From an optimization exercise on the open Yosys and OpenROAD flow, aimed at a short achievable clock period and few clock cycles; shortcuts taken in it are not production practice. In this exercise RTL edits were held to simulation tests only and were not proved equivalent to the original. Some runs may be left out. An edit can pass the tests and still lose a function that they never use.

Figure 1. Cell classes on the final placement (run 1).
Scale: 1 px per micron. Fill, decap, tap and diode cells in grey.
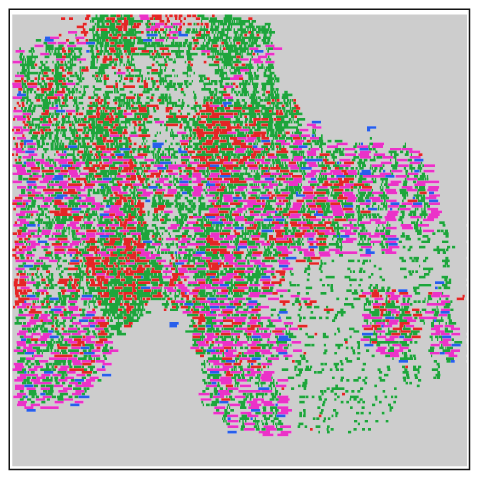
Figure 2. Nets reached from selected ports (run 1).
Scale: 1 px per micron.
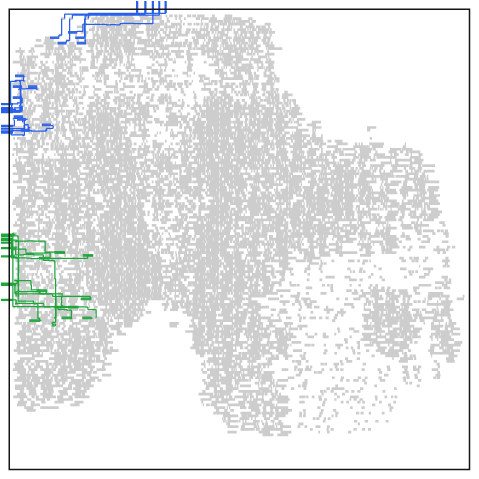
Figure 3. The routed nets (run 1).
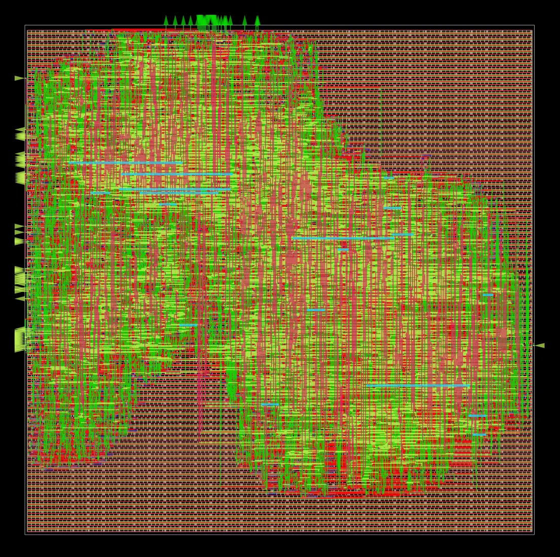
File: flow/flow/run.sh
#!/bin/bash
# Standard layout (standard.sh: ORFS synthesis through finish) with a larger
# setup-slack margin for ORFS's timing repair, so that repair keeps improving paths
# that already meet the design's clock period. The SDC and every other setting are
# the standard ones. Each tool's output is in orfs/logs/; make's output in flow_make.log.
set -uo pipefail
MARGIN=$(cat flow/margin.txt 2>/dev/null || echo 8)
bash standard.sh SETUP_SLACK_MARGIN=$MARGIN finish > flow_make.log 2>&1
rc=$?
tail -50 flow_make.log
exit $rc
File: flow/flow/margin.txt
11
File: flow/standard.sh
#!/bin/bash
# synth_recipe.tcl (not shown) runs the flow's synth.tcl, then flattens the netlist and writes it again
# the make line also repeats each setting of config.mk as NAME=value (left out here)
make -C /OpenROAD-flow-scripts/flow DESIGN_CONFIG=/design/flow/config.mk WORK_HOME=/design/flow/orfs CLKGATE_MAP_FILE= SYNTH_SCRIPT=/design/flow/synth_recipe.tcl "${@:-finish}"
File: flow/config.mk
export PLATFORM = sky130hd
export DESIGN_NAME = xmega
export DESIGN_NICKNAME = xmega
export VERILOG_FILES = /design/flow/design.v
export SDC_FILE = /design/flow/constraint.sdc
export NUM_CORES = 4
export LEC_CHECK = 0
export CAP_MARGIN = 30
export CORE_MARGIN = 2
export CORE_UTILIZATION = 30
export SLEW_MARGIN = 30
File: flow/constraint.sdc
create_clock -name core_clock -period 14.0 [get_ports {clk}]
set_input_delay 2.8000 -clock core_clock [delete_from_list [all_inputs] [get_ports {clk}]]
set_output_delay 2.8000 -clock core_clock [all_outputs]
set_load 0.01 [all_outputs]
File: flow/design.v
`timescale 1ns / 1ps
module xmega_alu2 (
	input [15:0] inst,
	input eq,		 
	input [15:0] rs1,
	input [15:0] rs2,
	input [7:0] sreg_in,
	input [15:0] mul_in,	 
	output reg [15:0] rd,
	output reg [7:0] sreg_out
);
localparam FC = 0, FZ = 1, FN = 2, FV = 3, FS = 4, FH = 5, FT = 6;
wire [7:0] a = rs1[7:0];
wire [7:0] b = rs2[7:0];
wire [7:0] k = {inst[11:8], inst[3:0]};
wire cin = sreg_in[FC];
wire i_2op  = (inst[15:14] == 2'b00);
wire i_cpc  = i_2op & (inst[13:10] == 4'b0001);
wire i_sbc  = i_2op & (inst[13:10] == 4'b0010);
wire i_add  = i_2op & (inst[13:10] == 4'b0011);
wire i_cp   = i_2op & (inst[13:10] == 4'b0101);
wire i_sub  = i_2op & (inst[13:10] == 4'b0110);
wire i_adc  = i_2op & (inst[13:10] == 4'b0111);
wire i_and  = i_2op & (inst[13:10] == 4'b1000);
wire i_eor  = i_2op & (inst[13:10] == 4'b1001);
wire i_or   = i_2op & (inst[13:10] == 4'b1010);
wire i_mov  = i_2op & (inst[13:10] == 4'b1011);
wire i_cpi  = (inst[15:12] == 4'b0011);
wire i_sbci = (inst[15:12] == 4'b0100);
wire i_subi = (inst[15:12] == 4'b0101);
wire i_ori  = (inst[15:12] == 4'b0110);
wire i_andi = (inst[15:12] == 4'b0111);
wire i_ldi  = (inst[15:12] == 4'b1110);
wire i_1op  = (inst[15:9] == 7'b1001010);
wire i_com  = i_1op & (inst[3:0] == 4'h0);
wire i_neg  = i_1op & (inst[3:0] == 4'h1);
wire i_swap = i_1op & (inst[3:0] == 4'h2);
wire i_inc  = i_1op & (inst[3:0] == 4'h3);
wire i_asr  = i_1op & (inst[3:0] == 4'h5);
wire i_lsr  = i_1op & (inst[3:0] == 4'h6);
wire i_ror  = i_1op & (inst[3:0] == 4'h7);
wire i_dec  = i_1op & (inst[3:0] == 4'hA);
wire i_sex  = (inst[15:8] == 8'b10010100) & (inst[3:0] == 4'b1000);
wire i_adiw = (inst[15:8] == 8'b10010110);
wire i_sbiw = (inst[15:8] == 8'b10010111);
wire i_bld  = (inst[15:9] == 7'b1111100) & ~inst[3];
wire i_bst  = (inst[15:9] == 7'b1111101) & ~inst[3];
wire i_movw = (inst[15:8] == 8'b00000001);
wire i_muls = (inst[15:8] == 8'b00000010);
wire i_mulsu = (inst[15:7] == 9'b000000110) & ~inst[3];
wire i_fmul  = (inst[15:7] == 9'b000000110) & inst[3];
wire i_fmuls = (inst[15:7] == 9'b000000111) & ~inst[3];
wire i_fmulsu = (inst[15:7] == 9'b000000111) & inst[3];
wire i_mul  = (inst[15:10] == 6'b100111);
wire s_rr  = i_sub | i_sbc | i_cp | i_cpc;		 
wire s_ri  = i_subi | i_sbci | i_cpi;			 
wire s_cin = i_sbc | i_cpc | i_sbci;			 
wire a_add = i_add | i_adc;
reg [7:0] ax, bx;
reg cx;
always @*
begin
	ax = a; bx = 8'h00; cx = 1'b0;
	if(a_add) begin bx = b; cx = i_adc & cin; end
	if(s_rr) begin bx = ~b; cx = s_cin ? ~cin : 1'b1; end
	if(s_ri) begin bx = ~k; cx = s_cin ? ~cin : 1'b1; end
	if(i_inc) begin bx = 8'h00; cx = 1'b1; end
	if(i_dec) begin bx = 8'hFF; cx = 1'b0; end
	if(i_neg) begin ax = 8'h00; bx = ~a; cx = 1'b1; end
end
wire [7:0] r;
wire co;
xmega_addc #(.N(8)) add8(.a(ax), .b(bx), .ci(cx), .s(r), .co(co));
wire [5:0] kw = {inst[7:6], inst[3:0]};
wire [16:0] w16 = i_sbiw ? ({1'b0, rs1} - {11'd0, kw}) : ({1'b0, rs1} + {11'd0, kw});
wire r0 = (r == 8'h00);
wire h_sub  = (~a[3] & b[3]) | (b[3] & r[3]) | (r[3] & ~a[3]);
wire h_subi = (~a[3] & inst[3]) | (inst[3] & r[3]) | (r[3] & ~a[3]);
wire v_add  = (a[7] & b[7] & ~r[7]) | (~a[7] & ~b[7] & r[7]);
wire v_sub  = (a[7] & ~b[7] & ~r[7]) | (~a[7] & b[7] & r[7]);
wire v_subi = (a[7] & ~inst[11] & ~r[7]) | (~a[1] & inst[11] & r[7]);
reg [7:0] lg;
always @*
begin
	lg = a & b;
	if(i_eor) lg = a ^ b;
	if(i_or) lg = a | b;
	if(i_ori) lg = a | k;
	if(i_andi) lg = a & k;
	if(i_com) lg = ~a;
end
wire lg0 = (lg == 8'h00);
reg [7:0] bl;
always @*
begin
	bl = a;
	bl[inst[2:0]] = sreg_in[FT];
end
wire [7:0] sh = {(i_asr ? a[7] : i_ror ? cin : 1'b0), a[7:1]};
wire sh0 = (sh == 8'h00);
always @*
begin
	sreg_out = sreg_in;
	rd = 16'h0000;
	if(a_add | s_rr | s_ri | i_inc | i_dec | i_neg)
	begin
		rd[7:0] = r;
		sreg_out[FN] = r[7];
		sreg_out[FZ] = ((i_sbc | i_cpc | i_sbci) ? sreg_in[FZ] : 1'b1) & r0;
		if(~i_inc & ~i_dec) sreg_out[FC] = (s_rr | s_ri | i_neg) ? ~co : co;
		if(i_inc) sreg_out[FC] = co;
		if(i_dec) sreg_out[FC] = ~co;
		if(s_rr)
		begin
			sreg_out[FH] = h_sub; sreg_out[FV] = v_sub; sreg_out[FS] = r[7] ^ v_sub;
		end
		if(s_ri)
		begin
			sreg_out[FH] = h_subi; sreg_out[FV] = v_subi; sreg_out[FS] = r[7] ^ v_subi;
		end
		if(a_add)
		begin
			if(eq)
			begin
				sreg_out[FH] = a[3]; sreg_out[FV] = r[7] ^ co; sreg_out[FS] = co;
			end
			else
			begin
				sreg_out[FH] = i_adc ? ((a[3] & b[3]) | (b[3] & r[3]) | (~r[3] & ~a[3]))
				                     : ((a[3] & b[3]) | (b[3] & ~r[3]) | (~r[3] & a[3]));
				sreg_out[FV] = v_add; sreg_out[FS] = r[7] ^ v_add;
			end
		end
		if(i_neg)
		begin
			sreg_out[FH] = r[3] ^ ~a[3];
			sreg_out[FV] = (r == 8'h80); sreg_out[FS] = r[7] ^ (r == 8'h80);
		end
		if(i_inc | i_dec)
		begin
			sreg_out[FV] = (r == 8'h7F); sreg_out[FS] = r[7] ^ (r == 8'h7F);
		end
	end
	if(i_and | i_eor | i_or | i_ori | i_andi | i_com)
	begin
		rd[7:0] = lg;
		if(i_com) sreg_out[FC] = 1'b1;
		sreg_out[FV] = 1'b0; sreg_out[FN] = lg[7]; sreg_out[FS] = lg[7]; sreg_out[FZ] = lg0;
	end
	if(i_asr | i_lsr | i_ror)
	begin
		rd[7:0] = sh;
		sreg_out[FC] = a[0];
		sreg_out[FZ] = sh0;
		if(i_asr)
		begin
			sreg_out[FV] = 1'b0; sreg_out[FN] = sh[7]; sreg_out[FS] = sh[7];
		end
		else
		begin
			sreg_out[FH] = a[3]; sreg_out[FN] = 1'b0; sreg_out[FV] = a[0]; sreg_out[FS] = a[0];
		end
	end
	if(i_swap) rd[7:0] = {a[3:0], a[7:4]};
	if(i_ldi) rd[7:0] = k;
	if(i_mov | i_movw) rd = rs2;
	if(i_bld) rd[7:0] = bl;
	if(i_bst) sreg_out[FT] = a[inst[2:0]];
	if(i_sex) sreg_out[inst[6:4]] = ~inst[7];
	if(i_adiw | i_sbiw)
	begin
		rd = w16[15:0];
		sreg_out[FC] = w16[16]; sreg_out[FV] = w16[16];
		sreg_out[FN] = w16[15]; sreg_out[FS] = w16[15] ^ w16[16];
		sreg_out[FZ] = (w16[15:0] == 16'h0000);
	end
	if(i_mul)
		rd = mul_in;
	if(i_muls)
		case({a[7], b[7]})
		2'b00: rd = mul_in;
		2'b10, 2'b01: rd = {~mul_in[15:8], mul_in[7:0]};
		default: rd = {1'b0, 7'h00 - mul_in[14:8], mul_in[7:0]};
		endcase
	if(i_mulsu)
		rd = {(a[7] ? ~mul_in[15:8] : mul_in[15:8]), mul_in[7:0]};
	if(i_fmul)
		rd = {mul_in[14:0], 1'b0};
	if(i_fmuls)
		case({a[7], b[7]})
		2'b00: rd = {mul_in[14:8], mul_in[7:0], 1'b0};
		2'b10, 2'b01: rd = {~mul_in[14:8], mul_in[7:0], 1'b0};
		default: rd = {7'h00 - mul_in[14:8], mul_in[7:0], 1'b0};
		endcase
	if(i_fmulsu)
		rd = {(a[7] ? ~mul_in[14:8] : mul_in[14:8]), mul_in[7:0], 1'b0};
	if(i_mul | i_muls | i_mulsu | i_fmul | i_fmuls | i_fmulsu)
	begin
		sreg_out[FC] = rd[15];
		sreg_out[FZ] = (rd == 16'h0000);
	end
end
endmodule
`timescale 1ns / 1ps
module xmega_dec (
	input [15:0] i,
	output c_2op_we,	 
	output c_2op,		 
	output c_imm_we,	 
	output c_1op,		 
	output c_1op_we,	 
	output c_bld,
	output c_we8,
	output c_movw,
	output c_mulf,		 
	output c_adiw,		 
	output c_ldp,		 
	output c_stp,
	output c_ldd,		 
	output c_std,
	output c_push,
	output c_pop,
	output c_lds,
	output c_sts,
	output c_lpmz,		 
	output c_lpm0,		 
	output c_rjmp,
	output c_rcall,
	output c_br,
	output c_jmp,
	output c_call,
	output c_ijmp,
	output c_icall,
	output c_ret,
	output c_cpse,
	output c_sbrx,		 
	output c_in,
	output c_out,
	output c_cbi,		 
	output c_2w,		 
	output [3:0] c_pidx	 
);
wire ptrm = ((i[3:2] == 2'b11) & (i[1:0] != 2'b11)) | (i[2:0] == 3'b001) | (i[2:0] == 3'b010);
assign c_2op_we = ((i[15:13] == 3'b000) & i[11]) | (i[15:12] == 4'b0010);
assign c_2op    = ((i[15:12] == 4'b0000) & (i[11:10] != 2'b00)) | (i[15:12] == 4'b0001) | (i[15:12] == 4'b0010);
assign c_imm_we = (i[15:14] == 2'b01) | (i[15:12] == 4'b1110);
assign c_1op    = (i[15:9] == 7'b1001010);
assign c_1op_we = c_1op & ((~i[3] & (i[2:0] != 3'b100)) | (i[3:0] == 4'b1010));
assign c_bld    = (i[15:9] == 7'b1111100) & ~i[3];
assign c_we8    = c_2op_we | c_imm_we | c_1op_we | c_bld;
assign c_movw   = (i[15:8] == 8'h01);
assign c_mulf   = (i[15:9] == 7'b0000001) | (i[15:10] == 6'b100111);
assign c_adiw   = (i[15:9] == 7'b1001011);
assign c_ldp    = (i[15:9] == 7'b1001000) & ptrm;
assign c_stp    = (i[15:9] == 7'b1001001) & ptrm;
assign c_ldd    = (i[15:14] == 2'b10) & ~i[12] & ~i[9];
assign c_std    = (i[15:14] == 2'b10) & ~i[12] & i[9];
assign c_push   = (i[15:9] == 7'b1001001) & (i[3:0] == 4'b1111);
assign c_pop    = (i[15:9] == 7'b1001000) & (i[3:0] == 4'b1111);
assign c_lds    = (i[15:9] == 7'b1001000) & (i[3:0] == 4'b0000);
assign c_sts    = (i[15:9] == 7'b1001001) & (i[3:0] == 4'b0000);
assign c_lpmz   = (i[15:9] == 7'b1001000) & (i[3:2] == 2'b01);
assign c_lpm0   = (i[15:5] == 11'b10010101110) & (i[3:0] == 4'b1000);
assign c_rjmp   = (i[15:12] == 4'b1100);
assign c_rcall  = (i[15:12] == 4'b1101);
assign c_br     = (i[15:11] == 5'b11110);
assign c_jmp    = (i[15:9] == 7'b1001010) & (i[3:1] == 3'b110);
assign c_call   = (i[15:9] == 7'b1001010) & (i[3:1] == 3'b111);
assign c_ijmp   = (i[15:5] == 11'b10010100000) & (i[3:0] == 4'b1001);
assign c_icall  = (i[15:5] == 11'b10010101000) & (i[3:0] == 4'b1001);
assign c_ret    = (i[15:5] == 11'b10010101000) & (i[3:0] == 4'b1000);
assign c_cpse   = (i[15:10] == 6'b000100);
assign c_sbrx   = (i[15:10] == 6'b111111) & ~i[3];
assign c_in     = (i[15:11] == 5'b10110);
assign c_out    = (i[15:11] == 5'b10111);
assign c_cbi    = (i[15:10] == 6'b100110) & ~i[8];
assign c_2w     = c_lds | c_sts | c_jmp | c_call;
assign c_pidx   = (c_ldp | c_stp) ? ((i[3:2] == 2'b11) ? 4'd13 : (i[3] ? 4'd14 : 4'd15)) :
                  (c_ldd | c_std) ? (i[3] ? 4'd14 : 4'd15) : 4'd15;
endmodule
module xmega_add #(parameter N = 10) (
	input [N-1:0] a,
	input [N-1:0] b,
	output [N-1:0] s
);
	wire [N-1:0] p0 = a ^ b;
	reg [N-1:0] g, p;
	integer d, k;
	always @*
	begin
		g = a & b;
		p = p0;
		for(d = 1; d < N; d = d * 2)
			for(k = N - 1; k >= d; k = k - 1)
			begin
				g[k] = g[k] | (p[k] & g[k-d]);
				p[k] = p[k] & p[k-d];
			end
	end
	assign s = p0 ^ {g[N-2:0], 1'b0};
endmodule
module xmega_addc #(parameter N = 8) (
	input [N-1:0] a,
	input [N-1:0] b,
	input ci,
	output [N-1:0] s,
	output co
);
	wire [N-1:0] p0 = a ^ b;
	reg [N:0] g, p;
	integer d, k;
	always @*
	begin
		g = {a & b, ci};
		p = {p0, 1'b0};
		for(d = 1; d <= N; d = d * 2)
			for(k = N; k >= d; k = k - 1)
			begin
				g[k] = g[k] | (p[k] & g[k-d]);
				p[k] = p[k] & p[k-d];
			end
	end
	assign s = p0 ^ g[N-1:0];
	assign co = g[N];
endmodule
`timescale 1ns / 1ps
module xmega #(
	parameter PLATFORM = "XILINX",
	parameter  [10 - 1:0]CORE_TYPE = 10'b0111111111,
	parameter ROM_ADDR_WIDTH = 10,
	parameter RAM_ADDR_WIDTH = 14,
	parameter WATCHDOG_CNT_WIDTH = 0,
	parameter VECTOR_INT_TABLE_SIZE = 0
	)(
	input rst,
	input clk,
	output reg[ROM_ADDR_WIDTH - 1:0]pgm_addr,
	input [15:0]pgm_data,
	output reg [RAM_ADDR_WIDTH - 1:0]data_addr,
	output reg [7:0]data_out,
	output reg data_write,
	input [7:0]data_in,
	output reg data_read,
	output reg [5:0]io_addr,
	output reg [7:0]io_out,
	output reg io_write,
	input [7:0]io_in,
	output reg io_read
    );
localparam AW = ROM_ADDR_WIDTH;
localparam DW = RAM_ADDR_WIDTH;
reg [AW-1:0] pa;	 
reg [AW-1:0] pa1;	 
reg [AW-1:0] ea;	 
reg first;		 
reg rsync;		 
reg pa_pred;		 
reg [3:0] bv;
reg [AW-1:0] btag0, btag1, btag2, btag3, btgt0, btgt1, btgt2, btgt3;
reg [1:0] bptr;
reg rv;
reg [15:0] ri;
reg [AW-1:0] rpc1;	 
reg [AW-1:0] rtgt;	 
reg [4:0] ra, rb, wa;
reg [31:0] ra_oh, rb_oh;
reg [15:0] ra_ph, rb_ph;
reg r_dredir;		 
reg [15:0] rw2;		 
reg rw2v;
reg xv;
reg [15:0] xi;
reg [2:0] xs;
reg [AW-1:0] xpc1, xtgt, xret;
reg [4:0] xwa;
reg xeq;		 
reg [15:0] xw2;
reg [7:0] opA_lo, opA_hi, opB_lo, opB_hi;
reg xioset;		 
reg xw8, xw8_in, xw16, xwstep;
reg [31:0] xw8_oh;
reg [3:0] xw16_p;
reg [15:0] xw16_oh;
reg [1:0] xw16_sel;	 
reg [31:0] m_oh, w_oh;
reg [7:0] SREG;
reg [DW-1:0] SP;
reg [15:0] mul_p;
reg [7:0] ret_hi, ret_lo;
reg [AW-1:0] ras0, ras1;	 
reg lpm_sel;
reg [4:0] lpm_rd;
reg m_rdreq;		 
reg m_v;		 
reg [4:0] m_r;
reg w_v;		 
reg [4:0] w_r;
reg w_pgm;		 
reg w_hi;
reg [7:0] R [0:31];
wire [15:0] w = pgm_data;
wire d_2op_we, d_2op, d_imm_we, d_1op, d_1op_we, d_bld, d_we8, d_movw, d_mulf, d_adiw, d_ldp, d_stp, d_ldd, d_std,
     d_push, d_pop, d_lds, d_sts, d_lpmz, d_lpm0, d_rjmp, d_rcall, d_br, d_jmp, d_call, d_ijmp, d_icall, d_ret,
     d_cpse, d_sbrx, d_in, d_out, d_cbi, d_2w;
wire [3:0] d_pidx;
xmega_dec dec_d(.i(w), .c_2op_we(d_2op_we), .c_2op(d_2op), .c_imm_we(d_imm_we), .c_1op(d_1op), .c_1op_we(d_1op_we),
	.c_bld(d_bld), .c_we8(d_we8), .c_movw(d_movw), .c_mulf(d_mulf), .c_adiw(d_adiw), .c_ldp(d_ldp), .c_stp(d_stp),
	.c_ldd(d_ldd), .c_std(d_std), .c_push(d_push), .c_pop(d_pop), .c_lds(d_lds), .c_sts(d_sts), .c_lpmz(d_lpmz),
	.c_lpm0(d_lpm0), .c_rjmp(d_rjmp), .c_rcall(d_rcall), .c_br(d_br), .c_jmp(d_jmp), .c_call(d_call), .c_ijmp(d_ijmp),
	.c_icall(d_icall), .c_ret(d_ret), .c_cpse(d_cpse), .c_sbrx(d_sbrx), .c_in(d_in), .c_out(d_out), .c_cbi(d_cbi),
	.c_2w(d_2w), .c_pidx(d_pidx));
wire r_2op_we, r_2op, r_imm_we, r_1op, r_1op_we, r_bld, r_we8, r_movw, r_mulf, r_adiw, r_ldp, r_stp, r_ldd, r_std,
     r_push, r_pop, r_lds, r_sts, r_lpmz, r_lpm0, r_rjmp, r_rcall, r_br, r_jmp, r_call, r_ijmp, r_icall, r_ret,
     r_cpse, r_sbrx, r_in, r_out, r_cbi, r_2w;
wire [3:0] r_pidx;
xmega_dec dec_r(.i(ri), .c_2op_we(r_2op_we), .c_2op(r_2op), .c_imm_we(r_imm_we), .c_1op(r_1op), .c_1op_we(r_1op_we),
	.c_bld(r_bld), .c_we8(r_we8), .c_movw(r_movw), .c_mulf(r_mulf), .c_adiw(r_adiw), .c_ldp(r_ldp), .c_stp(r_stp),
	.c_ldd(r_ldd), .c_std(r_std), .c_push(r_push), .c_pop(r_pop), .c_lds(r_lds), .c_sts(r_sts), .c_lpmz(r_lpmz),
	.c_lpm0(r_lpm0), .c_rjmp(r_rjmp), .c_rcall(r_rcall), .c_br(r_br), .c_jmp(r_jmp), .c_call(r_call), .c_ijmp(r_ijmp),
	.c_icall(r_icall), .c_ret(r_ret), .c_cpse(r_cpse), .c_sbrx(r_sbrx), .c_in(r_in), .c_out(r_out), .c_cbi(r_cbi),
	.c_2w(r_2w), .c_pidx(r_pidx));
wire x_2op_we, x_2op, x_imm_we, x_1op, x_1op_we, x_bld, x_we8, x_movw, x_mulf, x_adiw, x_ldp, x_stp, x_ldd, x_std,
     x_push, x_pop, x_lds, x_sts, x_lpmz, x_lpm0, x_rjmp, x_rcall, x_br, x_jmp, x_call, x_ijmp, x_icall, x_ret,
     x_cpse, x_sbrx, x_in, x_out, x_cbi, x_2w;
wire [3:0] x_pidx;
xmega_dec dec_x(.i(xi), .c_2op_we(x_2op_we), .c_2op(x_2op), .c_imm_we(x_imm_we), .c_1op(x_1op), .c_1op_we(x_1op_we),
	.c_bld(x_bld), .c_we8(x_we8), .c_movw(x_movw), .c_mulf(x_mulf), .c_adiw(x_adiw), .c_ldp(x_ldp), .c_stp(x_stp),
	.c_ldd(x_ldd), .c_std(x_std), .c_push(x_push), .c_pop(x_pop), .c_lds(x_lds), .c_sts(x_sts), .c_lpmz(x_lpmz),
	.c_lpm0(x_lpm0), .c_rjmp(x_rjmp), .c_rcall(x_rcall), .c_br(x_br), .c_jmp(x_jmp), .c_call(x_call), .c_ijmp(x_ijmp),
	.c_icall(x_icall), .c_ret(x_ret), .c_cpse(x_cpse), .c_sbrx(x_sbrx), .c_in(x_in), .c_out(x_out), .c_cbi(x_cbi),
	.c_2w(x_2w), .c_pidx(x_pidx));
wire d_muls  = (w[15:8] == 8'b00000010);
wire d_mulsu = (w[15:8] == 8'b00000011);
wire d_imm   = (w[15:12] == 4'b0011) | d_imm_we;
wire d_redir = d_rjmp | d_rcall | (d_br & w[9]) | d_ret;
wire d_ptr   = d_ldp | d_stp | d_ldd | d_std | d_lpmz | d_lpm0 | d_ijmp | d_icall;
wire [AW-1:0] tgt_br, tgt_rj;
xmega_add #(.N(AW)) add_br(.a(pa1), .b({{(AW-6){w[9]}}, w[8:3]}), .s(tgt_br));
xmega_add #(.N(AW)) add_rj(.a(pa1), .b(w[AW-1:0]), .s(tgt_rj));
wire [AW-1:0] dtgt = d_ret ? ras0 : d_br ? tgt_br : tgt_rj;
reg [4:0] d_ra, d_rb, d_wa;
always @*
begin
	d_ra = w[8:4];
	d_rb = {w[9], w[3:0]};
	d_wa = w[8:4];
	if(d_imm) begin d_ra = {1'b1, w[7:4]}; d_wa = {1'b1, w[7:4]}; end
	if(d_muls) begin d_ra = {1'b1, w[7:4]}; d_rb = {1'b1, w[3:0]}; end
	if(d_mulsu) begin d_ra = {2'b10, w[6:4]}; d_rb = {2'b10, w[2:0]}; end
	if(d_movw) begin d_rb = {w[3:0], 1'b0}; d_wa = {w[7:4], 1'b0}; end
	if(d_adiw) begin d_ra = {2'b11, w[5:4], 1'b0}; d_wa = {2'b11, w[5:4], 1'b0}; end
	if(d_ptr) d_rb = {d_pidx, 1'b0};
	if(d_mulf | d_lpm0) d_wa = 5'd0;
end
wire [5:0] x_ioa = {xi[10:9], xi[3:0]};
wire [2:0] x_lastst = x_ret ? 3'd4 :
                      (x_mulf | x_rcall | x_icall | x_call | x_lpmz | x_lpm0 | ((x_in | x_cbi) & ~xioset)) ? 3'd1 : 3'd0;
wire x_last = (xs == x_lastst);
wire xacc = ~xv | x_last;
wire [15:0] ptr = {opB_hi, opB_lo};
wire [15:0] ptr_inc = ptr + 16'd1;
wire [15:0] ptr_dec = ptr - 16'd1;
wire [15:0] ptr_q = ptr + {10'd0, xi[13], xi[11:10], xi[2:0]};
wire [DW-1:0] SP_inc = SP + 1'b1;
wire [DW-1:0] SP_dec = SP - 1'b1;
wire [15:0] alu_rd;
wire [7:0] sreg_out;
xmega_alu2 xmega_alu_inst(
	.inst(xi),
	.eq(xeq),
	.rs1({opA_hi, opA_lo}),
	.rs2({opB_hi, opB_lo}),
	.sreg_in(SREG),
	.mul_in(mul_p),
	.rd(alu_rd),
	.sreg_out(sreg_out)
);
wire [7:0] in_val = (x_ioa == 6'h3F) ? SREG :
                    (x_ioa == 6'h3D) ? SP[7:0] :
                    (x_ioa == 6'h3E) ? {{(16-DW){1'b0}}, SP[DW-1:8]} : io_in;
reg [7:0] cbi_val;
always @*
begin
	cbi_val = io_in;
	cbi_val[xi[2:0]] = xi[9];
end
wire wstep_ok = xv & (xs == {2'b00, xwstep});
wire x8_we = wstep_ok & xw8;
wire x16_we = wstep_ok & xw16;
wire [4:0] x8_a = xwa;
wire [3:0] x16_p = xw16_p;
wire [7:0] x8_d = xw8_in ? in_val : alu_rd[7:0];
wire [15:0] x16_d = xw16_sel[0] ? ptr_inc : xw16_sel[1] ? ptr_dec : alu_rd;
wire [7:0] w_d = w_pgm ? (w_hi ? pgm_data[15:8] : pgm_data[7:0]) : data_in;
wire br_taken = (SREG[xi[2:0]] == ~xi[10]);
wire skip_cond = x_cpse ? (opA_lo == opB_lo) : (opA_lo[xi[2:0]] == xi[9]);
wire skip = xv & (x_cpse | x_sbrx) & skip_cond;
wire squash = skip & rv & ~r_2w & ~r_dredir;	 
wire xr_skip = skip & ~squash;			 
wire xr_br = xv & x_br & (xi[9] ? ~br_taken : br_taken);
wire xr_z  = xv & (x_ijmp | (x_icall & (xs == 3'd0)));
wire [AW-1:0] ret_pc = {ret_hi[AW-9:0], ret_lo};
wire xr_ret = xv & x_ret & (xs == 3'd4) & (ret_pc != xtgt);
wire xredir = xr_br | xr_z | xr_ret | xr_skip;
wire [AW-1:0] xpc2 = xpc1 + 1'b1;
wire [AW-1:0] xtarget = xr_skip ? xpc2 :
                        xr_br ? (xi[9] ? xpc1 : xtgt) :
                        xr_z ? ptr[AW-1:0] : ret_pc;
reg [7:0] fA_lo, fA_hi, fB_lo, fB_hi;
integer k;
always @*
begin
	fA_lo = 8'h00; fA_hi = 8'h00; fB_lo = 8'h00; fB_hi = 8'h00;
	for(k = 0; k < 32; k = k + 1)
	begin
		fA_lo = fA_lo | ({8{ra_oh[k]}} & R[k]);
		fB_lo = fB_lo | ({8{rb_oh[k]}} & R[k]);
	end
	for(k = 0; k < 16; k = k + 1)
	begin
		fA_hi = fA_hi | ({8{ra_ph[k]}} & R[2*k+1]);
		fB_hi = fB_hi | ({8{rb_ph[k]}} & R[2*k+1]);
	end
end
wire [4:0] ra_h = {ra[4:1], 1'b1};
wire [4:0] rb_h = {rb[4:1], 1'b1};
wire [7:0] rA_lo = (x8_we && x8_a == ra) ? x8_d : (x16_we && x16_p == ra[4:1]) ? (ra[0] ? x16_d[15:8] : x16_d[7:0]) :
                   (w_v && w_r == ra) ? w_d : fA_lo;
wire [7:0] rA_hi = (x8_we && x8_a == ra_h) ? x8_d : (x16_we && x16_p == ra[4:1]) ? x16_d[15:8] :
                   (w_v && w_r == ra_h) ? w_d : fA_hi;
wire [7:0] rB_lo = (x8_we && x8_a == rb) ? x8_d : (x16_we && x16_p == rb[4:1]) ? (rb[0] ? x16_d[15:8] : x16_d[7:0]) :
                   (w_v && w_r == rb) ? w_d : fB_lo;
wire [7:0] rB_hi = (x8_we && x8_a == rb_h) ? x8_d : (x16_we && x16_p == rb[4:1]) ? x16_d[15:8] :
                   (w_v && w_r == rb_h) ? w_d : fB_hi;
wire r_ptr = r_ldp | r_stp | r_ldd | r_std | r_lpmz | r_lpm0 | r_ijmp | r_icall;
wire r_rause = ~(r_rjmp | r_rcall | r_br | r_jmp | r_call | r_ijmp | r_icall | r_ret |
                 r_lpm0 | r_movw | r_cbi | (ri == 16'h0000) | (r_1op & ri[3] & (ri[3:0] != 4'b1010)));
wire r_rbuse = r_2op | r_mulf;
wire r_rbpair = r_movw | r_ptr;
wire r_wapair = r_movw | r_mulf;
wire x_ldnow = xv & (x_ldp | x_ldd | x_lds | x_pop);
wire x_lpm1 = xv & (x_lpmz | x_lpm0) & (xs == 3'd1);
wire [4:0] x_ldrd = xi[8:4];
wire rhaz = (x_ldnow & ((r_rause & ((x_ldrd) == ra)) | (r_adiw & ((x_ldrd) >> 1 == ra[4:1])) | (r_rbuse & ((x_ldrd) == rb)) | (r_rbpair & ((x_ldrd) >> 1 == rb[4:1])) | (r_wapair & ((x_ldrd) >> 1 == wa[4:1])) | (r_lpm0 & ((x_ldrd) == 5'd0)))) | (x_lpm1 & ((r_rause & ((lpm_rd) == ra)) | (r_adiw & ((lpm_rd) >> 1 == ra[4:1])) | (r_rbuse & ((lpm_rd) == rb)) | (r_rbpair & ((lpm_rd) >> 1 == rb[4:1])) | (r_wapair & ((lpm_rd) >> 1 == wa[4:1])) | (r_lpm0 & ((lpm_rd) == 5'd0)))) | (m_v & ((r_rause & ((m_r) == ra)) | (r_adiw & ((m_r) >> 1 == ra[4:1])) | (r_rbuse & ((m_r) == rb)) | (r_rbpair & ((m_r) >> 1 == rb[4:1])) | (r_wapair & ((m_r) >> 1 == wa[4:1])) | (r_lpm0 & ((m_r) == 5'd0))));
wire r_needw2 = rv & r_2w & ~rw2v;
wire rgo = rv & ~rhaz & ~r_needw2;
wire xen = rgo & xacc;			 
wire xcons = xen & ~skip & ~xredir;	 
wire r_jc = r_jmp | r_call;
wire pvalid = rsync | ~first;
wire dv0 = pvalid & (pa == ea);
wire ren = dv0 & ~r_needw2 & (~rv | (xacc & ~rhaz));	 
wire dcons = ren & ~xredir;				 
wire w2cap = dv0 & r_needw2 & ~xredir;
wire [AW-1:0] fa = pgm_addr;
wire [AW-1:0] fa_inc = fa + 1'b1;
wire lpm_fetch = xv & (x_lpmz | x_lpm0) & (xs == 3'd0);
wire [3:0] bhit = bv & {btag3 == fa, btag2 == fa, btag1 == fa, btag0 == fa};
wire btb_hit = |bhit;
wire [AW-1:0] btb_t = ({AW{bhit[0]}} & btgt0) | ({AW{bhit[1]}} & btgt1) | ({AW{bhit[2]}} & btgt2) | ({AW{bhit[3]}} & btgt3);
wire d_jump = dcons & d_redir & ~pa_pred;	 
wire btb_ins = d_jump & ~d_ret;
reg [AW-1:0] ea_n;
reg eq_n;
always @*
begin
	if(xredir) begin ea_n = xtarget; eq_n = 1'b0; end
	else if(dcons) begin ea_n = d_redir ? dtgt : pa1; eq_n = d_redir ? pa_pred : (fa == pa1); end
	else if(w2cap) begin ea_n = r_jc ? w[AW-1:0] : pa1; eq_n = (fa == pa1); end
	else begin ea_n = ea; eq_n = (fa == ea); end
end
wire r_n1 = ~(r_mulf | r_rcall | r_icall | r_call | r_lpmz | r_lpm0 | r_ret);
wire [2:0] xs_n = xs + 3'd1;
wire x_free_n = xcons ? r_n1 : (~xv | x_last | (xs_n == x_lastst));
wire r_valid_n = dcons | (rv & ~xcons & ~squash & ~xredir);
wire r_w2_n = (dcons & d_2w) | (r_needw2 & ~w2cap & ~xredir);
wire acc_pred = r_w2_n | ~r_valid_n | x_free_n;
always @(posedge clk)
	rsync <= rst;
integer i;
always @(posedge clk)
begin
	for(i = 0; i < 32; i = i + 1)
	begin
		if(w_v && w_oh[i]) R[i] <= w_d;
		else if(x8_we && xw8_oh[i]) R[i] <= x8_d;
		else if(x16_we && xw16_oh[i/2]) R[i] <= i[0] ? x16_d[15:8] : x16_d[7:0];
	end
end
wire io_conflict = xv & ((x_out & (x_ioa[5:3] != 3'b111)) | x_cbi);
wire r_iobus = r_cbi | (r_ioa[5:3] != 3'b111);
wire r_ioset = (r_in | r_cbi) & ~(io_conflict & r_iobus);
wire r_ptrupd = (r_ldp | r_stp) & (ri[1:0] == 2'b01 | ri[1:0] == 2'b10);
wire r_xw16 = r_movw | r_adiw | r_mulf | r_ptrupd | (r_lpmz & ri[0]);
wire [3:0] r_xw16_p = (r_ldp | r_stp) ? r_pidx : r_lpmz ? 4'd15 : wa[4:1];
wire [5:0] r_ioa = r_in ? {ri[10:9], ri[3:0]} : {1'b0, ri[7:3]};
always @(posedge clk or posedge rst)
begin
	if(rst)
	begin
		pgm_addr <= {AW{1'b0}};
		pa_pred <= 1'b0;
		bv <= 4'd0; bptr <= 2'd0;
		btag0 <= {AW{1'b0}}; btag1 <= {AW{1'b0}}; btag2 <= {AW{1'b0}}; btag3 <= {AW{1'b0}};
		btgt0 <= {AW{1'b0}}; btgt1 <= {AW{1'b0}}; btgt2 <= {AW{1'b0}}; btgt3 <= {AW{1'b0}};
		pa <= {AW{1'b0}};
		pa1 <= {{(AW-1){1'b0}}, 1'b1};
		ea <= {AW{1'b0}};
		first <= 1'b1;
		rv <= 1'b0;
		ri <= 16'h0000;
		rpc1 <= {AW{1'b0}};
		rtgt <= {AW{1'b0}};
		ra <= 5'd0; rb <= 5'd0; wa <= 5'd0;
		ra_oh <= 32'd1; rb_oh <= 32'd1; ra_ph <= 16'd1; rb_ph <= 16'd1;
		r_dredir <= 1'b0;
		rw2 <= 16'h0000;
		rw2v <= 1'b0;
		xv <= 1'b0;
		xi <= 16'h0000;
		xs <= 3'd0;
		ras0 <= {AW{1'b0}}; ras1 <= {AW{1'b0}};
		ret_lo <= 8'h00;
		xpc1 <= {AW{1'b0}};
		xtgt <= {AW{1'b0}};
		xret <= {AW{1'b0}};
		xwa <= 5'd0;
		xeq <= 1'b0;
		xw2 <= 16'h0000;
		opA_lo <= 8'h00; opA_hi <= 8'h00; opB_lo <= 8'h00; opB_hi <= 8'h00;
		xioset <= 1'b0;
		xw8 <= 1'b0; xw8_in <= 1'b0; xw16 <= 1'b0; xwstep <= 1'b0;
		xw8_oh <= 32'd0; xw16_p <= 4'd0; xw16_oh <= 16'd0; xw16_sel <= 2'd0;
		m_oh <= 32'd0; w_oh <= 32'd0;
		SREG <= 8'h00;
		SP <= {DW{1'b0}};
		mul_p <= 16'h0000;
		ret_hi <= 8'h00;
		lpm_sel <= 1'b0;
		lpm_rd <= 5'd0;
		m_rdreq <= 1'b0; m_v <= 1'b0; m_r <= 5'd0;
		w_v <= 1'b0; w_r <= 5'd0; w_pgm <= 1'b0; w_hi <= 1'b0;
		data_addr <= {DW{1'b0}};
		data_out <= 8'h00;
		data_write <= 1'b0;
		data_read <= 1'b0;
		io_addr <= 6'h00;
		io_out <= 8'h00;
		io_write <= 1'b0;
		io_read <= 1'b0;
	end
	else
	begin
		first <= 1'b0;
		ea <= ea_n;
		pa_pred <= 1'b0;
		if(lpm_fetch) pgm_addr <= ptr[AW:1];
		else if(xredir) pgm_addr <= xtarget;
		else if(d_jump) pgm_addr <= dtgt;
		else if(w2cap & r_jc) pgm_addr <= w[AW-1:0];
		else if(eq_n & acc_pred)
		begin
			pgm_addr <= btb_hit ? btb_t : fa_inc;
			pa_pred <= btb_hit;
		end
		else pgm_addr <= ea_n;
		if(btb_ins)
		begin
			bv[bptr] <= 1'b1;
			bptr <= bptr + 2'd1;
			case(bptr)
			2'd0: begin btag0 <= pa; btgt0 <= dtgt; end
			2'd1: begin btag1 <= pa; btgt1 <= dtgt; end
			2'd2: begin btag2 <= pa; btgt2 <= dtgt; end
			default: begin btag3 <= pa; btgt3 <= dtgt; end
			endcase
		end
		pa <= pgm_addr;
		pa1 <= fa_inc;
		data_write <= 1'b0;
		m_rdreq <= 1'b0;
		m_v <= 1'b0;
		data_read <= m_rdreq;
		w_v <= m_v;
		w_r <= m_r;
		w_oh <= m_oh;
		w_pgm <= 1'b0;
		io_write <= 1'b0;
		io_read <= 1'b0;
		if(xv)
		begin
			xs <= x_last ? 3'd0 : xs + 3'd1;
			if(x_last)
			begin
				SREG <= sreg_out;
				if(x_out && x_ioa == 6'h3F) SREG <= opA_lo;
			end
			if(x_out)
			begin
				if(x_ioa == 6'h3D) SP[7:0] <= opA_lo;
				if(x_ioa == 6'h3E) SP[DW-1:8] <= opA_lo[DW-9:0];
				if(x_ioa[5:3] != 3'b111)
				begin
					io_addr <= x_ioa;
					io_out <= opA_lo;
					io_write <= 1'b1;
				end
			end
			if((x_in | x_cbi) & ~xioset & (xs == 3'd0))
			begin
				io_addr <= x_in ? x_ioa : {1'b0, xi[7:3]};
				io_read <= x_cbi | (x_ioa[5:3] != 3'b111);
			end
			if(x_cbi & x_last)
			begin
				io_out <= cbi_val;
				io_write <= 1'b1;
			end
			if(x_mulf & (xs == 3'd0))
				mul_p <= opA_lo * opB_lo;
			if(x_push)
			begin
				data_addr <= SP; data_out <= opA_lo; data_write <= 1'b1; SP <= SP_dec;
			end
			if(x_pop)
			begin
				data_addr <= SP_inc; SP <= SP_inc;
				m_rdreq <= 1'b1; m_v <= 1'b1; m_r <= xi[8:4]; m_oh <= 32'd1 << xi[8:4];
			end
			if(x_ldp | x_ldd | x_lds)
			begin
				data_addr <= x_lds ? xw2[DW-1:0] : x_ldd ? ptr_q[DW-1:0] : (xi[1:0] == 2'b10) ? ptr_dec[DW-1:0] : ptr[DW-1:0];
				m_rdreq <= 1'b1; m_v <= 1'b1; m_r <= xi[8:4]; m_oh <= 32'd1 << xi[8:4];
			end
			if(x_stp | x_std | x_sts)
			begin
				data_addr <= x_sts ? xw2[DW-1:0] : x_std ? ptr_q[DW-1:0] : (xi[1:0] == 2'b10) ? ptr_dec[DW-1:0] : ptr[DW-1:0];
				data_out <= opA_lo;
				data_write <= 1'b1;
			end
			if(x_rcall | x_icall | x_call)
			begin
				data_addr <= SP; SP <= SP_dec; data_write <= 1'b1;
				if(xs == 3'd0)
				begin
					data_out <= xret[7:0];
					ras0 <= xret; ras1 <= ras0;
				end
				else
					data_out <= {{(16-AW){1'b0}}, xret[AW-1:8]};
			end
			if(x_ret)
			begin
				if(xs[2:1] == 2'b00)
				begin
					data_addr <= SP_inc; SP <= SP_inc; m_rdreq <= 1'b1;
				end
				if(xs == 3'd0) ras0 <= ras1;
				if(xs == 3'd2) ret_hi <= data_in;
				if(xs == 3'd3) ret_lo <= data_in;
			end
			if(x_lpmz | x_lpm0)
			begin
				if(xs == 3'd0)
				begin
					lpm_sel <= ptr[0];
					lpm_rd <= x_lpm0 ? 5'd0 : xi[8:4];
				end
				else
				begin
					w_v <= 1'b1; w_r <= lpm_rd; w_oh <= 32'd1 << lpm_rd; w_pgm <= 1'b1; w_hi <= lpm_sel;
				end
			end
		end
		if(xen)
		begin
			xv <= xcons;
			xi <= ri;
			xs <= 3'd0;
			xpc1 <= rpc1;
			xtgt <= rtgt;
			xret <= r_call ? rpc1 + 1'b1 : rpc1;
			xwa <= wa;
			xeq <= (ra == rb);
			xw2 <= rw2;
			opA_lo <= rA_lo; opA_hi <= rA_hi;
			opB_lo <= rB_lo; opB_hi <= rB_hi;
			xioset <= r_ioset;
			xw8 <= r_we8 | r_in;
			xw8_in <= r_in;
			xw8_oh <= (r_we8 | r_in) ? (32'd1 << wa) : 32'd0;
			xw16 <= r_xw16;
			xw16_p <= r_xw16_p;
			xw16_oh <= r_xw16 ? (16'd1 << r_xw16_p) : 16'd0;
			xw16_sel <= r_ptrupd ? (ri[0] ? 2'd1 : 2'd2) : (r_lpmz & ri[0]) ? 2'd1 : 2'd0;
			xwstep <= r_mulf | (r_in & ~r_ioset);
			if((r_in | r_cbi) & r_iobus & ~io_conflict)
			begin
				io_addr <= r_ioa;
				io_read <= 1'b1;
			end
		end
		else if(xacc)
			xv <= 1'b0;
		if(w2cap)
		begin
			rw2 <= w;
			rw2v <= 1'b1;
		end
		if(ren)
		begin
			rv <= dcons;
			ri <= w;
			rpc1 <= pa1;
			rtgt <= dtgt;
			ra <= d_ra; rb <= d_rb; wa <= d_wa;
			ra_oh <= 32'd1 << d_ra; rb_oh <= 32'd1 << d_rb;
			ra_ph <= 16'd1 << d_ra[4:1]; rb_ph <= 16'd1 << d_rb[4:1];
			r_dredir <= d_redir;
			rw2v <= 1'b0;
		end
		else if(xcons | squash | xredir)
		begin
			rv <= 1'b0;
			rw2v <= 1'b0;
		end
	end
end
endmodule
==> results.toml, run 1 <==
[status]
outcome = "complete, no violations"

[finish]
buffers_excl_clock = 1208
n_fill_cell = 18500
largest_reg_flops = 256
seq_cells = 903
inv_count = 171
largest_class = "multi-input gates"
final_cell_mix = "nand2_1 (837), dfrtp_1 (596), nor2_1 (508), buf_4 (492), a21oi_1 (346)"

[timing]
hold_violations = 0
fin_skew_ps = 84.6
setup_viol = 0
layout_setup_ws_ps = 9020

[drt]
wirelength_microns = 411000
top_layer = "met5"
wl_met2_microns = 160000

[placement]
numPortBuffers = 83

[setup_path]
endpoint_kind = "flop"
cp-startpoint = "xi[13]"
critPathArrivalTime_ps = 5710
critPathSlowestCell = "dfrtp_2"
reg2regPathDepth = 22

[global_route]
met2_usage = 0.498
top_usage_layer = "met2"

[synth]
yosys.area.top_type = "dfrtp_1"
synthFlopType = "dfrtp_1"
synth_top_area_share = 0.258
yosysSeqAreaShare = 0.385
synth-xor-area-share = 0.0412
yosysWarnings = 5
muxShareOfSynthArea = 0.0615
synth_top_family_by_area = "compound AO/OA/AOI/OAI gates"
synth_nets = 7466

[die]
dieHeight_microns = 459
ios = 84
die_x_microns = 459
start_util = 0.302

[cts]
path_clk_slew_ps = 70
clock_latency_ps = 850
cts.repair.resized = 2112

[job]
drv_cap = 0

[hold_path]
hp-class = "flop to flop"
Testbench counts for the RTL of run 1, summed over its fixed seeds: cycles 108,977.
-- Figure 1 (at the start) --
Red marks other buffers and delay cells, cells 1208. Green marks combinational and other logic, cells 5733. Blue marks clock drivers and dummy loads, cells 203. Magenta marks flops, cells 903.
fin area: 91300 sq um
core area: 205000 sq um
Seq area share: 0.263
row cnt: 166

-- Figure 2 (at the start) --
Green marks `pgm_addr`, bits 10, direction output, edge left, end cells 10, buffers 11, wire 1070 microns. Blue marks `data_addr`, bits 14, direction output, edge 9 left, 5 top, end cells 14, buffers 14, wire 847 microns.

-- Figure 3 (at the start) --
via count: 72.9k
drt wl/cell: 38.3 microns

==> run 2: changes to the inputs <==
--- a/flow/design.v
+++ b/flow/design.v
@@ -2,2 +2,3 @@
 module xmega_alu2 (
+	input [39:0] ctl,
 	input [15:0] inst,
@@ -16,44 +17,42 @@
 wire cin = sreg_in[FC];
-wire i_2op  = (inst[15:14] == 2'b00);
-wire i_cpc  = i_2op & (inst[13:10] == 4'b0001);
-wire i_sbc  = i_2op & (inst[13:10] == 4'b0010);
-wire i_add  = i_2op & (inst[13:10] == 4'b0011);
-wire i_cp   = i_2op & (inst[13:10] == 4'b0101);
-wire i_sub  = i_2op & (inst[13:10] == 4'b0110);
-wire i_adc  = i_2op & (inst[13:10] == 4'b0111);
-wire i_and  = i_2op & (inst[13:10] == 4'b1000);
-wire i_eor  = i_2op & (inst[13:10] == 4'b1001);
-wire i_or   = i_2op & (inst[13:10] == 4'b1010);
-wire i_mov  = i_2op & (inst[13:10] == 4'b1011);
-wire i_cpi  = (inst[15:12] == 4'b0011);
-wire i_sbci = (inst[15:12] == 4'b0100);
-wire i_subi = (inst[15:12] == 4'b0101);
-wire i_ori  = (inst[15:12] == 4'b0110);
-wire i_andi = (inst[15:12] == 4'b0111);
-wire i_ldi  = (inst[15:12] == 4'b1110);
-wire i_1op  = (inst[15:9] == 7'b1001010);
-wire i_com  = i_1op & (inst[3:0] == 4'h0);
-wire i_neg  = i_1op & (inst[3:0] == 4'h1);
-wire i_swap = i_1op & (inst[3:0] == 4'h2);
-wire i_inc  = i_1op & (inst[3:0] == 4'h3);
-wire i_asr  = i_1op & (inst[3:0] == 4'h5);
-wire i_lsr  = i_1op & (inst[3:0] == 4'h6);
-wire i_ror  = i_1op & (inst[3:0] == 4'h7);
-wire i_dec  = i_1op & (inst[3:0] == 4'hA);
-wire i_sex  = (inst[15:8] == 8'b10010100) & (inst[3:0] == 4'b1000);
-wire i_adiw = (inst[15:8] == 8'b10010110);
-wire i_sbiw = (inst[15:8] == 8'b10010111);
-wire i_bld  = (inst[15:9] == 7'b1111100) & ~inst[3];
-wire i_bst  = (inst[15:9] == 7'b1111101) & ~inst[3];
-wire i_movw = (inst[15:8] == 8'b00000001);
-wire i_muls = (inst[15:8] == 8'b00000010);
-wire i_mulsu = (inst[15:7] == 9'b000000110) & ~inst[3];
-wire i_fmul  = (inst[15:7] == 9'b000000110) & inst[3];
-wire i_fmuls = (inst[15:7] == 9'b000000111) & ~inst[3];
-wire i_fmulsu = (inst[15:7] == 9'b000000111) & inst[3];
-wire i_mul  = (inst[15:10] == 6'b100111);
-wire s_rr  = i_sub | i_sbc | i_cp | i_cpc;		 
-wire s_ri  = i_subi | i_sbci | i_cpi;			 
-wire s_cin = i_sbc | i_cpc | i_sbci;			 
-wire a_add = i_add | i_adc;
+wire i_cpc = ctl[39];
+wire i_sbc = ctl[38];
+wire i_add = ctl[37];
+wire i_cp = ctl[36];
+wire i_sub = ctl[35];
+wire i_adc = ctl[34];
+wire i_and = ctl[33];
+wire i_eor = ctl[32];
+wire i_or = ctl[31];
+wire i_mov = ctl[30];
+wire i_cpi = ctl[29];
+wire i_sbci = ctl[28];
+wire i_subi = ctl[27];
+wire i_ori = ctl[26];
+wire i_andi = ctl[25];
+wire i_ldi = ctl[24];
+wire i_com = ctl[23];
+wire i_neg = ctl[22];
+wire i_swap = ctl[21];
+wire i_inc = ctl[20];
+wire i_asr = ctl[19];
+wire i_lsr = ctl[18];
+wire i_ror = ctl[17];
+wire i_dec = ctl[16];
+wire i_sex = ctl[15];
+wire i_adiw = ctl[14];
+wire i_sbiw = ctl[13];
+wire i_bld = ctl[12];
+wire i_bst = ctl[11];
+wire i_movw = ctl[10];
+wire i_muls = ctl[9];
+wire i_mulsu = ctl[8];
+wire i_fmul = ctl[7];
+wire i_fmuls = ctl[6];
+wire i_fmulsu = ctl[5];
+wire i_mul = ctl[4];
+wire s_rr = ctl[3];
+wire s_ri = ctl[2];
+wire s_cin = ctl[1];
+wire a_add = ctl[0];
 reg [7:0] ax, bx;
@@ -203,2 +202,50 @@
 endmodule
+module xmega_alu_dec (
+	input [15:0] inst,
+	output [39:0] ctl
+);
+wire i_2op  = (inst[15:14] == 2'b00);
+wire i_cpc  = i_2op & (inst[13:10] == 4'b0001);
+wire i_sbc  = i_2op & (inst[13:10] == 4'b0010);
+wire i_add  = i_2op & (inst[13:10] == 4'b0011);
+wire i_cp   = i_2op & (inst[13:10] == 4'b0101);
+wire i_sub  = i_2op & (inst[13:10] == 4'b0110);
+wire i_adc  = i_2op & (inst[13:10] == 4'b0111);
+wire i_and  = i_2op & (inst[13:10] == 4'b1000);
+wire i_eor  = i_2op & (inst[13:10] == 4'b1001);
+wire i_or   = i_2op & (inst[13:10] == 4'b1010);
+wire i_mov  = i_2op & (inst[13:10] == 4'b1011);
+wire i_cpi  = (inst[15:12] == 4'b0011);
+wire i_sbci = (inst[15:12] == 4'b0100);
+wire i_subi = (inst[15:12] == 4'b0101);
+wire i_ori  = (inst[15:12] == 4'b0110);
+wire i_andi = (inst[15:12] == 4'b0111);
+wire i_ldi  = (inst[15:12] == 4'b1110);
+wire i_1op  = (inst[15:9] == 7'b1001010);
+wire i_com  = i_1op & (inst[3:0] == 4'h0);
+wire i_neg  = i_1op & (inst[3:0] == 4'h1);
+wire i_swap = i_1op & (inst[3:0] == 4'h2);
+wire i_inc  = i_1op & (inst[3:0] == 4'h3);
+wire i_asr  = i_1op & (inst[3:0] == 4'h5);
+wire i_lsr  = i_1op & (inst[3:0] == 4'h6);
+wire i_ror  = i_1op & (inst[3:0] == 4'h7);
+wire i_dec  = i_1op & (inst[3:0] == 4'hA);
+wire i_sex  = (inst[15:8] == 8'b10010100) & (inst[3:0] == 4'b1000);
+wire i_adiw = (inst[15:8] == 8'b10010110);
+wire i_sbiw = (inst[15:8] == 8'b10010111);
+wire i_bld  = (inst[15:9] == 7'b1111100) & ~inst[3];
+wire i_bst  = (inst[15:9] == 7'b1111101) & ~inst[3];
+wire i_movw = (inst[15:8] == 8'b00000001);
+wire i_muls = (inst[15:8] == 8'b00000010);
+wire i_mulsu = (inst[15:7] == 9'b000000110) & ~inst[3];
+wire i_fmul  = (inst[15:7] == 9'b000000110) & inst[3];
+wire i_fmuls = (inst[15:7] == 9'b000000111) & ~inst[3];
+wire i_fmulsu = (inst[15:7] == 9'b000000111) & inst[3];
+wire i_mul  = (inst[15:10] == 6'b100111);
+wire s_rr  = i_sub | i_sbc | i_cp | i_cpc;		 
+wire s_ri  = i_subi | i_sbci | i_cpi;			 
+wire s_cin = i_sbc | i_cpc | i_sbci;			 
+wire a_add = i_add | i_adc;
+assign ctl = {i_cpc, i_sbc, i_add, i_cp, i_sub, i_adc, i_and, i_eor, i_or, i_mov, i_cpi, i_sbci, i_subi, i_ori, i_andi, i_ldi, i_com, i_neg, i_swap, i_inc, i_asr, i_lsr, i_ror, i_dec, i_sex, i_adiw, i_sbiw, i_bld, i_bst, i_movw, i_muls, i_mulsu, i_fmul, i_fmuls, i_fmulsu, i_mul, s_rr, s_ri, s_cin, a_add};
+endmodule
 `timescale 1ns / 1ps
@@ -376,2 +423,4 @@
 reg xeq;		 
+reg xbr_done;		 
+reg [39:0] xctl;		 
 reg [15:0] xw2;
@@ -455,3 +504,3 @@
 wire [5:0] x_ioa = {xi[10:9], xi[3:0]};
-wire [2:0] x_lastst = x_ret ? 3'd4 :
+wire [2:0] x_lastst = x_ret ? 3'd3 :
                       (x_mulf | x_rcall | x_icall | x_call | x_lpmz | x_lpm0 | ((x_in | x_cbi) & ~xioset)) ? 3'd1 : 3'd0;
@@ -468,2 +517,3 @@
 xmega_alu2 xmega_alu_inst(
+	.ctl(xctl),
 	.inst(xi),
@@ -499,6 +549,6 @@
 wire xr_skip = skip & ~squash;			 
-wire xr_br = xv & x_br & (xi[9] ? ~br_taken : br_taken);
+wire xr_br = xv & x_br & ~xbr_done & (xi[9] ? ~br_taken : br_taken);
 wire xr_z  = xv & (x_ijmp | (x_icall & (xs == 3'd0)));
-wire [AW-1:0] ret_pc = {ret_hi[AW-9:0], ret_lo};
-wire xr_ret = xv & x_ret & (xs == 3'd4) & (ret_pc != xtgt);
+wire [AW-1:0] ret_pc = {ret_hi[AW-9:0], data_in};
+wire xr_ret = xv & x_ret & (xs == 3'd3) & (ret_pc != xtgt);
 wire xredir = xr_br | xr_z | xr_ret | xr_skip;
@@ -549,2 +599,14 @@
 wire r_jc = r_jmp | r_call;
+wire [39:0] r_ctl;
+xmega_alu_dec alu_dec_r(.inst(ri), .ctl(r_ctl));
+wire x_nf = ~xv | (xi[15:10] == 6'b001011) | x_movw | (xi[15:12] == 4'b1110) | x_ldp | x_stp | x_ldd | x_std | x_push | x_pop | x_lds | x_sts |
+            x_in | (x_out & (x_ioa != 6'h3F)) | x_cbi | x_bld | x_lpmz | x_lpm0 | x_rjmp | x_rcall | x_br |
+            x_jmp | x_call | x_ijmp | x_icall | (xi == 16'h0000);
+wire x_dec = xv & x_1op & (xi[3:0] == 4'hA);
+wire r_zdec = x_dec & (ri[2:0] == 3'd1);
+wire r_flag = r_zdec ? (opA_lo == 8'h01) : SREG[ri[2:0]];
+wire r_known = x_nf | r_zdec;
+wire r_resolve = xen & r_br & r_known & ~xr_br & ~xr_z;
+wire rr_redir = r_resolve & (ri[9] ? (r_flag != ~ri[10]) : (r_flag == ~ri[10]));
+wire [AW-1:0] rr_target = ri[9] ? rpc1 : rtgt;
 wire pvalid = rsync | ~first;
@@ -552,4 +614,4 @@
 wire ren = dv0 & ~r_needw2 & (~rv | (xacc & ~rhaz));	 
-wire dcons = ren & ~xredir;				 
-wire w2cap = dv0 & r_needw2 & ~xredir;
+wire dcons = ren & ~xredir & ~rr_redir;		 
+wire w2cap = dv0 & r_needw2 & ~xredir;	 
 wire [AW-1:0] fa = pgm_addr;
@@ -567,2 +629,3 @@
 	if(xredir) begin ea_n = xtarget; eq_n = 1'b0; end
+	else if(rr_redir) begin ea_n = rr_target; eq_n = 1'b0; end
 	else if(dcons) begin ea_n = d_redir ? dtgt : pa1; eq_n = d_redir ? pa_pred : (fa == pa1); end
@@ -628,2 +691,4 @@
 		xeq <= 1'b0;
+		xctl <= 40'd0;
+		xbr_done <= 1'b0;
 		xw2 <= 16'h0000;
@@ -658,2 +723,3 @@
 		else if(xredir) pgm_addr <= xtarget;
+		else if(rr_redir) pgm_addr <= rr_target;
 		else if(d_jump) pgm_addr <= dtgt;
@@ -759,3 +825,2 @@
 				if(xs == 3'd2) ret_hi <= data_in;
-				if(xs == 3'd3) ret_lo <= data_in;
 			end
@@ -784,2 +849,4 @@
 			xeq <= (ra == rb);
+			xctl <= r_ctl;
+			xbr_done <= r_resolve;
 			xw2 <= rw2;
==> flow/flow/margin.txt (replaced) <==
10
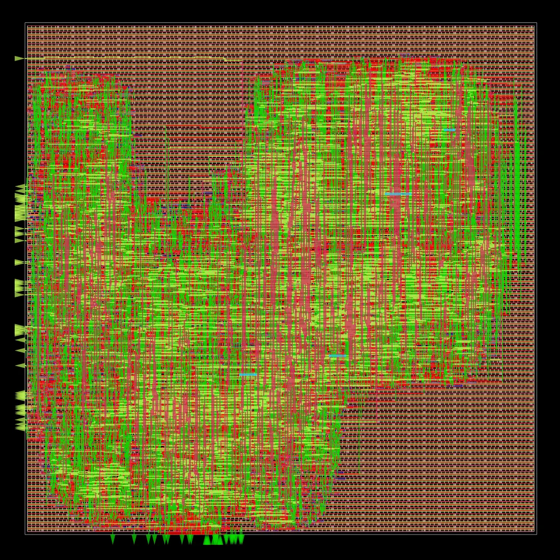
Figure 4: run 2, the routed nets.
via count: 69.9k
met2 wire length: 160000 microns
WL met3: 49000 microns
final WL: 385000 microns

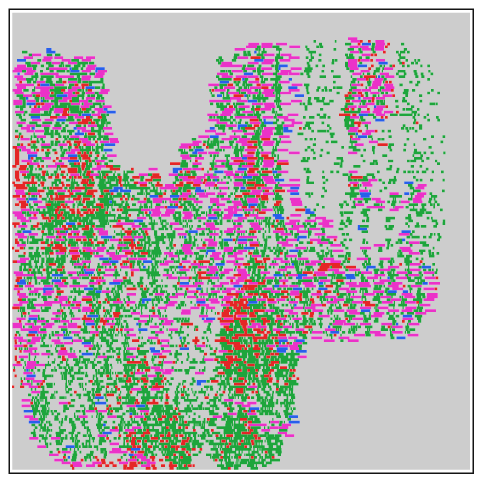
Figure 5: run 2, cell classes on the final placement.
Scale: 1 px per micron. Fill, decap, tap and diode cells in grey.
Blue marks clock drivers and dummy loads, cells 211. Magenta marks flops, cells 931. Red marks other buffers and delay cells, cells 931. Green marks combinational and other logic, cells 5938.
core area: 209000 sq um
fin util: 0.411
Seq area share: 0.287
row cnt: 168
fin area: 86000 sq um

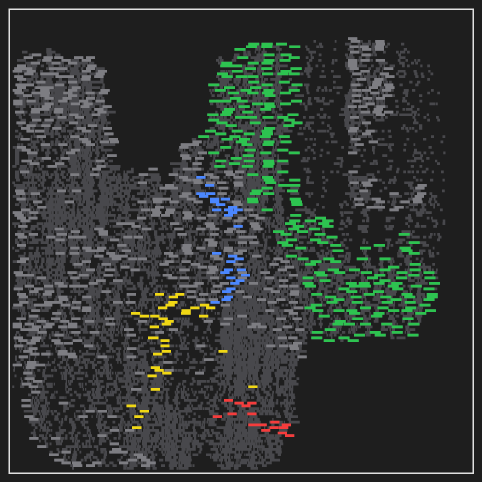
Figure 6: run 2, sequential cells grouped by signal name.
Scale: 1 px per micron. Other sequential cells in the stronger grey, the rest of the logic in the fainter grey.
Green marks `R`, placed flops 256. Red marks `mul_p`, placed flops 16, where bottom centre. Yellow marks `xctl`, placed flops 35. Blue marks `w_oh`, placed flops 32, where centre.

==> results.toml, run 2 <==
[timing]
layout_setup_ws_ps = 8990
hold_violations = 0

[drt]
drcViolationCount = 0
wl_per_cell_microns = 35.5
top_layer = "met5"

[synth]
synth_top_family_by_area = "compound AO/OA/AOI/OAI gates"
synthFlopType = "dfrtp_1"
yosys.area.top_type = "dfrtp_1"
ys_ff_latch = 931
synth-xor-area-share = 0.0424
synth_nets = 7723
synth_top_area_share = 0.265
muxShareOfSynthArea = 0.0486
synth_edf_count = 256
yosysWarnings = 5

[setup_path]
critPathArrivalTime_ps = 5690
crit_type = "primary input to flop"
worst_ep_required_time_ps = 14680
reg2regPathDepth = 23
cp-startpoint = "pgm_data[2]"
critPathSlowestCell = "or3_1"
endpoint_kind = "flop"

[cts]
clock_latency_ps = 790
path_clk_slew_ps = 60
cts.repair.resized = 1704

[finish]
seq_cells = 931
largest_class = "multi-input gates"
final_cell_mix = "nand2_1 (1018), dfrtp_1 (631), nor2_1 (604), buf_4 (467), a21oi_1 (383)"
buffers_excl_clock = 931
inv_count = 151
drive_gt1_frac = 0.294

[global_route]
grt_use_met3 = 0.106
top_usage_layer = "met2"
met2_usage = 0.496
grt_use_met1 = 0.425

[die]
dieHeight_microns = 462
die_x_microns = 462
start_util = 0.301

[status]
outcome = "complete, no violations"

[job]
drv_cap = 0

[hold_path]
hp-class = "flop to flop"

[placement]
numPortBuffers = 83
Testbench counts for the RTL of run 2, summed over its fixed seeds: cycles 106,822.
==> run 3: changes to the inputs <==
--- a/flow/config.mk
+++ b/flow/config.mk
@@ -9,3 +9,3 @@
 export CORE_MARGIN = 2
-export CORE_UTILIZATION = 30
+export CORE_UTILIZATION = 40
 export SLEW_MARGIN = 30
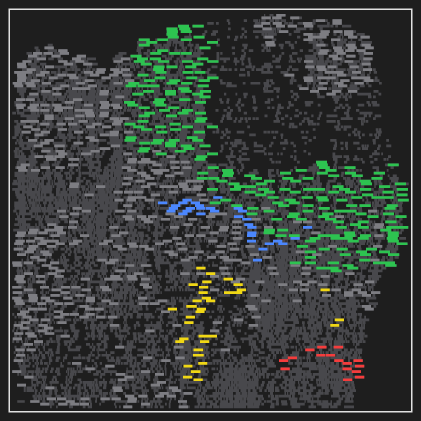
Figure 7: run 3, sequential cells grouped by signal name.
Scale: 1 px per micron. Other sequential cells in the stronger grey, the rest of the logic in the fainter grey.
Green marks `R`, placed flops 256. Blue marks `w_oh`, placed flops 32, where centre. Yellow marks `xctl`, placed flops 35, where bottom centre. Red marks `mul_p`, placed flops 16, where lower right.
Another 592 sequential cells are not coloured.
FF+latch area: 24600 sq um
Seq area share: 0.290
fin util: 0.543

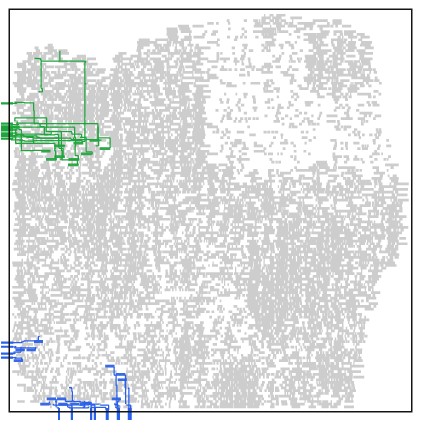
Figure 8: run 3, nets reached from selected ports.
Scale: 1 px per micron.
Green marks `pgm_addr`, bits 10, direction output, edge left, end cells 10, buffers 11, wire 1210 microns. Blue marks `data_addr`, bits 14, direction output, edge 10 bottom, 4 left, end cells 14, buffers 14, wire 448 microns.
Port Buf Inserts: 83
# IOs: 84

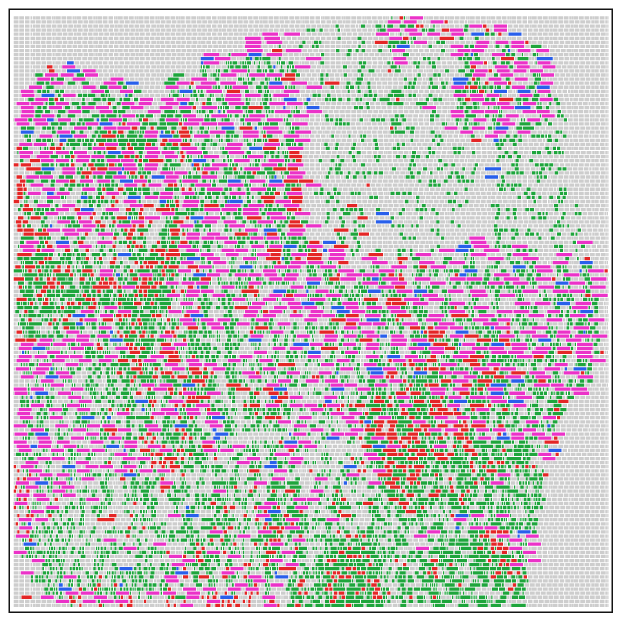
Figure 9: run 3, cell classes on the final placement.
Scale: 1.5 px per micron. Fill, decap, tap and diode cells in grey.
Blue marks clock drivers and dummy loads, cells 197. Red marks other buffers and delay cells, cells 926. Magenta marks flops, cells 931. Green marks combinational and other logic, cells 5937.

==> results.toml, run 3 <==
[drt]
top_layer = "met5"
wl_per_cell_microns = 37.5
wl_met2_microns = 151000
wirelength_microns = 378000
wl_met3_microns = 58300

[synth]
synth_top_family_by_area = "compound AO/OA/AOI/OAI gates"
avgSynthCellArea_sq_um = 8.40
synth-xor-area-share = 0.0424
yosys.area.top_type = "dfrtp_1"
synth_top_area_share = 0.265
ys_ff_latch = 931
yosysWarnings = 5
yosysSeqAreaShare = 0.390
synth_nets = 7723
synth_edf_count = 256
muxShareOfSynthArea = 0.0486
synthFlopType = "dfrtp_1"

[finish]
seq_cells = 931
n_fill_cell = 13600
largest_class = "multi-input gates"
inv_count = 151
largest_reg_flops = 256
buffers_excl_clock = 926
drive_gt1_frac = 0.294
design_area_sq_um = 84900
clkbuf_count = 155

[global_route]
grt_antenna_before_repair = 24
top_usage_layer = "met2"
grt_use_met1 = 0.546
met2_usage = 0.623

[status]
outcome = "complete, no violations"

[setup_path]
crit_type = "primary input to flop"
cp-startpoint = "pgm_data[6]"
critPathArrivalTime_ps = 5540
critPathSlowestCell = "or3_1"
worstPathMaxFanout = 3
endpoint_kind = "flop"
reg2regPathDepth = 22

[timing]
setup_viol = 0
layout_setup_ws_ps = 9160

[die]
rows = 145
dieHeight_microns = 401
fp.coreArea_sq_um = 156000
start_util = 0.403

[cts]
tritoncts = "done"
clock_latency_ps = 790

[hold_path]
hp-class = "flop to flop"
holdCritStartpoint = "m_rdreq"

[job]
drv_cap = 0
==> run 4: changes to the inputs <==
--- a/flow/config.mk
+++ b/flow/config.mk
@@ -9,3 +9,3 @@
 export CORE_MARGIN = 2
-export CORE_UTILIZATION = 40
+export CORE_UTILIZATION = 35
 export SLEW_MARGIN = 30
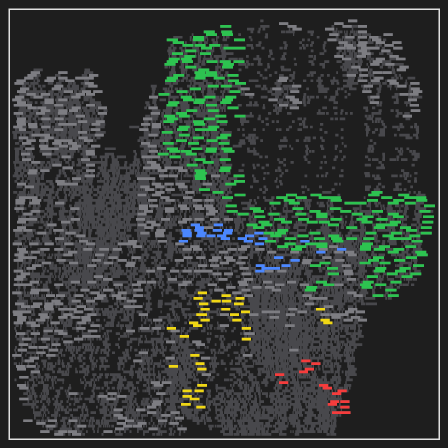
Figure 10: run 4, sequential cells grouped by signal name.
Scale: 1 px per micron. Other sequential cells in the stronger grey, the rest of the logic in the fainter grey.
Blue marks `w_oh`, placed flops 32, where centre. Yellow marks `xctl`, placed flops 35, where bottom centre. Red marks `mul_p`, placed flops 16, where lower right. Green marks `R`, placed flops 256.

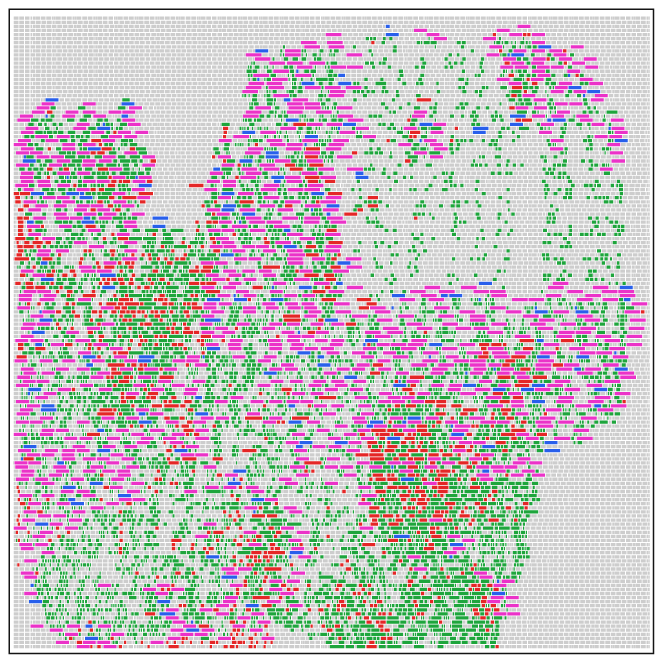
Figure 11: run 4, cell classes on the final placement.
Scale: 1.5 px per micron. Fill, decap, tap and diode cells in grey.
Magenta marks flops, cells 931. Red marks other buffers and delay cells, cells 886. Blue marks clock drivers and dummy loads, cells 197. Green marks combinational and other logic, cells 5940.
Seq area share: 0.293
core area: 179000 sq um

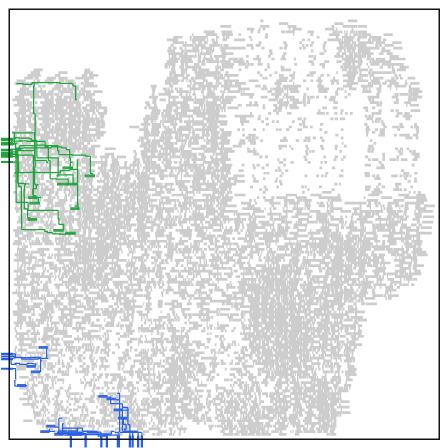
Figure 12: run 4, nets reached from selected ports.
Scale: 1 px per micron.
Green marks `pgm_addr`, bits 10, direction output, edge left, end cells 10, buffers 11, wire 1370 microns. Blue marks `data_addr`, bits 14, direction output, edge 10 bottom, 4 left, end cells 14, buffers 14, wire 674 microns.

==> results.toml, run 4 <==
[setup_path]
critPathSlowestCell = "or3_1"
worstPathMaxFanout = 4
crit_type = "primary input to flop"
worst_ep_required_time_ps = 14670
endpoint_kind = "flop"
cp-startpoint = "pgm_data[5]"
reg2regPathDepth = 22

[finish]
regArea_sq_um = 24600
design_area_sq_um = 84200
final_cell_mix = "nand2_1 (1018), dfrtp_1 (636), nor2_1 (590), buf_4 (431), a21oi_1 (414)"
seq_cells = 931
drive_gt1_frac = 0.283
buffers_excl_clock = 886
inv_count = 151
largest_class = "multi-input gates"

[synth]
yosysWarnings = 5
synth_top_family_by_area = "compound AO/OA/AOI/OAI gates"
synth_top_area_share = 0.265
avgSynthCellArea_sq_um = 8.40
synth_edf_count = 256
muxShareOfSynthArea = 0.0486
ys_ff_latch = 931
yosysSeqAreaShare = 0.390

[die]
dieHeight_microns = 428
ios = 84
die_x_microns = 428
start_util = 0.353

[global_route]
grt_antenna_before_repair = 24
met2_usage = 0.561

[drt]
wl_per_cell_microns = 36.8
via_count = 69700
wl_met3_microns = 52200
top_layer = "met5"
wirelength_microns = 380000

[status]
outcome = "complete, no violations"

[timing]
layout_setup_ws_ps = 9100
hold_violations = 0
setup_viol = 0

[cts]
tritoncts = "done"
cts.repair.resized = 1501
clock_latency_ps = 800

[job]
drv_cap = 0

[hold_path]
holdCritStartpoint = "m_rdreq"
==> run 5: changes to the inputs <==
--- a/flow/design.v
+++ b/flow/design.v
@@ -624,3 +624,3 @@
 wire btb_ins = d_jump & ~d_ret;
-reg [AW-1:0] ea_n;
+reg [AW-1:0] ea_o;
 reg eq_n;
@@ -628,8 +628,10 @@
 begin
-	if(xredir) begin ea_n = xtarget; eq_n = 1'b0; end
-	else if(rr_redir) begin ea_n = rr_target; eq_n = 1'b0; end
-	else if(dcons) begin ea_n = d_redir ? dtgt : pa1; eq_n = d_redir ? pa_pred : (fa == pa1); end
-	else if(w2cap) begin ea_n = r_jc ? w[AW-1:0] : pa1; eq_n = (fa == pa1); end
-	else begin ea_n = ea; eq_n = (fa == ea); end
+	if(xredir) begin ea_o = xtarget; eq_n = 1'b0; end
+	else if(rr_redir) begin ea_o = rr_target; eq_n = 1'b0; end
+	else if(dcons) begin ea_o = pa1; eq_n = d_redir ? pa_pred : (fa == pa1); end
+	else if(w2cap) begin ea_o = r_jc ? w[AW-1:0] : pa1; eq_n = (fa == pa1); end
+	else begin ea_o = ea; eq_n = (fa == ea); end
 end
+wire d_tgt_sel = dcons & d_redir;
+wire [AW-1:0] ea_n = d_tgt_sel ? dtgt : ea_o;
 wire r_n1 = ~(r_mulf | r_rcall | r_icall | r_call | r_lpmz | r_lpm0 | r_ret);
@@ -721,6 +723,6 @@
 		pa_pred <= 1'b0;
-		if(lpm_fetch) pgm_addr <= ptr[AW:1];
+		if(d_tgt_sel & ~lpm_fetch & ~(pa_pred & acc_pred)) pgm_addr <= dtgt;
+		else if(lpm_fetch) pgm_addr <= ptr[AW:1];
 		else if(xredir) pgm_addr <= xtarget;
 		else if(rr_redir) pgm_addr <= rr_target;
-		else if(d_jump) pgm_addr <= dtgt;
 		else if(w2cap & r_jc) pgm_addr <= w[AW-1:0];
@@ -731,3 +733,3 @@
 		end
-		else pgm_addr <= ea_n;
+		else pgm_addr <= ea_o;
 		if(btb_ins)
--- a/flow/config.mk
+++ b/flow/config.mk
@@ -9,3 +9,3 @@
 export CORE_MARGIN = 2
-export CORE_UTILIZATION = 35
+export CORE_UTILIZATION = 30
 export SLEW_MARGIN = 30
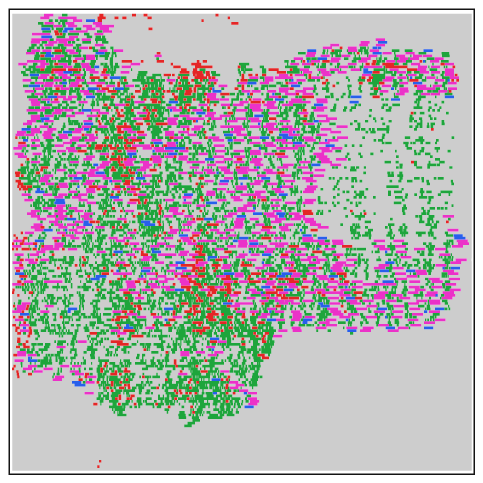
Figure 13: run 5, cell classes on the final placement.
Scale: 1 px per micron. Fill, decap, tap and diode cells in grey.
Red marks other buffers and delay cells, cells 722. Magenta marks flops, cells 931. Blue marks clock drivers and dummy loads, cells 199. Green marks combinational and other logic, cells 5896.
fin util: 0.386
fin area: 81000 sq um
core area: 210000 sq um
Seq area share: 0.304

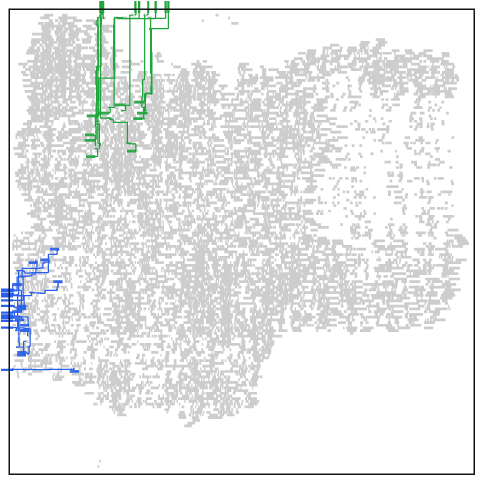
Figure 14: run 5, nets reached from selected ports.
Scale: 1 px per micron.
Blue marks `data_addr`, bits 14, direction output, edge left, end cells 14, buffers 14, wire 715 microns. Green marks `pgm_addr`, bits 10, direction output, edge top, end cells 10, buffers 14, wire 1430 microns.

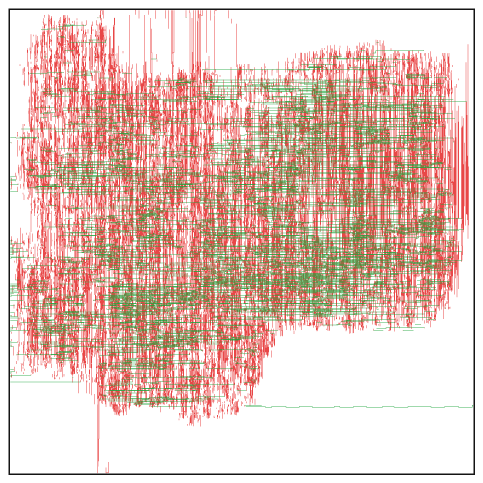
Figure 15: run 5, routed metal, one colour a layer.
Scale: 1 px per micron. Only two layers are drawn.
Red marks metal 2, wire length 147 mm. Green marks metal 3, wire length 49.7 mm.

==> results.toml, run 5 <==
[finish]
n_fill_cell = 20800
inv_count = 179
clkbuf_count = 138
buffers_excl_clock = 722
drive_gt1_frac = 0.240
seq_cells = 931
largest_class = "multi-input gates"
largest_reg_flops = 256
regArea_sq_um = 24700

[die]
start_util = 0.302
die_x_microns = 463
ios = 84
dieHeight_microns = 463
rows = 168

[drt]
drcViolationCount = 0
wl_per_cell_microns = 33.8
wirelength_microns = 357000
top_layer = "met5"
wl_met2_microns = 147000
via_count = 67800
wl_met3_microns = 49700

[synth]
synth-xor-area-share = 0.0418
synth_top_area_share = 0.264
yosysSeqAreaShare = 0.388
synthFlopType = "dfrtp_1"
avgSynthCellArea_sq_um = 8.46
synth_nets = 7708
ys_ff_latch = 931
synth_edf_count = 256
synth_top_family_by_area = "compound AO/OA/AOI/OAI gates"
muxShareOfSynthArea = 0.0552
yosysWarnings = 5
yosys.area.top_type = "dfrtp_1"

[cts]
tritoncts = "done"
cts.repair.resized = 1194

[global_route]
top_usage_layer = "met2"
grt_use_met1 = 0.402
met2_usage = 0.459

[placement]
numPortBuffers = 83

[setup_path]
worst_ep_required_time_ps = 14590
reg2regPathDepth = 20
endpoint_kind = "flop"
critPathArrivalTime_ps = 5770
critPathSlowestCell = "or4b_4"
cp-startpoint = "xctl[2]"

[status]
outcome = "complete, no violations"

[hold_path]
holdCritStartpoint = "m_rdreq"
hp-class = "flop to flop"

[timing]
fin_skew_ps = 70.3
hold_violations = 0

[job]
drv_cap = 0
Testbench counts for the RTL of run 5, summed over its fixed seeds: cycles 106,822.
==> run 6: changes to the inputs <==
--- a/flow/config.mk
+++ b/flow/config.mk
@@ -9,3 +9,3 @@
 export CORE_MARGIN = 2
-export CORE_UTILIZATION = 30
+export CORE_UTILIZATION = 45
 export SLEW_MARGIN = 30
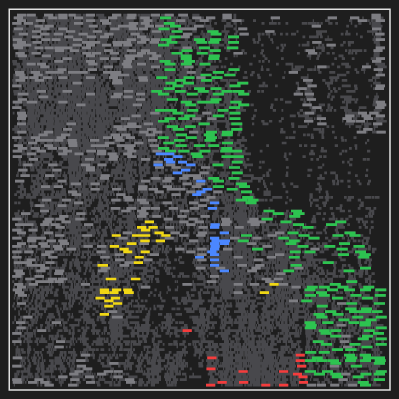
Figure 16: run 6, sequential cells grouped by signal name.
Scale: 1 px per micron. Other sequential cells in the stronger grey, the rest of the logic in the fainter grey.
Yellow marks `xctl`, placed flops 35. Red marks `mul_p`, placed flops 16. Green marks `R`, placed flops 256. Blue marks `w_oh`, placed flops 32, where centre.
Another 592 sequential cells are not coloured.
Seq area share: 0.297
FF+latch area: 24700 sq um

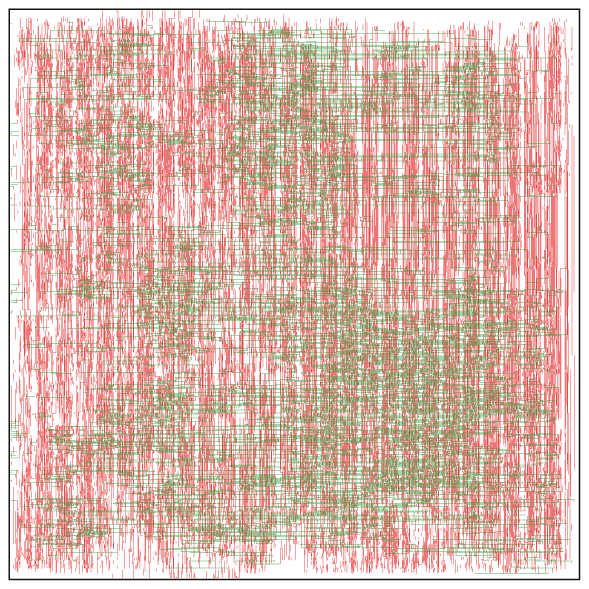
Figure 17: run 6, routed metal, one colour a layer.
Scale: 1.5 px per micron. Only two layers are drawn.
Red marks metal 2, wire length 160 mm. Green marks metal 3, wire length 57.5 mm.
via count: 71.7k
all-layer global routing usage: 0.521
drt wl/cell: 40.3 microns
final WL: 396000 microns

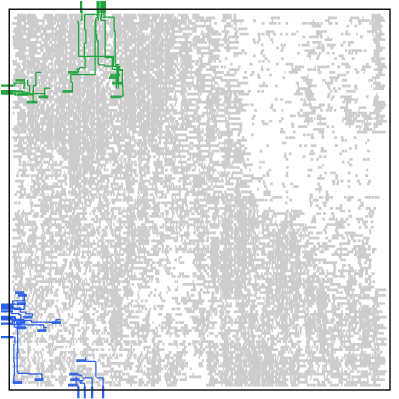
Figure 18: run 6, nets reached from selected ports.
Scale: 1 px per micron.
Blue marks `data_addr`, bits 14, direction output, edge 10 left, 4 bottom, end cells 14, buffers 14, wire 548 microns. Green marks `pgm_addr`, bits 10, direction output, edge 6 top, 4 left, end cells 10, buffers 11, wire 827 microns.

==> results.toml, run 6 <==
[die]
ios = 84
fp.coreArea_sq_um = 140000
rows = 137
start_util = 0.454

[global_route]
grt_use_met1 = 0.618
grt_antenna_before_repair = 42
top_usage_layer = "met2"

[setup_path]
worstPathMaxFanout = 7
critPathArrivalTime_ps = 5630
cp-startpoint = "data_in[3]"
critPathSlowestCell = "or3_4"

[synth]
avgSynthCellArea_sq_um = 8.46
synth_edf_count = 256
muxShareOfSynthArea = 0.0552
synth-xor-area-share = 0.0418
yosys.area.top_type = "dfrtp_1"
yosysSeqAreaShare = 0.388
synth_top_family_by_area = "compound AO/OA/AOI/OAI gates"
synth_nets = 7708
synth_top_area_share = 0.264

[finish]
seq_cells = 931
drive_gt1_frac = 0.270
largest_class = "multi-input gates"
clkbuf_count = 134
final_cell_mix = "nand2_1 (1008), dfrtp_1 (627), nor2_1 (579), a21oi_1 (511), buf_4 (459)"
n_fill_cell = 11500
inv_count = 180

[drt]
top_layer = "met5"
wl_met3_microns = 57500
drcViolationCount = 0

[placement]
numPortBuffers = 83

[timing]
layout_setup_ws_ps = 9050
fin_skew_ps = 96.6

[cts]
tritoncts = "done"
clock_latency_ps = 810

[hold_path]
holdCritStartpoint = "m_rdreq"

[status]
outcome = "complete, no violations"
==> run 7: changes to the inputs <==
--- a/flow/design.v
+++ b/flow/design.v
@@ -99,2 +99,37 @@
 wire sh0 = (sh == 8'h00);
+wire c_ar = a_add | s_rr | s_ri | i_inc | i_dec | i_neg;
+wire c_lg = i_and | i_eor | i_or | i_ori | i_andi | i_com;
+wire c_sh = i_asr | i_lsr | i_ror;
+wire c_w16 = i_adiw | i_sbiw;
+wire c_mul = i_mul | i_muls | i_mulsu | i_fmul | i_fmuls | i_fmulsu;
+reg [15:0] mul_rd;
+always @*
+begin
+	mul_rd = 16'h0000;
+	if(i_mul)
+		mul_rd = mul_in;
+	if(i_muls)
+		case({a[7], b[7]})
+		2'b00: mul_rd = mul_in;
+		2'b10, 2'b01: mul_rd = {~mul_in[15:8], mul_in[7:0]};
+		default: mul_rd = {1'b0, 7'h00 - mul_in[14:8], mul_in[7:0]};
+		endcase
+	if(i_mulsu)
+		mul_rd = {(a[7] ? ~mul_in[15:8] : mul_in[15:8]), mul_in[7:0]};
+	if(i_fmul)
+		mul_rd = {mul_in[14:0], 1'b0};
+	if(i_fmuls)
+		case({a[7], b[7]})
+		2'b00: mul_rd = {mul_in[14:8], mul_in[7:0], 1'b0};
+		2'b10, 2'b01: mul_rd = {~mul_in[14:8], mul_in[7:0], 1'b0};
+		default: mul_rd = {7'h00 - mul_in[14:8], mul_in[7:0], 1'b0};
+		endcase
+	if(i_fmulsu)
+		mul_rd = {(a[7] ? ~mul_in[14:8] : mul_in[14:8]), mul_in[7:0], 1'b0};
+end
+always @*
+	rd = ({16{c_ar}} & {8'h00, r}) | ({16{c_lg}} & {8'h00, lg}) | ({16{c_sh}} & {8'h00, sh}) |
+	     ({16{i_swap}} & {8'h00, a[3:0], a[7:4]}) | ({16{i_ldi}} & {8'h00, k}) |
+	     ({16{i_mov | i_movw}} & rs2) | ({16{i_bld}} & {8'h00, bl}) | ({16{c_w16}} & w16[15:0]) |
+	     ({16{c_mul}} & mul_rd);
 always @*
@@ -102,6 +137,4 @@
 	sreg_out = sreg_in;
-	rd = 16'h0000;
-	if(a_add | s_rr | s_ri | i_inc | i_dec | i_neg)
+	if(c_ar)
 	begin
-		rd[7:0] = r;
 		sreg_out[FN] = r[7];
@@ -142,5 +175,4 @@
 	end
-	if(i_and | i_eor | i_or | i_ori | i_andi | i_com)
+	if(c_lg)
 	begin
-		rd[7:0] = lg;
 		if(i_com) sreg_out[FC] = 1'b1;
@@ -148,5 +180,4 @@
 	end
-	if(i_asr | i_lsr | i_ror)
+	if(c_sh)
 	begin
-		rd[7:0] = sh;
 		sreg_out[FC] = a[0];
@@ -162,11 +193,6 @@
 	end
-	if(i_swap) rd[7:0] = {a[3:0], a[7:4]};
-	if(i_ldi) rd[7:0] = k;
-	if(i_mov | i_movw) rd = rs2;
-	if(i_bld) rd[7:0] = bl;
 	if(i_bst) sreg_out[FT] = a[inst[2:0]];
 	if(i_sex) sreg_out[inst[6:4]] = ~inst[7];
-	if(i_adiw | i_sbiw)
+	if(c_w16)
 	begin
-		rd = w16[15:0];
 		sreg_out[FC] = w16[16]; sreg_out[FV] = w16[16];
@@ -175,26 +201,6 @@
 	end
-	if(i_mul)
-		rd = mul_in;
-	if(i_muls)
-		case({a[7], b[7]})
-		2'b00: rd = mul_in;
-		2'b10, 2'b01: rd = {~mul_in[15:8], mul_in[7:0]};
-		default: rd = {1'b0, 7'h00 - mul_in[14:8], mul_in[7:0]};
-		endcase
-	if(i_mulsu)
-		rd = {(a[7] ? ~mul_in[15:8] : mul_in[15:8]), mul_in[7:0]};
-	if(i_fmul)
-		rd = {mul_in[14:0], 1'b0};
-	if(i_fmuls)
-		case({a[7], b[7]})
-		2'b00: rd = {mul_in[14:8], mul_in[7:0], 1'b0};
-		2'b10, 2'b01: rd = {~mul_in[14:8], mul_in[7:0], 1'b0};
-		default: rd = {7'h00 - mul_in[14:8], mul_in[7:0], 1'b0};
-		endcase
-	if(i_fmulsu)
-		rd = {(a[7] ? ~mul_in[14:8] : mul_in[14:8]), mul_in[7:0], 1'b0};
-	if(i_mul | i_muls | i_mulsu | i_fmul | i_fmuls | i_fmulsu)
+	if(c_mul)
 	begin
-		sreg_out[FC] = rd[15];
-		sreg_out[FZ] = (rd == 16'h0000);
+		sreg_out[FC] = mul_rd[15];
+		sreg_out[FZ] = (mul_rd == 16'h0000);
 	end
==> flow/flow/margin.txt (replaced) <==
9.5
--- a/flow/config.mk
+++ b/flow/config.mk
@@ -9,3 +9,3 @@
 export CORE_MARGIN = 2
-export CORE_UTILIZATION = 45
+export CORE_UTILIZATION = 40
 export SLEW_MARGIN = 30
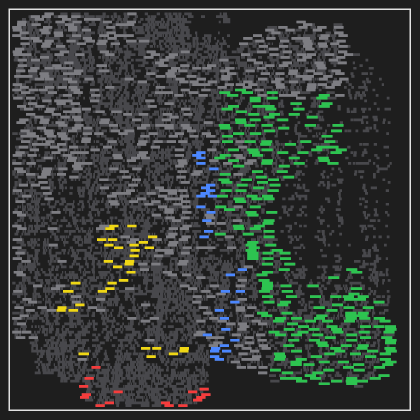
Figure 19: run 7, sequential cells grouped by signal name.
Scale: 1 px per micron. Other sequential cells in the stronger grey, the rest of the logic in the fainter grey.
Green marks `R`, placed flops 256. Blue marks `w_oh`, placed flops 32. Red marks `mul_p`, placed flops 16. Yellow marks `xctl`, placed flops 35.

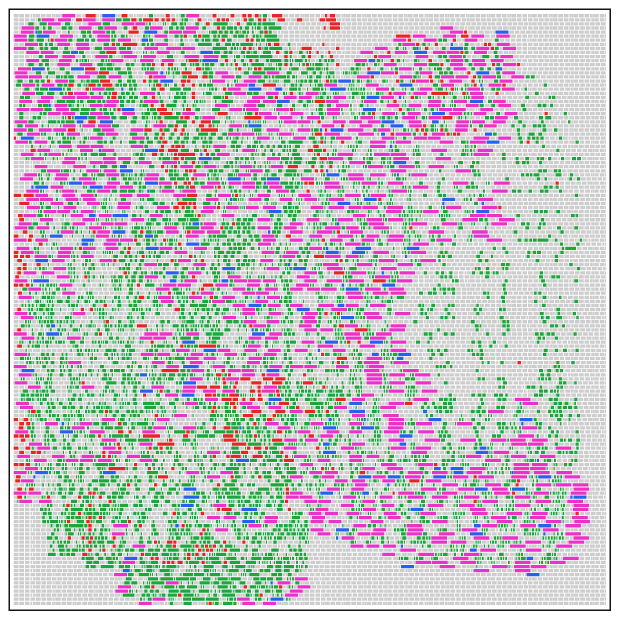
Figure 20: run 7, cell classes on the final placement.
Scale: 1.5 px per micron. Fill, decap, tap and diode cells in grey.
Magenta marks flops, cells 931. Red marks other buffers and delay cells, cells 542. Blue marks clock drivers and dummy loads, cells 197. Green marks combinational and other logic, cells 5752.

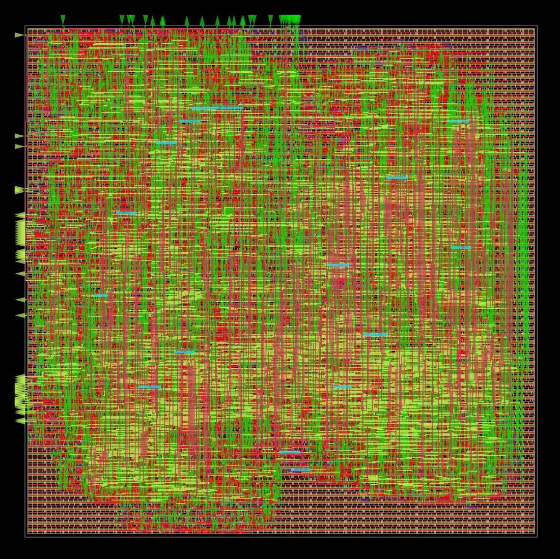
Figure 21: run 7, the routed nets.
all-layer global routing usage: 0.416
met2 wire length: 143000 microns
drt wl/cell: 36.2 microns
via count: 64.9k
top sig layer: met5

==> results.toml, run 7 <==
[timing]
fin_skew_ps = 76.9
layout_setup_ws_ps = 9190
setup_viol = 0
hold_violations = 0

[synth]
avgSynthCellArea_sq_um = 8.54
yosys.area.top_type = "dfrtp_1"
synth-xor-area-share = 0.0424
synth_top_family_by_area = "compound AO/OA/AOI/OAI gates"
synth_edf_count = 256
synth_top_area_share = 0.267
yosysSeqAreaShare = 0.393
muxShareOfSynthArea = 0.0577
synth_nets = 7551

[setup_path]
endpoint_kind = "flop"
reg2regPathDepth = 19
critPathSlowestCell = "nor4_4"
critPathArrivalTime_ps = 5510
worst_ep_required_time_ps = 14700
crit_type = "primary input to flop"
path_buf_inv = 5
worstPathMaxFanout = 7

[cts]
cts.repair.resized = 480
tritoncts = "done"

[finish]
regMostFlops = "R"
regArea_sq_um = 24600
drive_gt1_frac = 0.164
buffers_excl_clock = 542
n_fill_cell = 14600
largest_reg_flops = 256
final_cell_mix = "nand2_1 (977), dfrtp_1 (642), nor2_1 (629), a21oi_1 (528), o21ai_0 (516)"
design_area_sq_um = 74400
largest_class = "multi-input gates"
utilization = 0.477
seq_cells = 931
seq_area_frac = 0.331
inv_count = 164

[drt]
wl_met3_microns = 41700
drcViolationCount = 0
wirelength_microns = 344000

[global_route]
top_usage_layer = "met2"
grt_use_met3 = 0.119
met2_usage = 0.610
grt_antenna_before_repair = 30

[hold_path]
hp-class = "flop to flop"

[die]
fp.coreArea_sq_um = 156000
start_util = 0.402
dieArea_sq_um = 160000
ios = 84
rows = 145
dieHeight_microns = 400

[status]
outcome = "complete, no violations"

[placement]
numPortBuffers = 83

[job]
drv_cap = 0
Testbench counts for the RTL of run 7, summed over its fixed seeds: cycles 106,822.
==> run 8: changes to the inputs <==
--- a/flow/design.v
+++ b/flow/design.v
@@ -421,2 +421,5 @@
 reg r_dredir;		 
+reg r_jdone;		 
+reg [AW-1:0] rpa;	 
+reg [AW-1:0] pred_t;	 
 reg [15:0] rw2;		 
@@ -489,8 +492,6 @@
 wire d_imm   = (w[15:12] == 4'b0011) | d_imm_we;
-wire d_redir = d_rjmp | d_rcall | (d_br & w[9]) | d_ret;
+wire d_redir = d_ret | (d_rjmp | d_rcall | (d_br & w[9])) & pa_pred;
 wire d_ptr   = d_ldp | d_stp | d_ldd | d_std | d_lpmz | d_lpm0 | d_ijmp | d_icall;
-wire [AW-1:0] tgt_br, tgt_rj;
-xmega_add #(.N(AW)) add_br(.a(pa1), .b({{(AW-6){w[9]}}, w[8:3]}), .s(tgt_br));
-xmega_add #(.N(AW)) add_rj(.a(pa1), .b(w[AW-1:0]), .s(tgt_rj));
-wire [AW-1:0] dtgt = d_ret ? ras0 : d_br ? tgt_br : tgt_rj;
+wire d_rel = d_rjmp | d_rcall | (d_br & w[9]);
+wire [AW-1:0] dtgt = d_ret ? ras0 : pred_t;
 reg [4:0] d_ra, d_rb, d_wa;
@@ -605,2 +606,6 @@
 wire r_jc = r_jmp | r_call;
+wire r_rel = r_rjmp | r_rcall | (r_br & ri[9]);
+wire [AW-1:0] r_off = r_br ? {{(AW-6){ri[9]}}, ri[8:3]} : ri[AW-1:0];
+wire [AW-1:0] r_jtgt = rpc1 + r_off;
+wire r_fire = rv & r_rel & (~r_jdone | (rtgt != r_jtgt)) & ~xredir;
 wire [39:0] r_ctl;
@@ -616,3 +621,3 @@
 wire rr_redir = r_resolve & (ri[9] ? (r_flag != ~ri[10]) : (r_flag == ~ri[10]));
-wire [AW-1:0] rr_target = ri[9] ? rpc1 : rtgt;
+wire [AW-1:0] rr_target = ri[9] ? rpc1 : r_jtgt;
 wire pvalid = rsync | ~first;
@@ -620,3 +625,3 @@
 wire ren = dv0 & ~r_needw2 & (~rv | (xacc & ~rhaz));	 
-wire dcons = ren & ~xredir & ~rr_redir;		 
+wire dcons = ren & ~xredir & ~rr_redir & ~r_fire;	 
 wire w2cap = dv0 & r_needw2 & ~xredir;	 
@@ -629,3 +634,3 @@
 wire d_jump = dcons & d_redir & ~pa_pred;	 
-wire btb_ins = d_jump & ~d_ret;
+wire btb_ins = r_fire & ~rr_redir;
 reg [AW-1:0] ea_o;
@@ -636,2 +641,3 @@
 	else if(rr_redir) begin ea_o = rr_target; eq_n = 1'b0; end
+	else if(r_fire) begin ea_o = r_jtgt; eq_n = 1'b0; end
 	else if(dcons) begin ea_o = pa1; eq_n = d_redir ? pa_pred : (fa == pa1); end
@@ -687,2 +693,5 @@
 		r_dredir <= 1'b0;
+		r_jdone <= 1'b0;
+		rpa <= {AW{1'b0}};
+		pred_t <= {AW{1'b0}};
 		rw2 <= 16'h0000;
@@ -733,2 +742,3 @@
 		else if(rr_redir) pgm_addr <= rr_target;
+		else if(r_fire) pgm_addr <= r_jtgt;
 		else if(w2cap & r_jc) pgm_addr <= w[AW-1:0];
@@ -738,2 +748,3 @@
 			pa_pred <= btb_hit;
+			pred_t <= btb_t;
 		end
@@ -745,6 +756,6 @@
 			case(bptr)
-			2'd0: begin btag0 <= pa; btgt0 <= dtgt; end
-			2'd1: begin btag1 <= pa; btgt1 <= dtgt; end
-			2'd2: begin btag2 <= pa; btgt2 <= dtgt; end
-			default: begin btag3 <= pa; btgt3 <= dtgt; end
+			2'd0: begin btag0 <= rpa; btgt0 <= r_jtgt; end
+			2'd1: begin btag1 <= rpa; btgt1 <= r_jtgt; end
+			2'd2: begin btag2 <= rpa; btgt2 <= r_jtgt; end
+			default: begin btag3 <= rpa; btgt3 <= r_jtgt; end
 			endcase
@@ -853,3 +864,3 @@
 			xpc1 <= rpc1;
-			xtgt <= rtgt;
+			xtgt <= r_ret ? rtgt : r_jtgt;
 			xret <= r_call ? rpc1 + 1'b1 : rpc1;
@@ -879,2 +890,7 @@
 			xv <= 1'b0;
+		if(r_fire)
+		begin
+			r_jdone <= 1'b1;
+			rtgt <= r_jtgt;
+		end
 		if(w2cap)
@@ -890,2 +906,4 @@
 			rtgt <= dtgt;
+			rpa <= pa;
+			r_jdone <= pa_pred;
 			ra <= d_ra; rb <= d_rb; wa <= d_wa;
@@ -893,3 +911,3 @@
 			ra_ph <= 16'd1 << d_ra[4:1]; rb_ph <= 16'd1 << d_rb[4:1];
-			r_dredir <= d_redir;
+			r_dredir <= d_ret | d_rel;
 			rw2v <= 1'b0;
==> flow/flow/margin.txt (replaced) <==
10
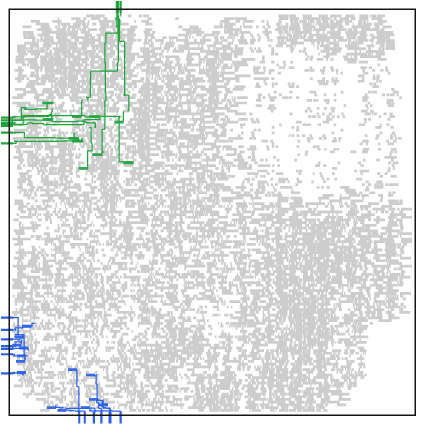
Figure 22: run 8, nets reached from selected ports.
Scale: 1 px per micron.
Green marks `pgm_addr`, bits 10, direction output, edge 7 left, 3 top, end cells 10, buffers 14, wire 1160 microns. Blue marks `data_addr`, bits 14, direction output, edge 7 left, 7 bottom, end cells 14, buffers 14, wire 438 microns.

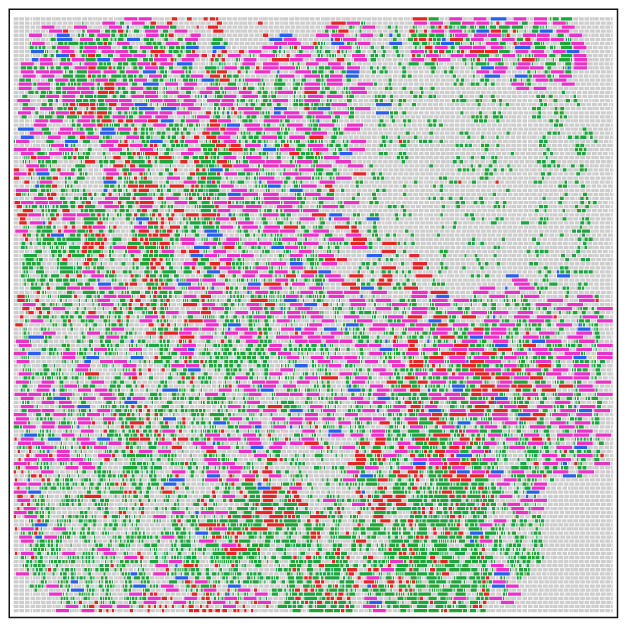
Figure 23: run 8, cell classes on the final placement.
Scale: 1.5 px per micron. Fill, decap, tap and diode cells in grey.
Red marks other buffers and delay cells, cells 873. Blue marks clock drivers and dummy loads, cells 211. Magenta marks flops, cells 952. Green marks combinational and other logic, cells 5920.

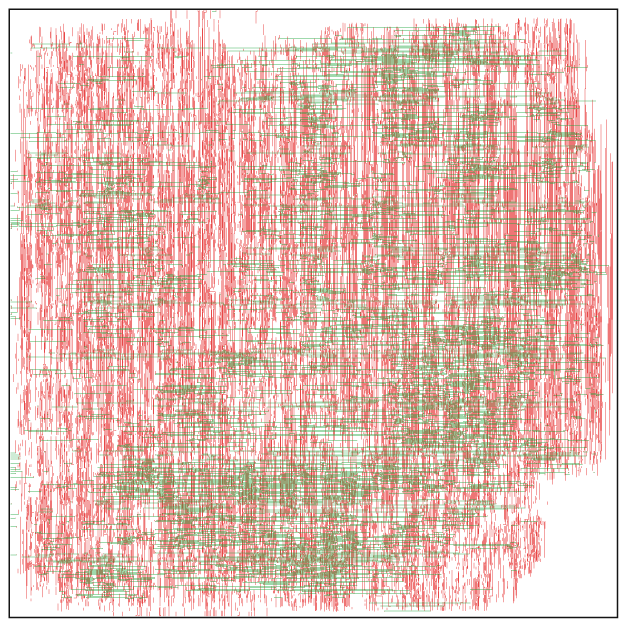
Figure 24: run 8, routed metal, one colour a layer.
Scale: 1.5 px per micron. Only two layers are drawn.
Red marks metal 2, wire length 160 mm. Green marks metal 3, wire length 53.7 mm.
all-layer global routing usage: 0.455
drt wl/cell: 39.0 microns
final WL: 392000 microns
via count: 69.7k

==> results.toml, run 8 <==
[timing]
layout_setup_ws_ps = 8850

[finish]
seq_cells = 952
clkbuf_count = 139
regMostFlops = "R"
utilization = 0.532
design_area_sq_um = 84500
largest_class = "multi-input gates"
regArea_sq_um = 25200
largest_reg_flops = 256

[drt]
drcViolationCount = 0
wl_met3_microns = 53700
top_layer = "met5"

[die]
die_x_microns = 404
fp.coreArea_sq_um = 159000
dieHeight_microns = 404
rows = 146

[synth]
synth_top_family_by_area = "compound AO/OA/AOI/OAI gates"
synth_nets = 7731
synth_edf_count = 256
yosysWarnings = 4

[setup_path]
endpoint_kind = "flop"
worstPathMaxFanout = 26
reg2regPathDepth = 15
crit_type = "flop to flop"
path_buf_inv = 4
worst_ep_required_time_ps = 14710

[global_route]
grt_use_met1 = 0.576
grt_use_met3 = 0.160

[job]
drv_cap = 0

[cts]
path_clk_slew_ps = 60

[status]
outcome = "complete, no violations"

[hold_path]
holdCritStartpoint = "m_rdreq"
Testbench counts for the RTL of run 8, summed over its fixed seeds: cycles 108,062.

==> port drivers added, routing unchanged <==
In the flow no input, the clock included, has a driving cell. The finished layouts below were timed again as built, in two steps. Step 1: set_driving_cell puts a clkbuf_16 on clk and a buf_2 on each other input, an assumption about the parent block. Step 2, shift: input delay + t, output delay - t, t = (earliest + latest rising clock arrival at the registers) / 2. This alone moves slack from input paths to output paths. a / b / c = ideal / step 1 / step 2; a / b = the first two.
run	shift t [ns]	setup slack, ns	latest minus earliest clock arrival (ns)
run 1	0.895	9.021 / 9.021 / 8.367	0.089 / 0.089
run 2	0.853	8.989 / 9.038 / 8.185	0.042 / 0.043
run 3	0.843	9.155 / 9.124 / 8.331	0.054 / 0.053
run 4	0.846	9.105 / 9.121 / 8.315	0.077 / 0.077
run 5	0.859	8.820 / 8.820 / 8.263	0.072 / 0.071
run 6	0.852	9.051 / 9.056 / 8.259	0.096 / 0.097
run 7	0.827	9.189 / 9.191 / 8.365	0.079 / 0.079
run 8	0.857	8.852 / 8.852 / 8.135	0.049 / 0.049
After both steps setup and hold are still met in every run listed.
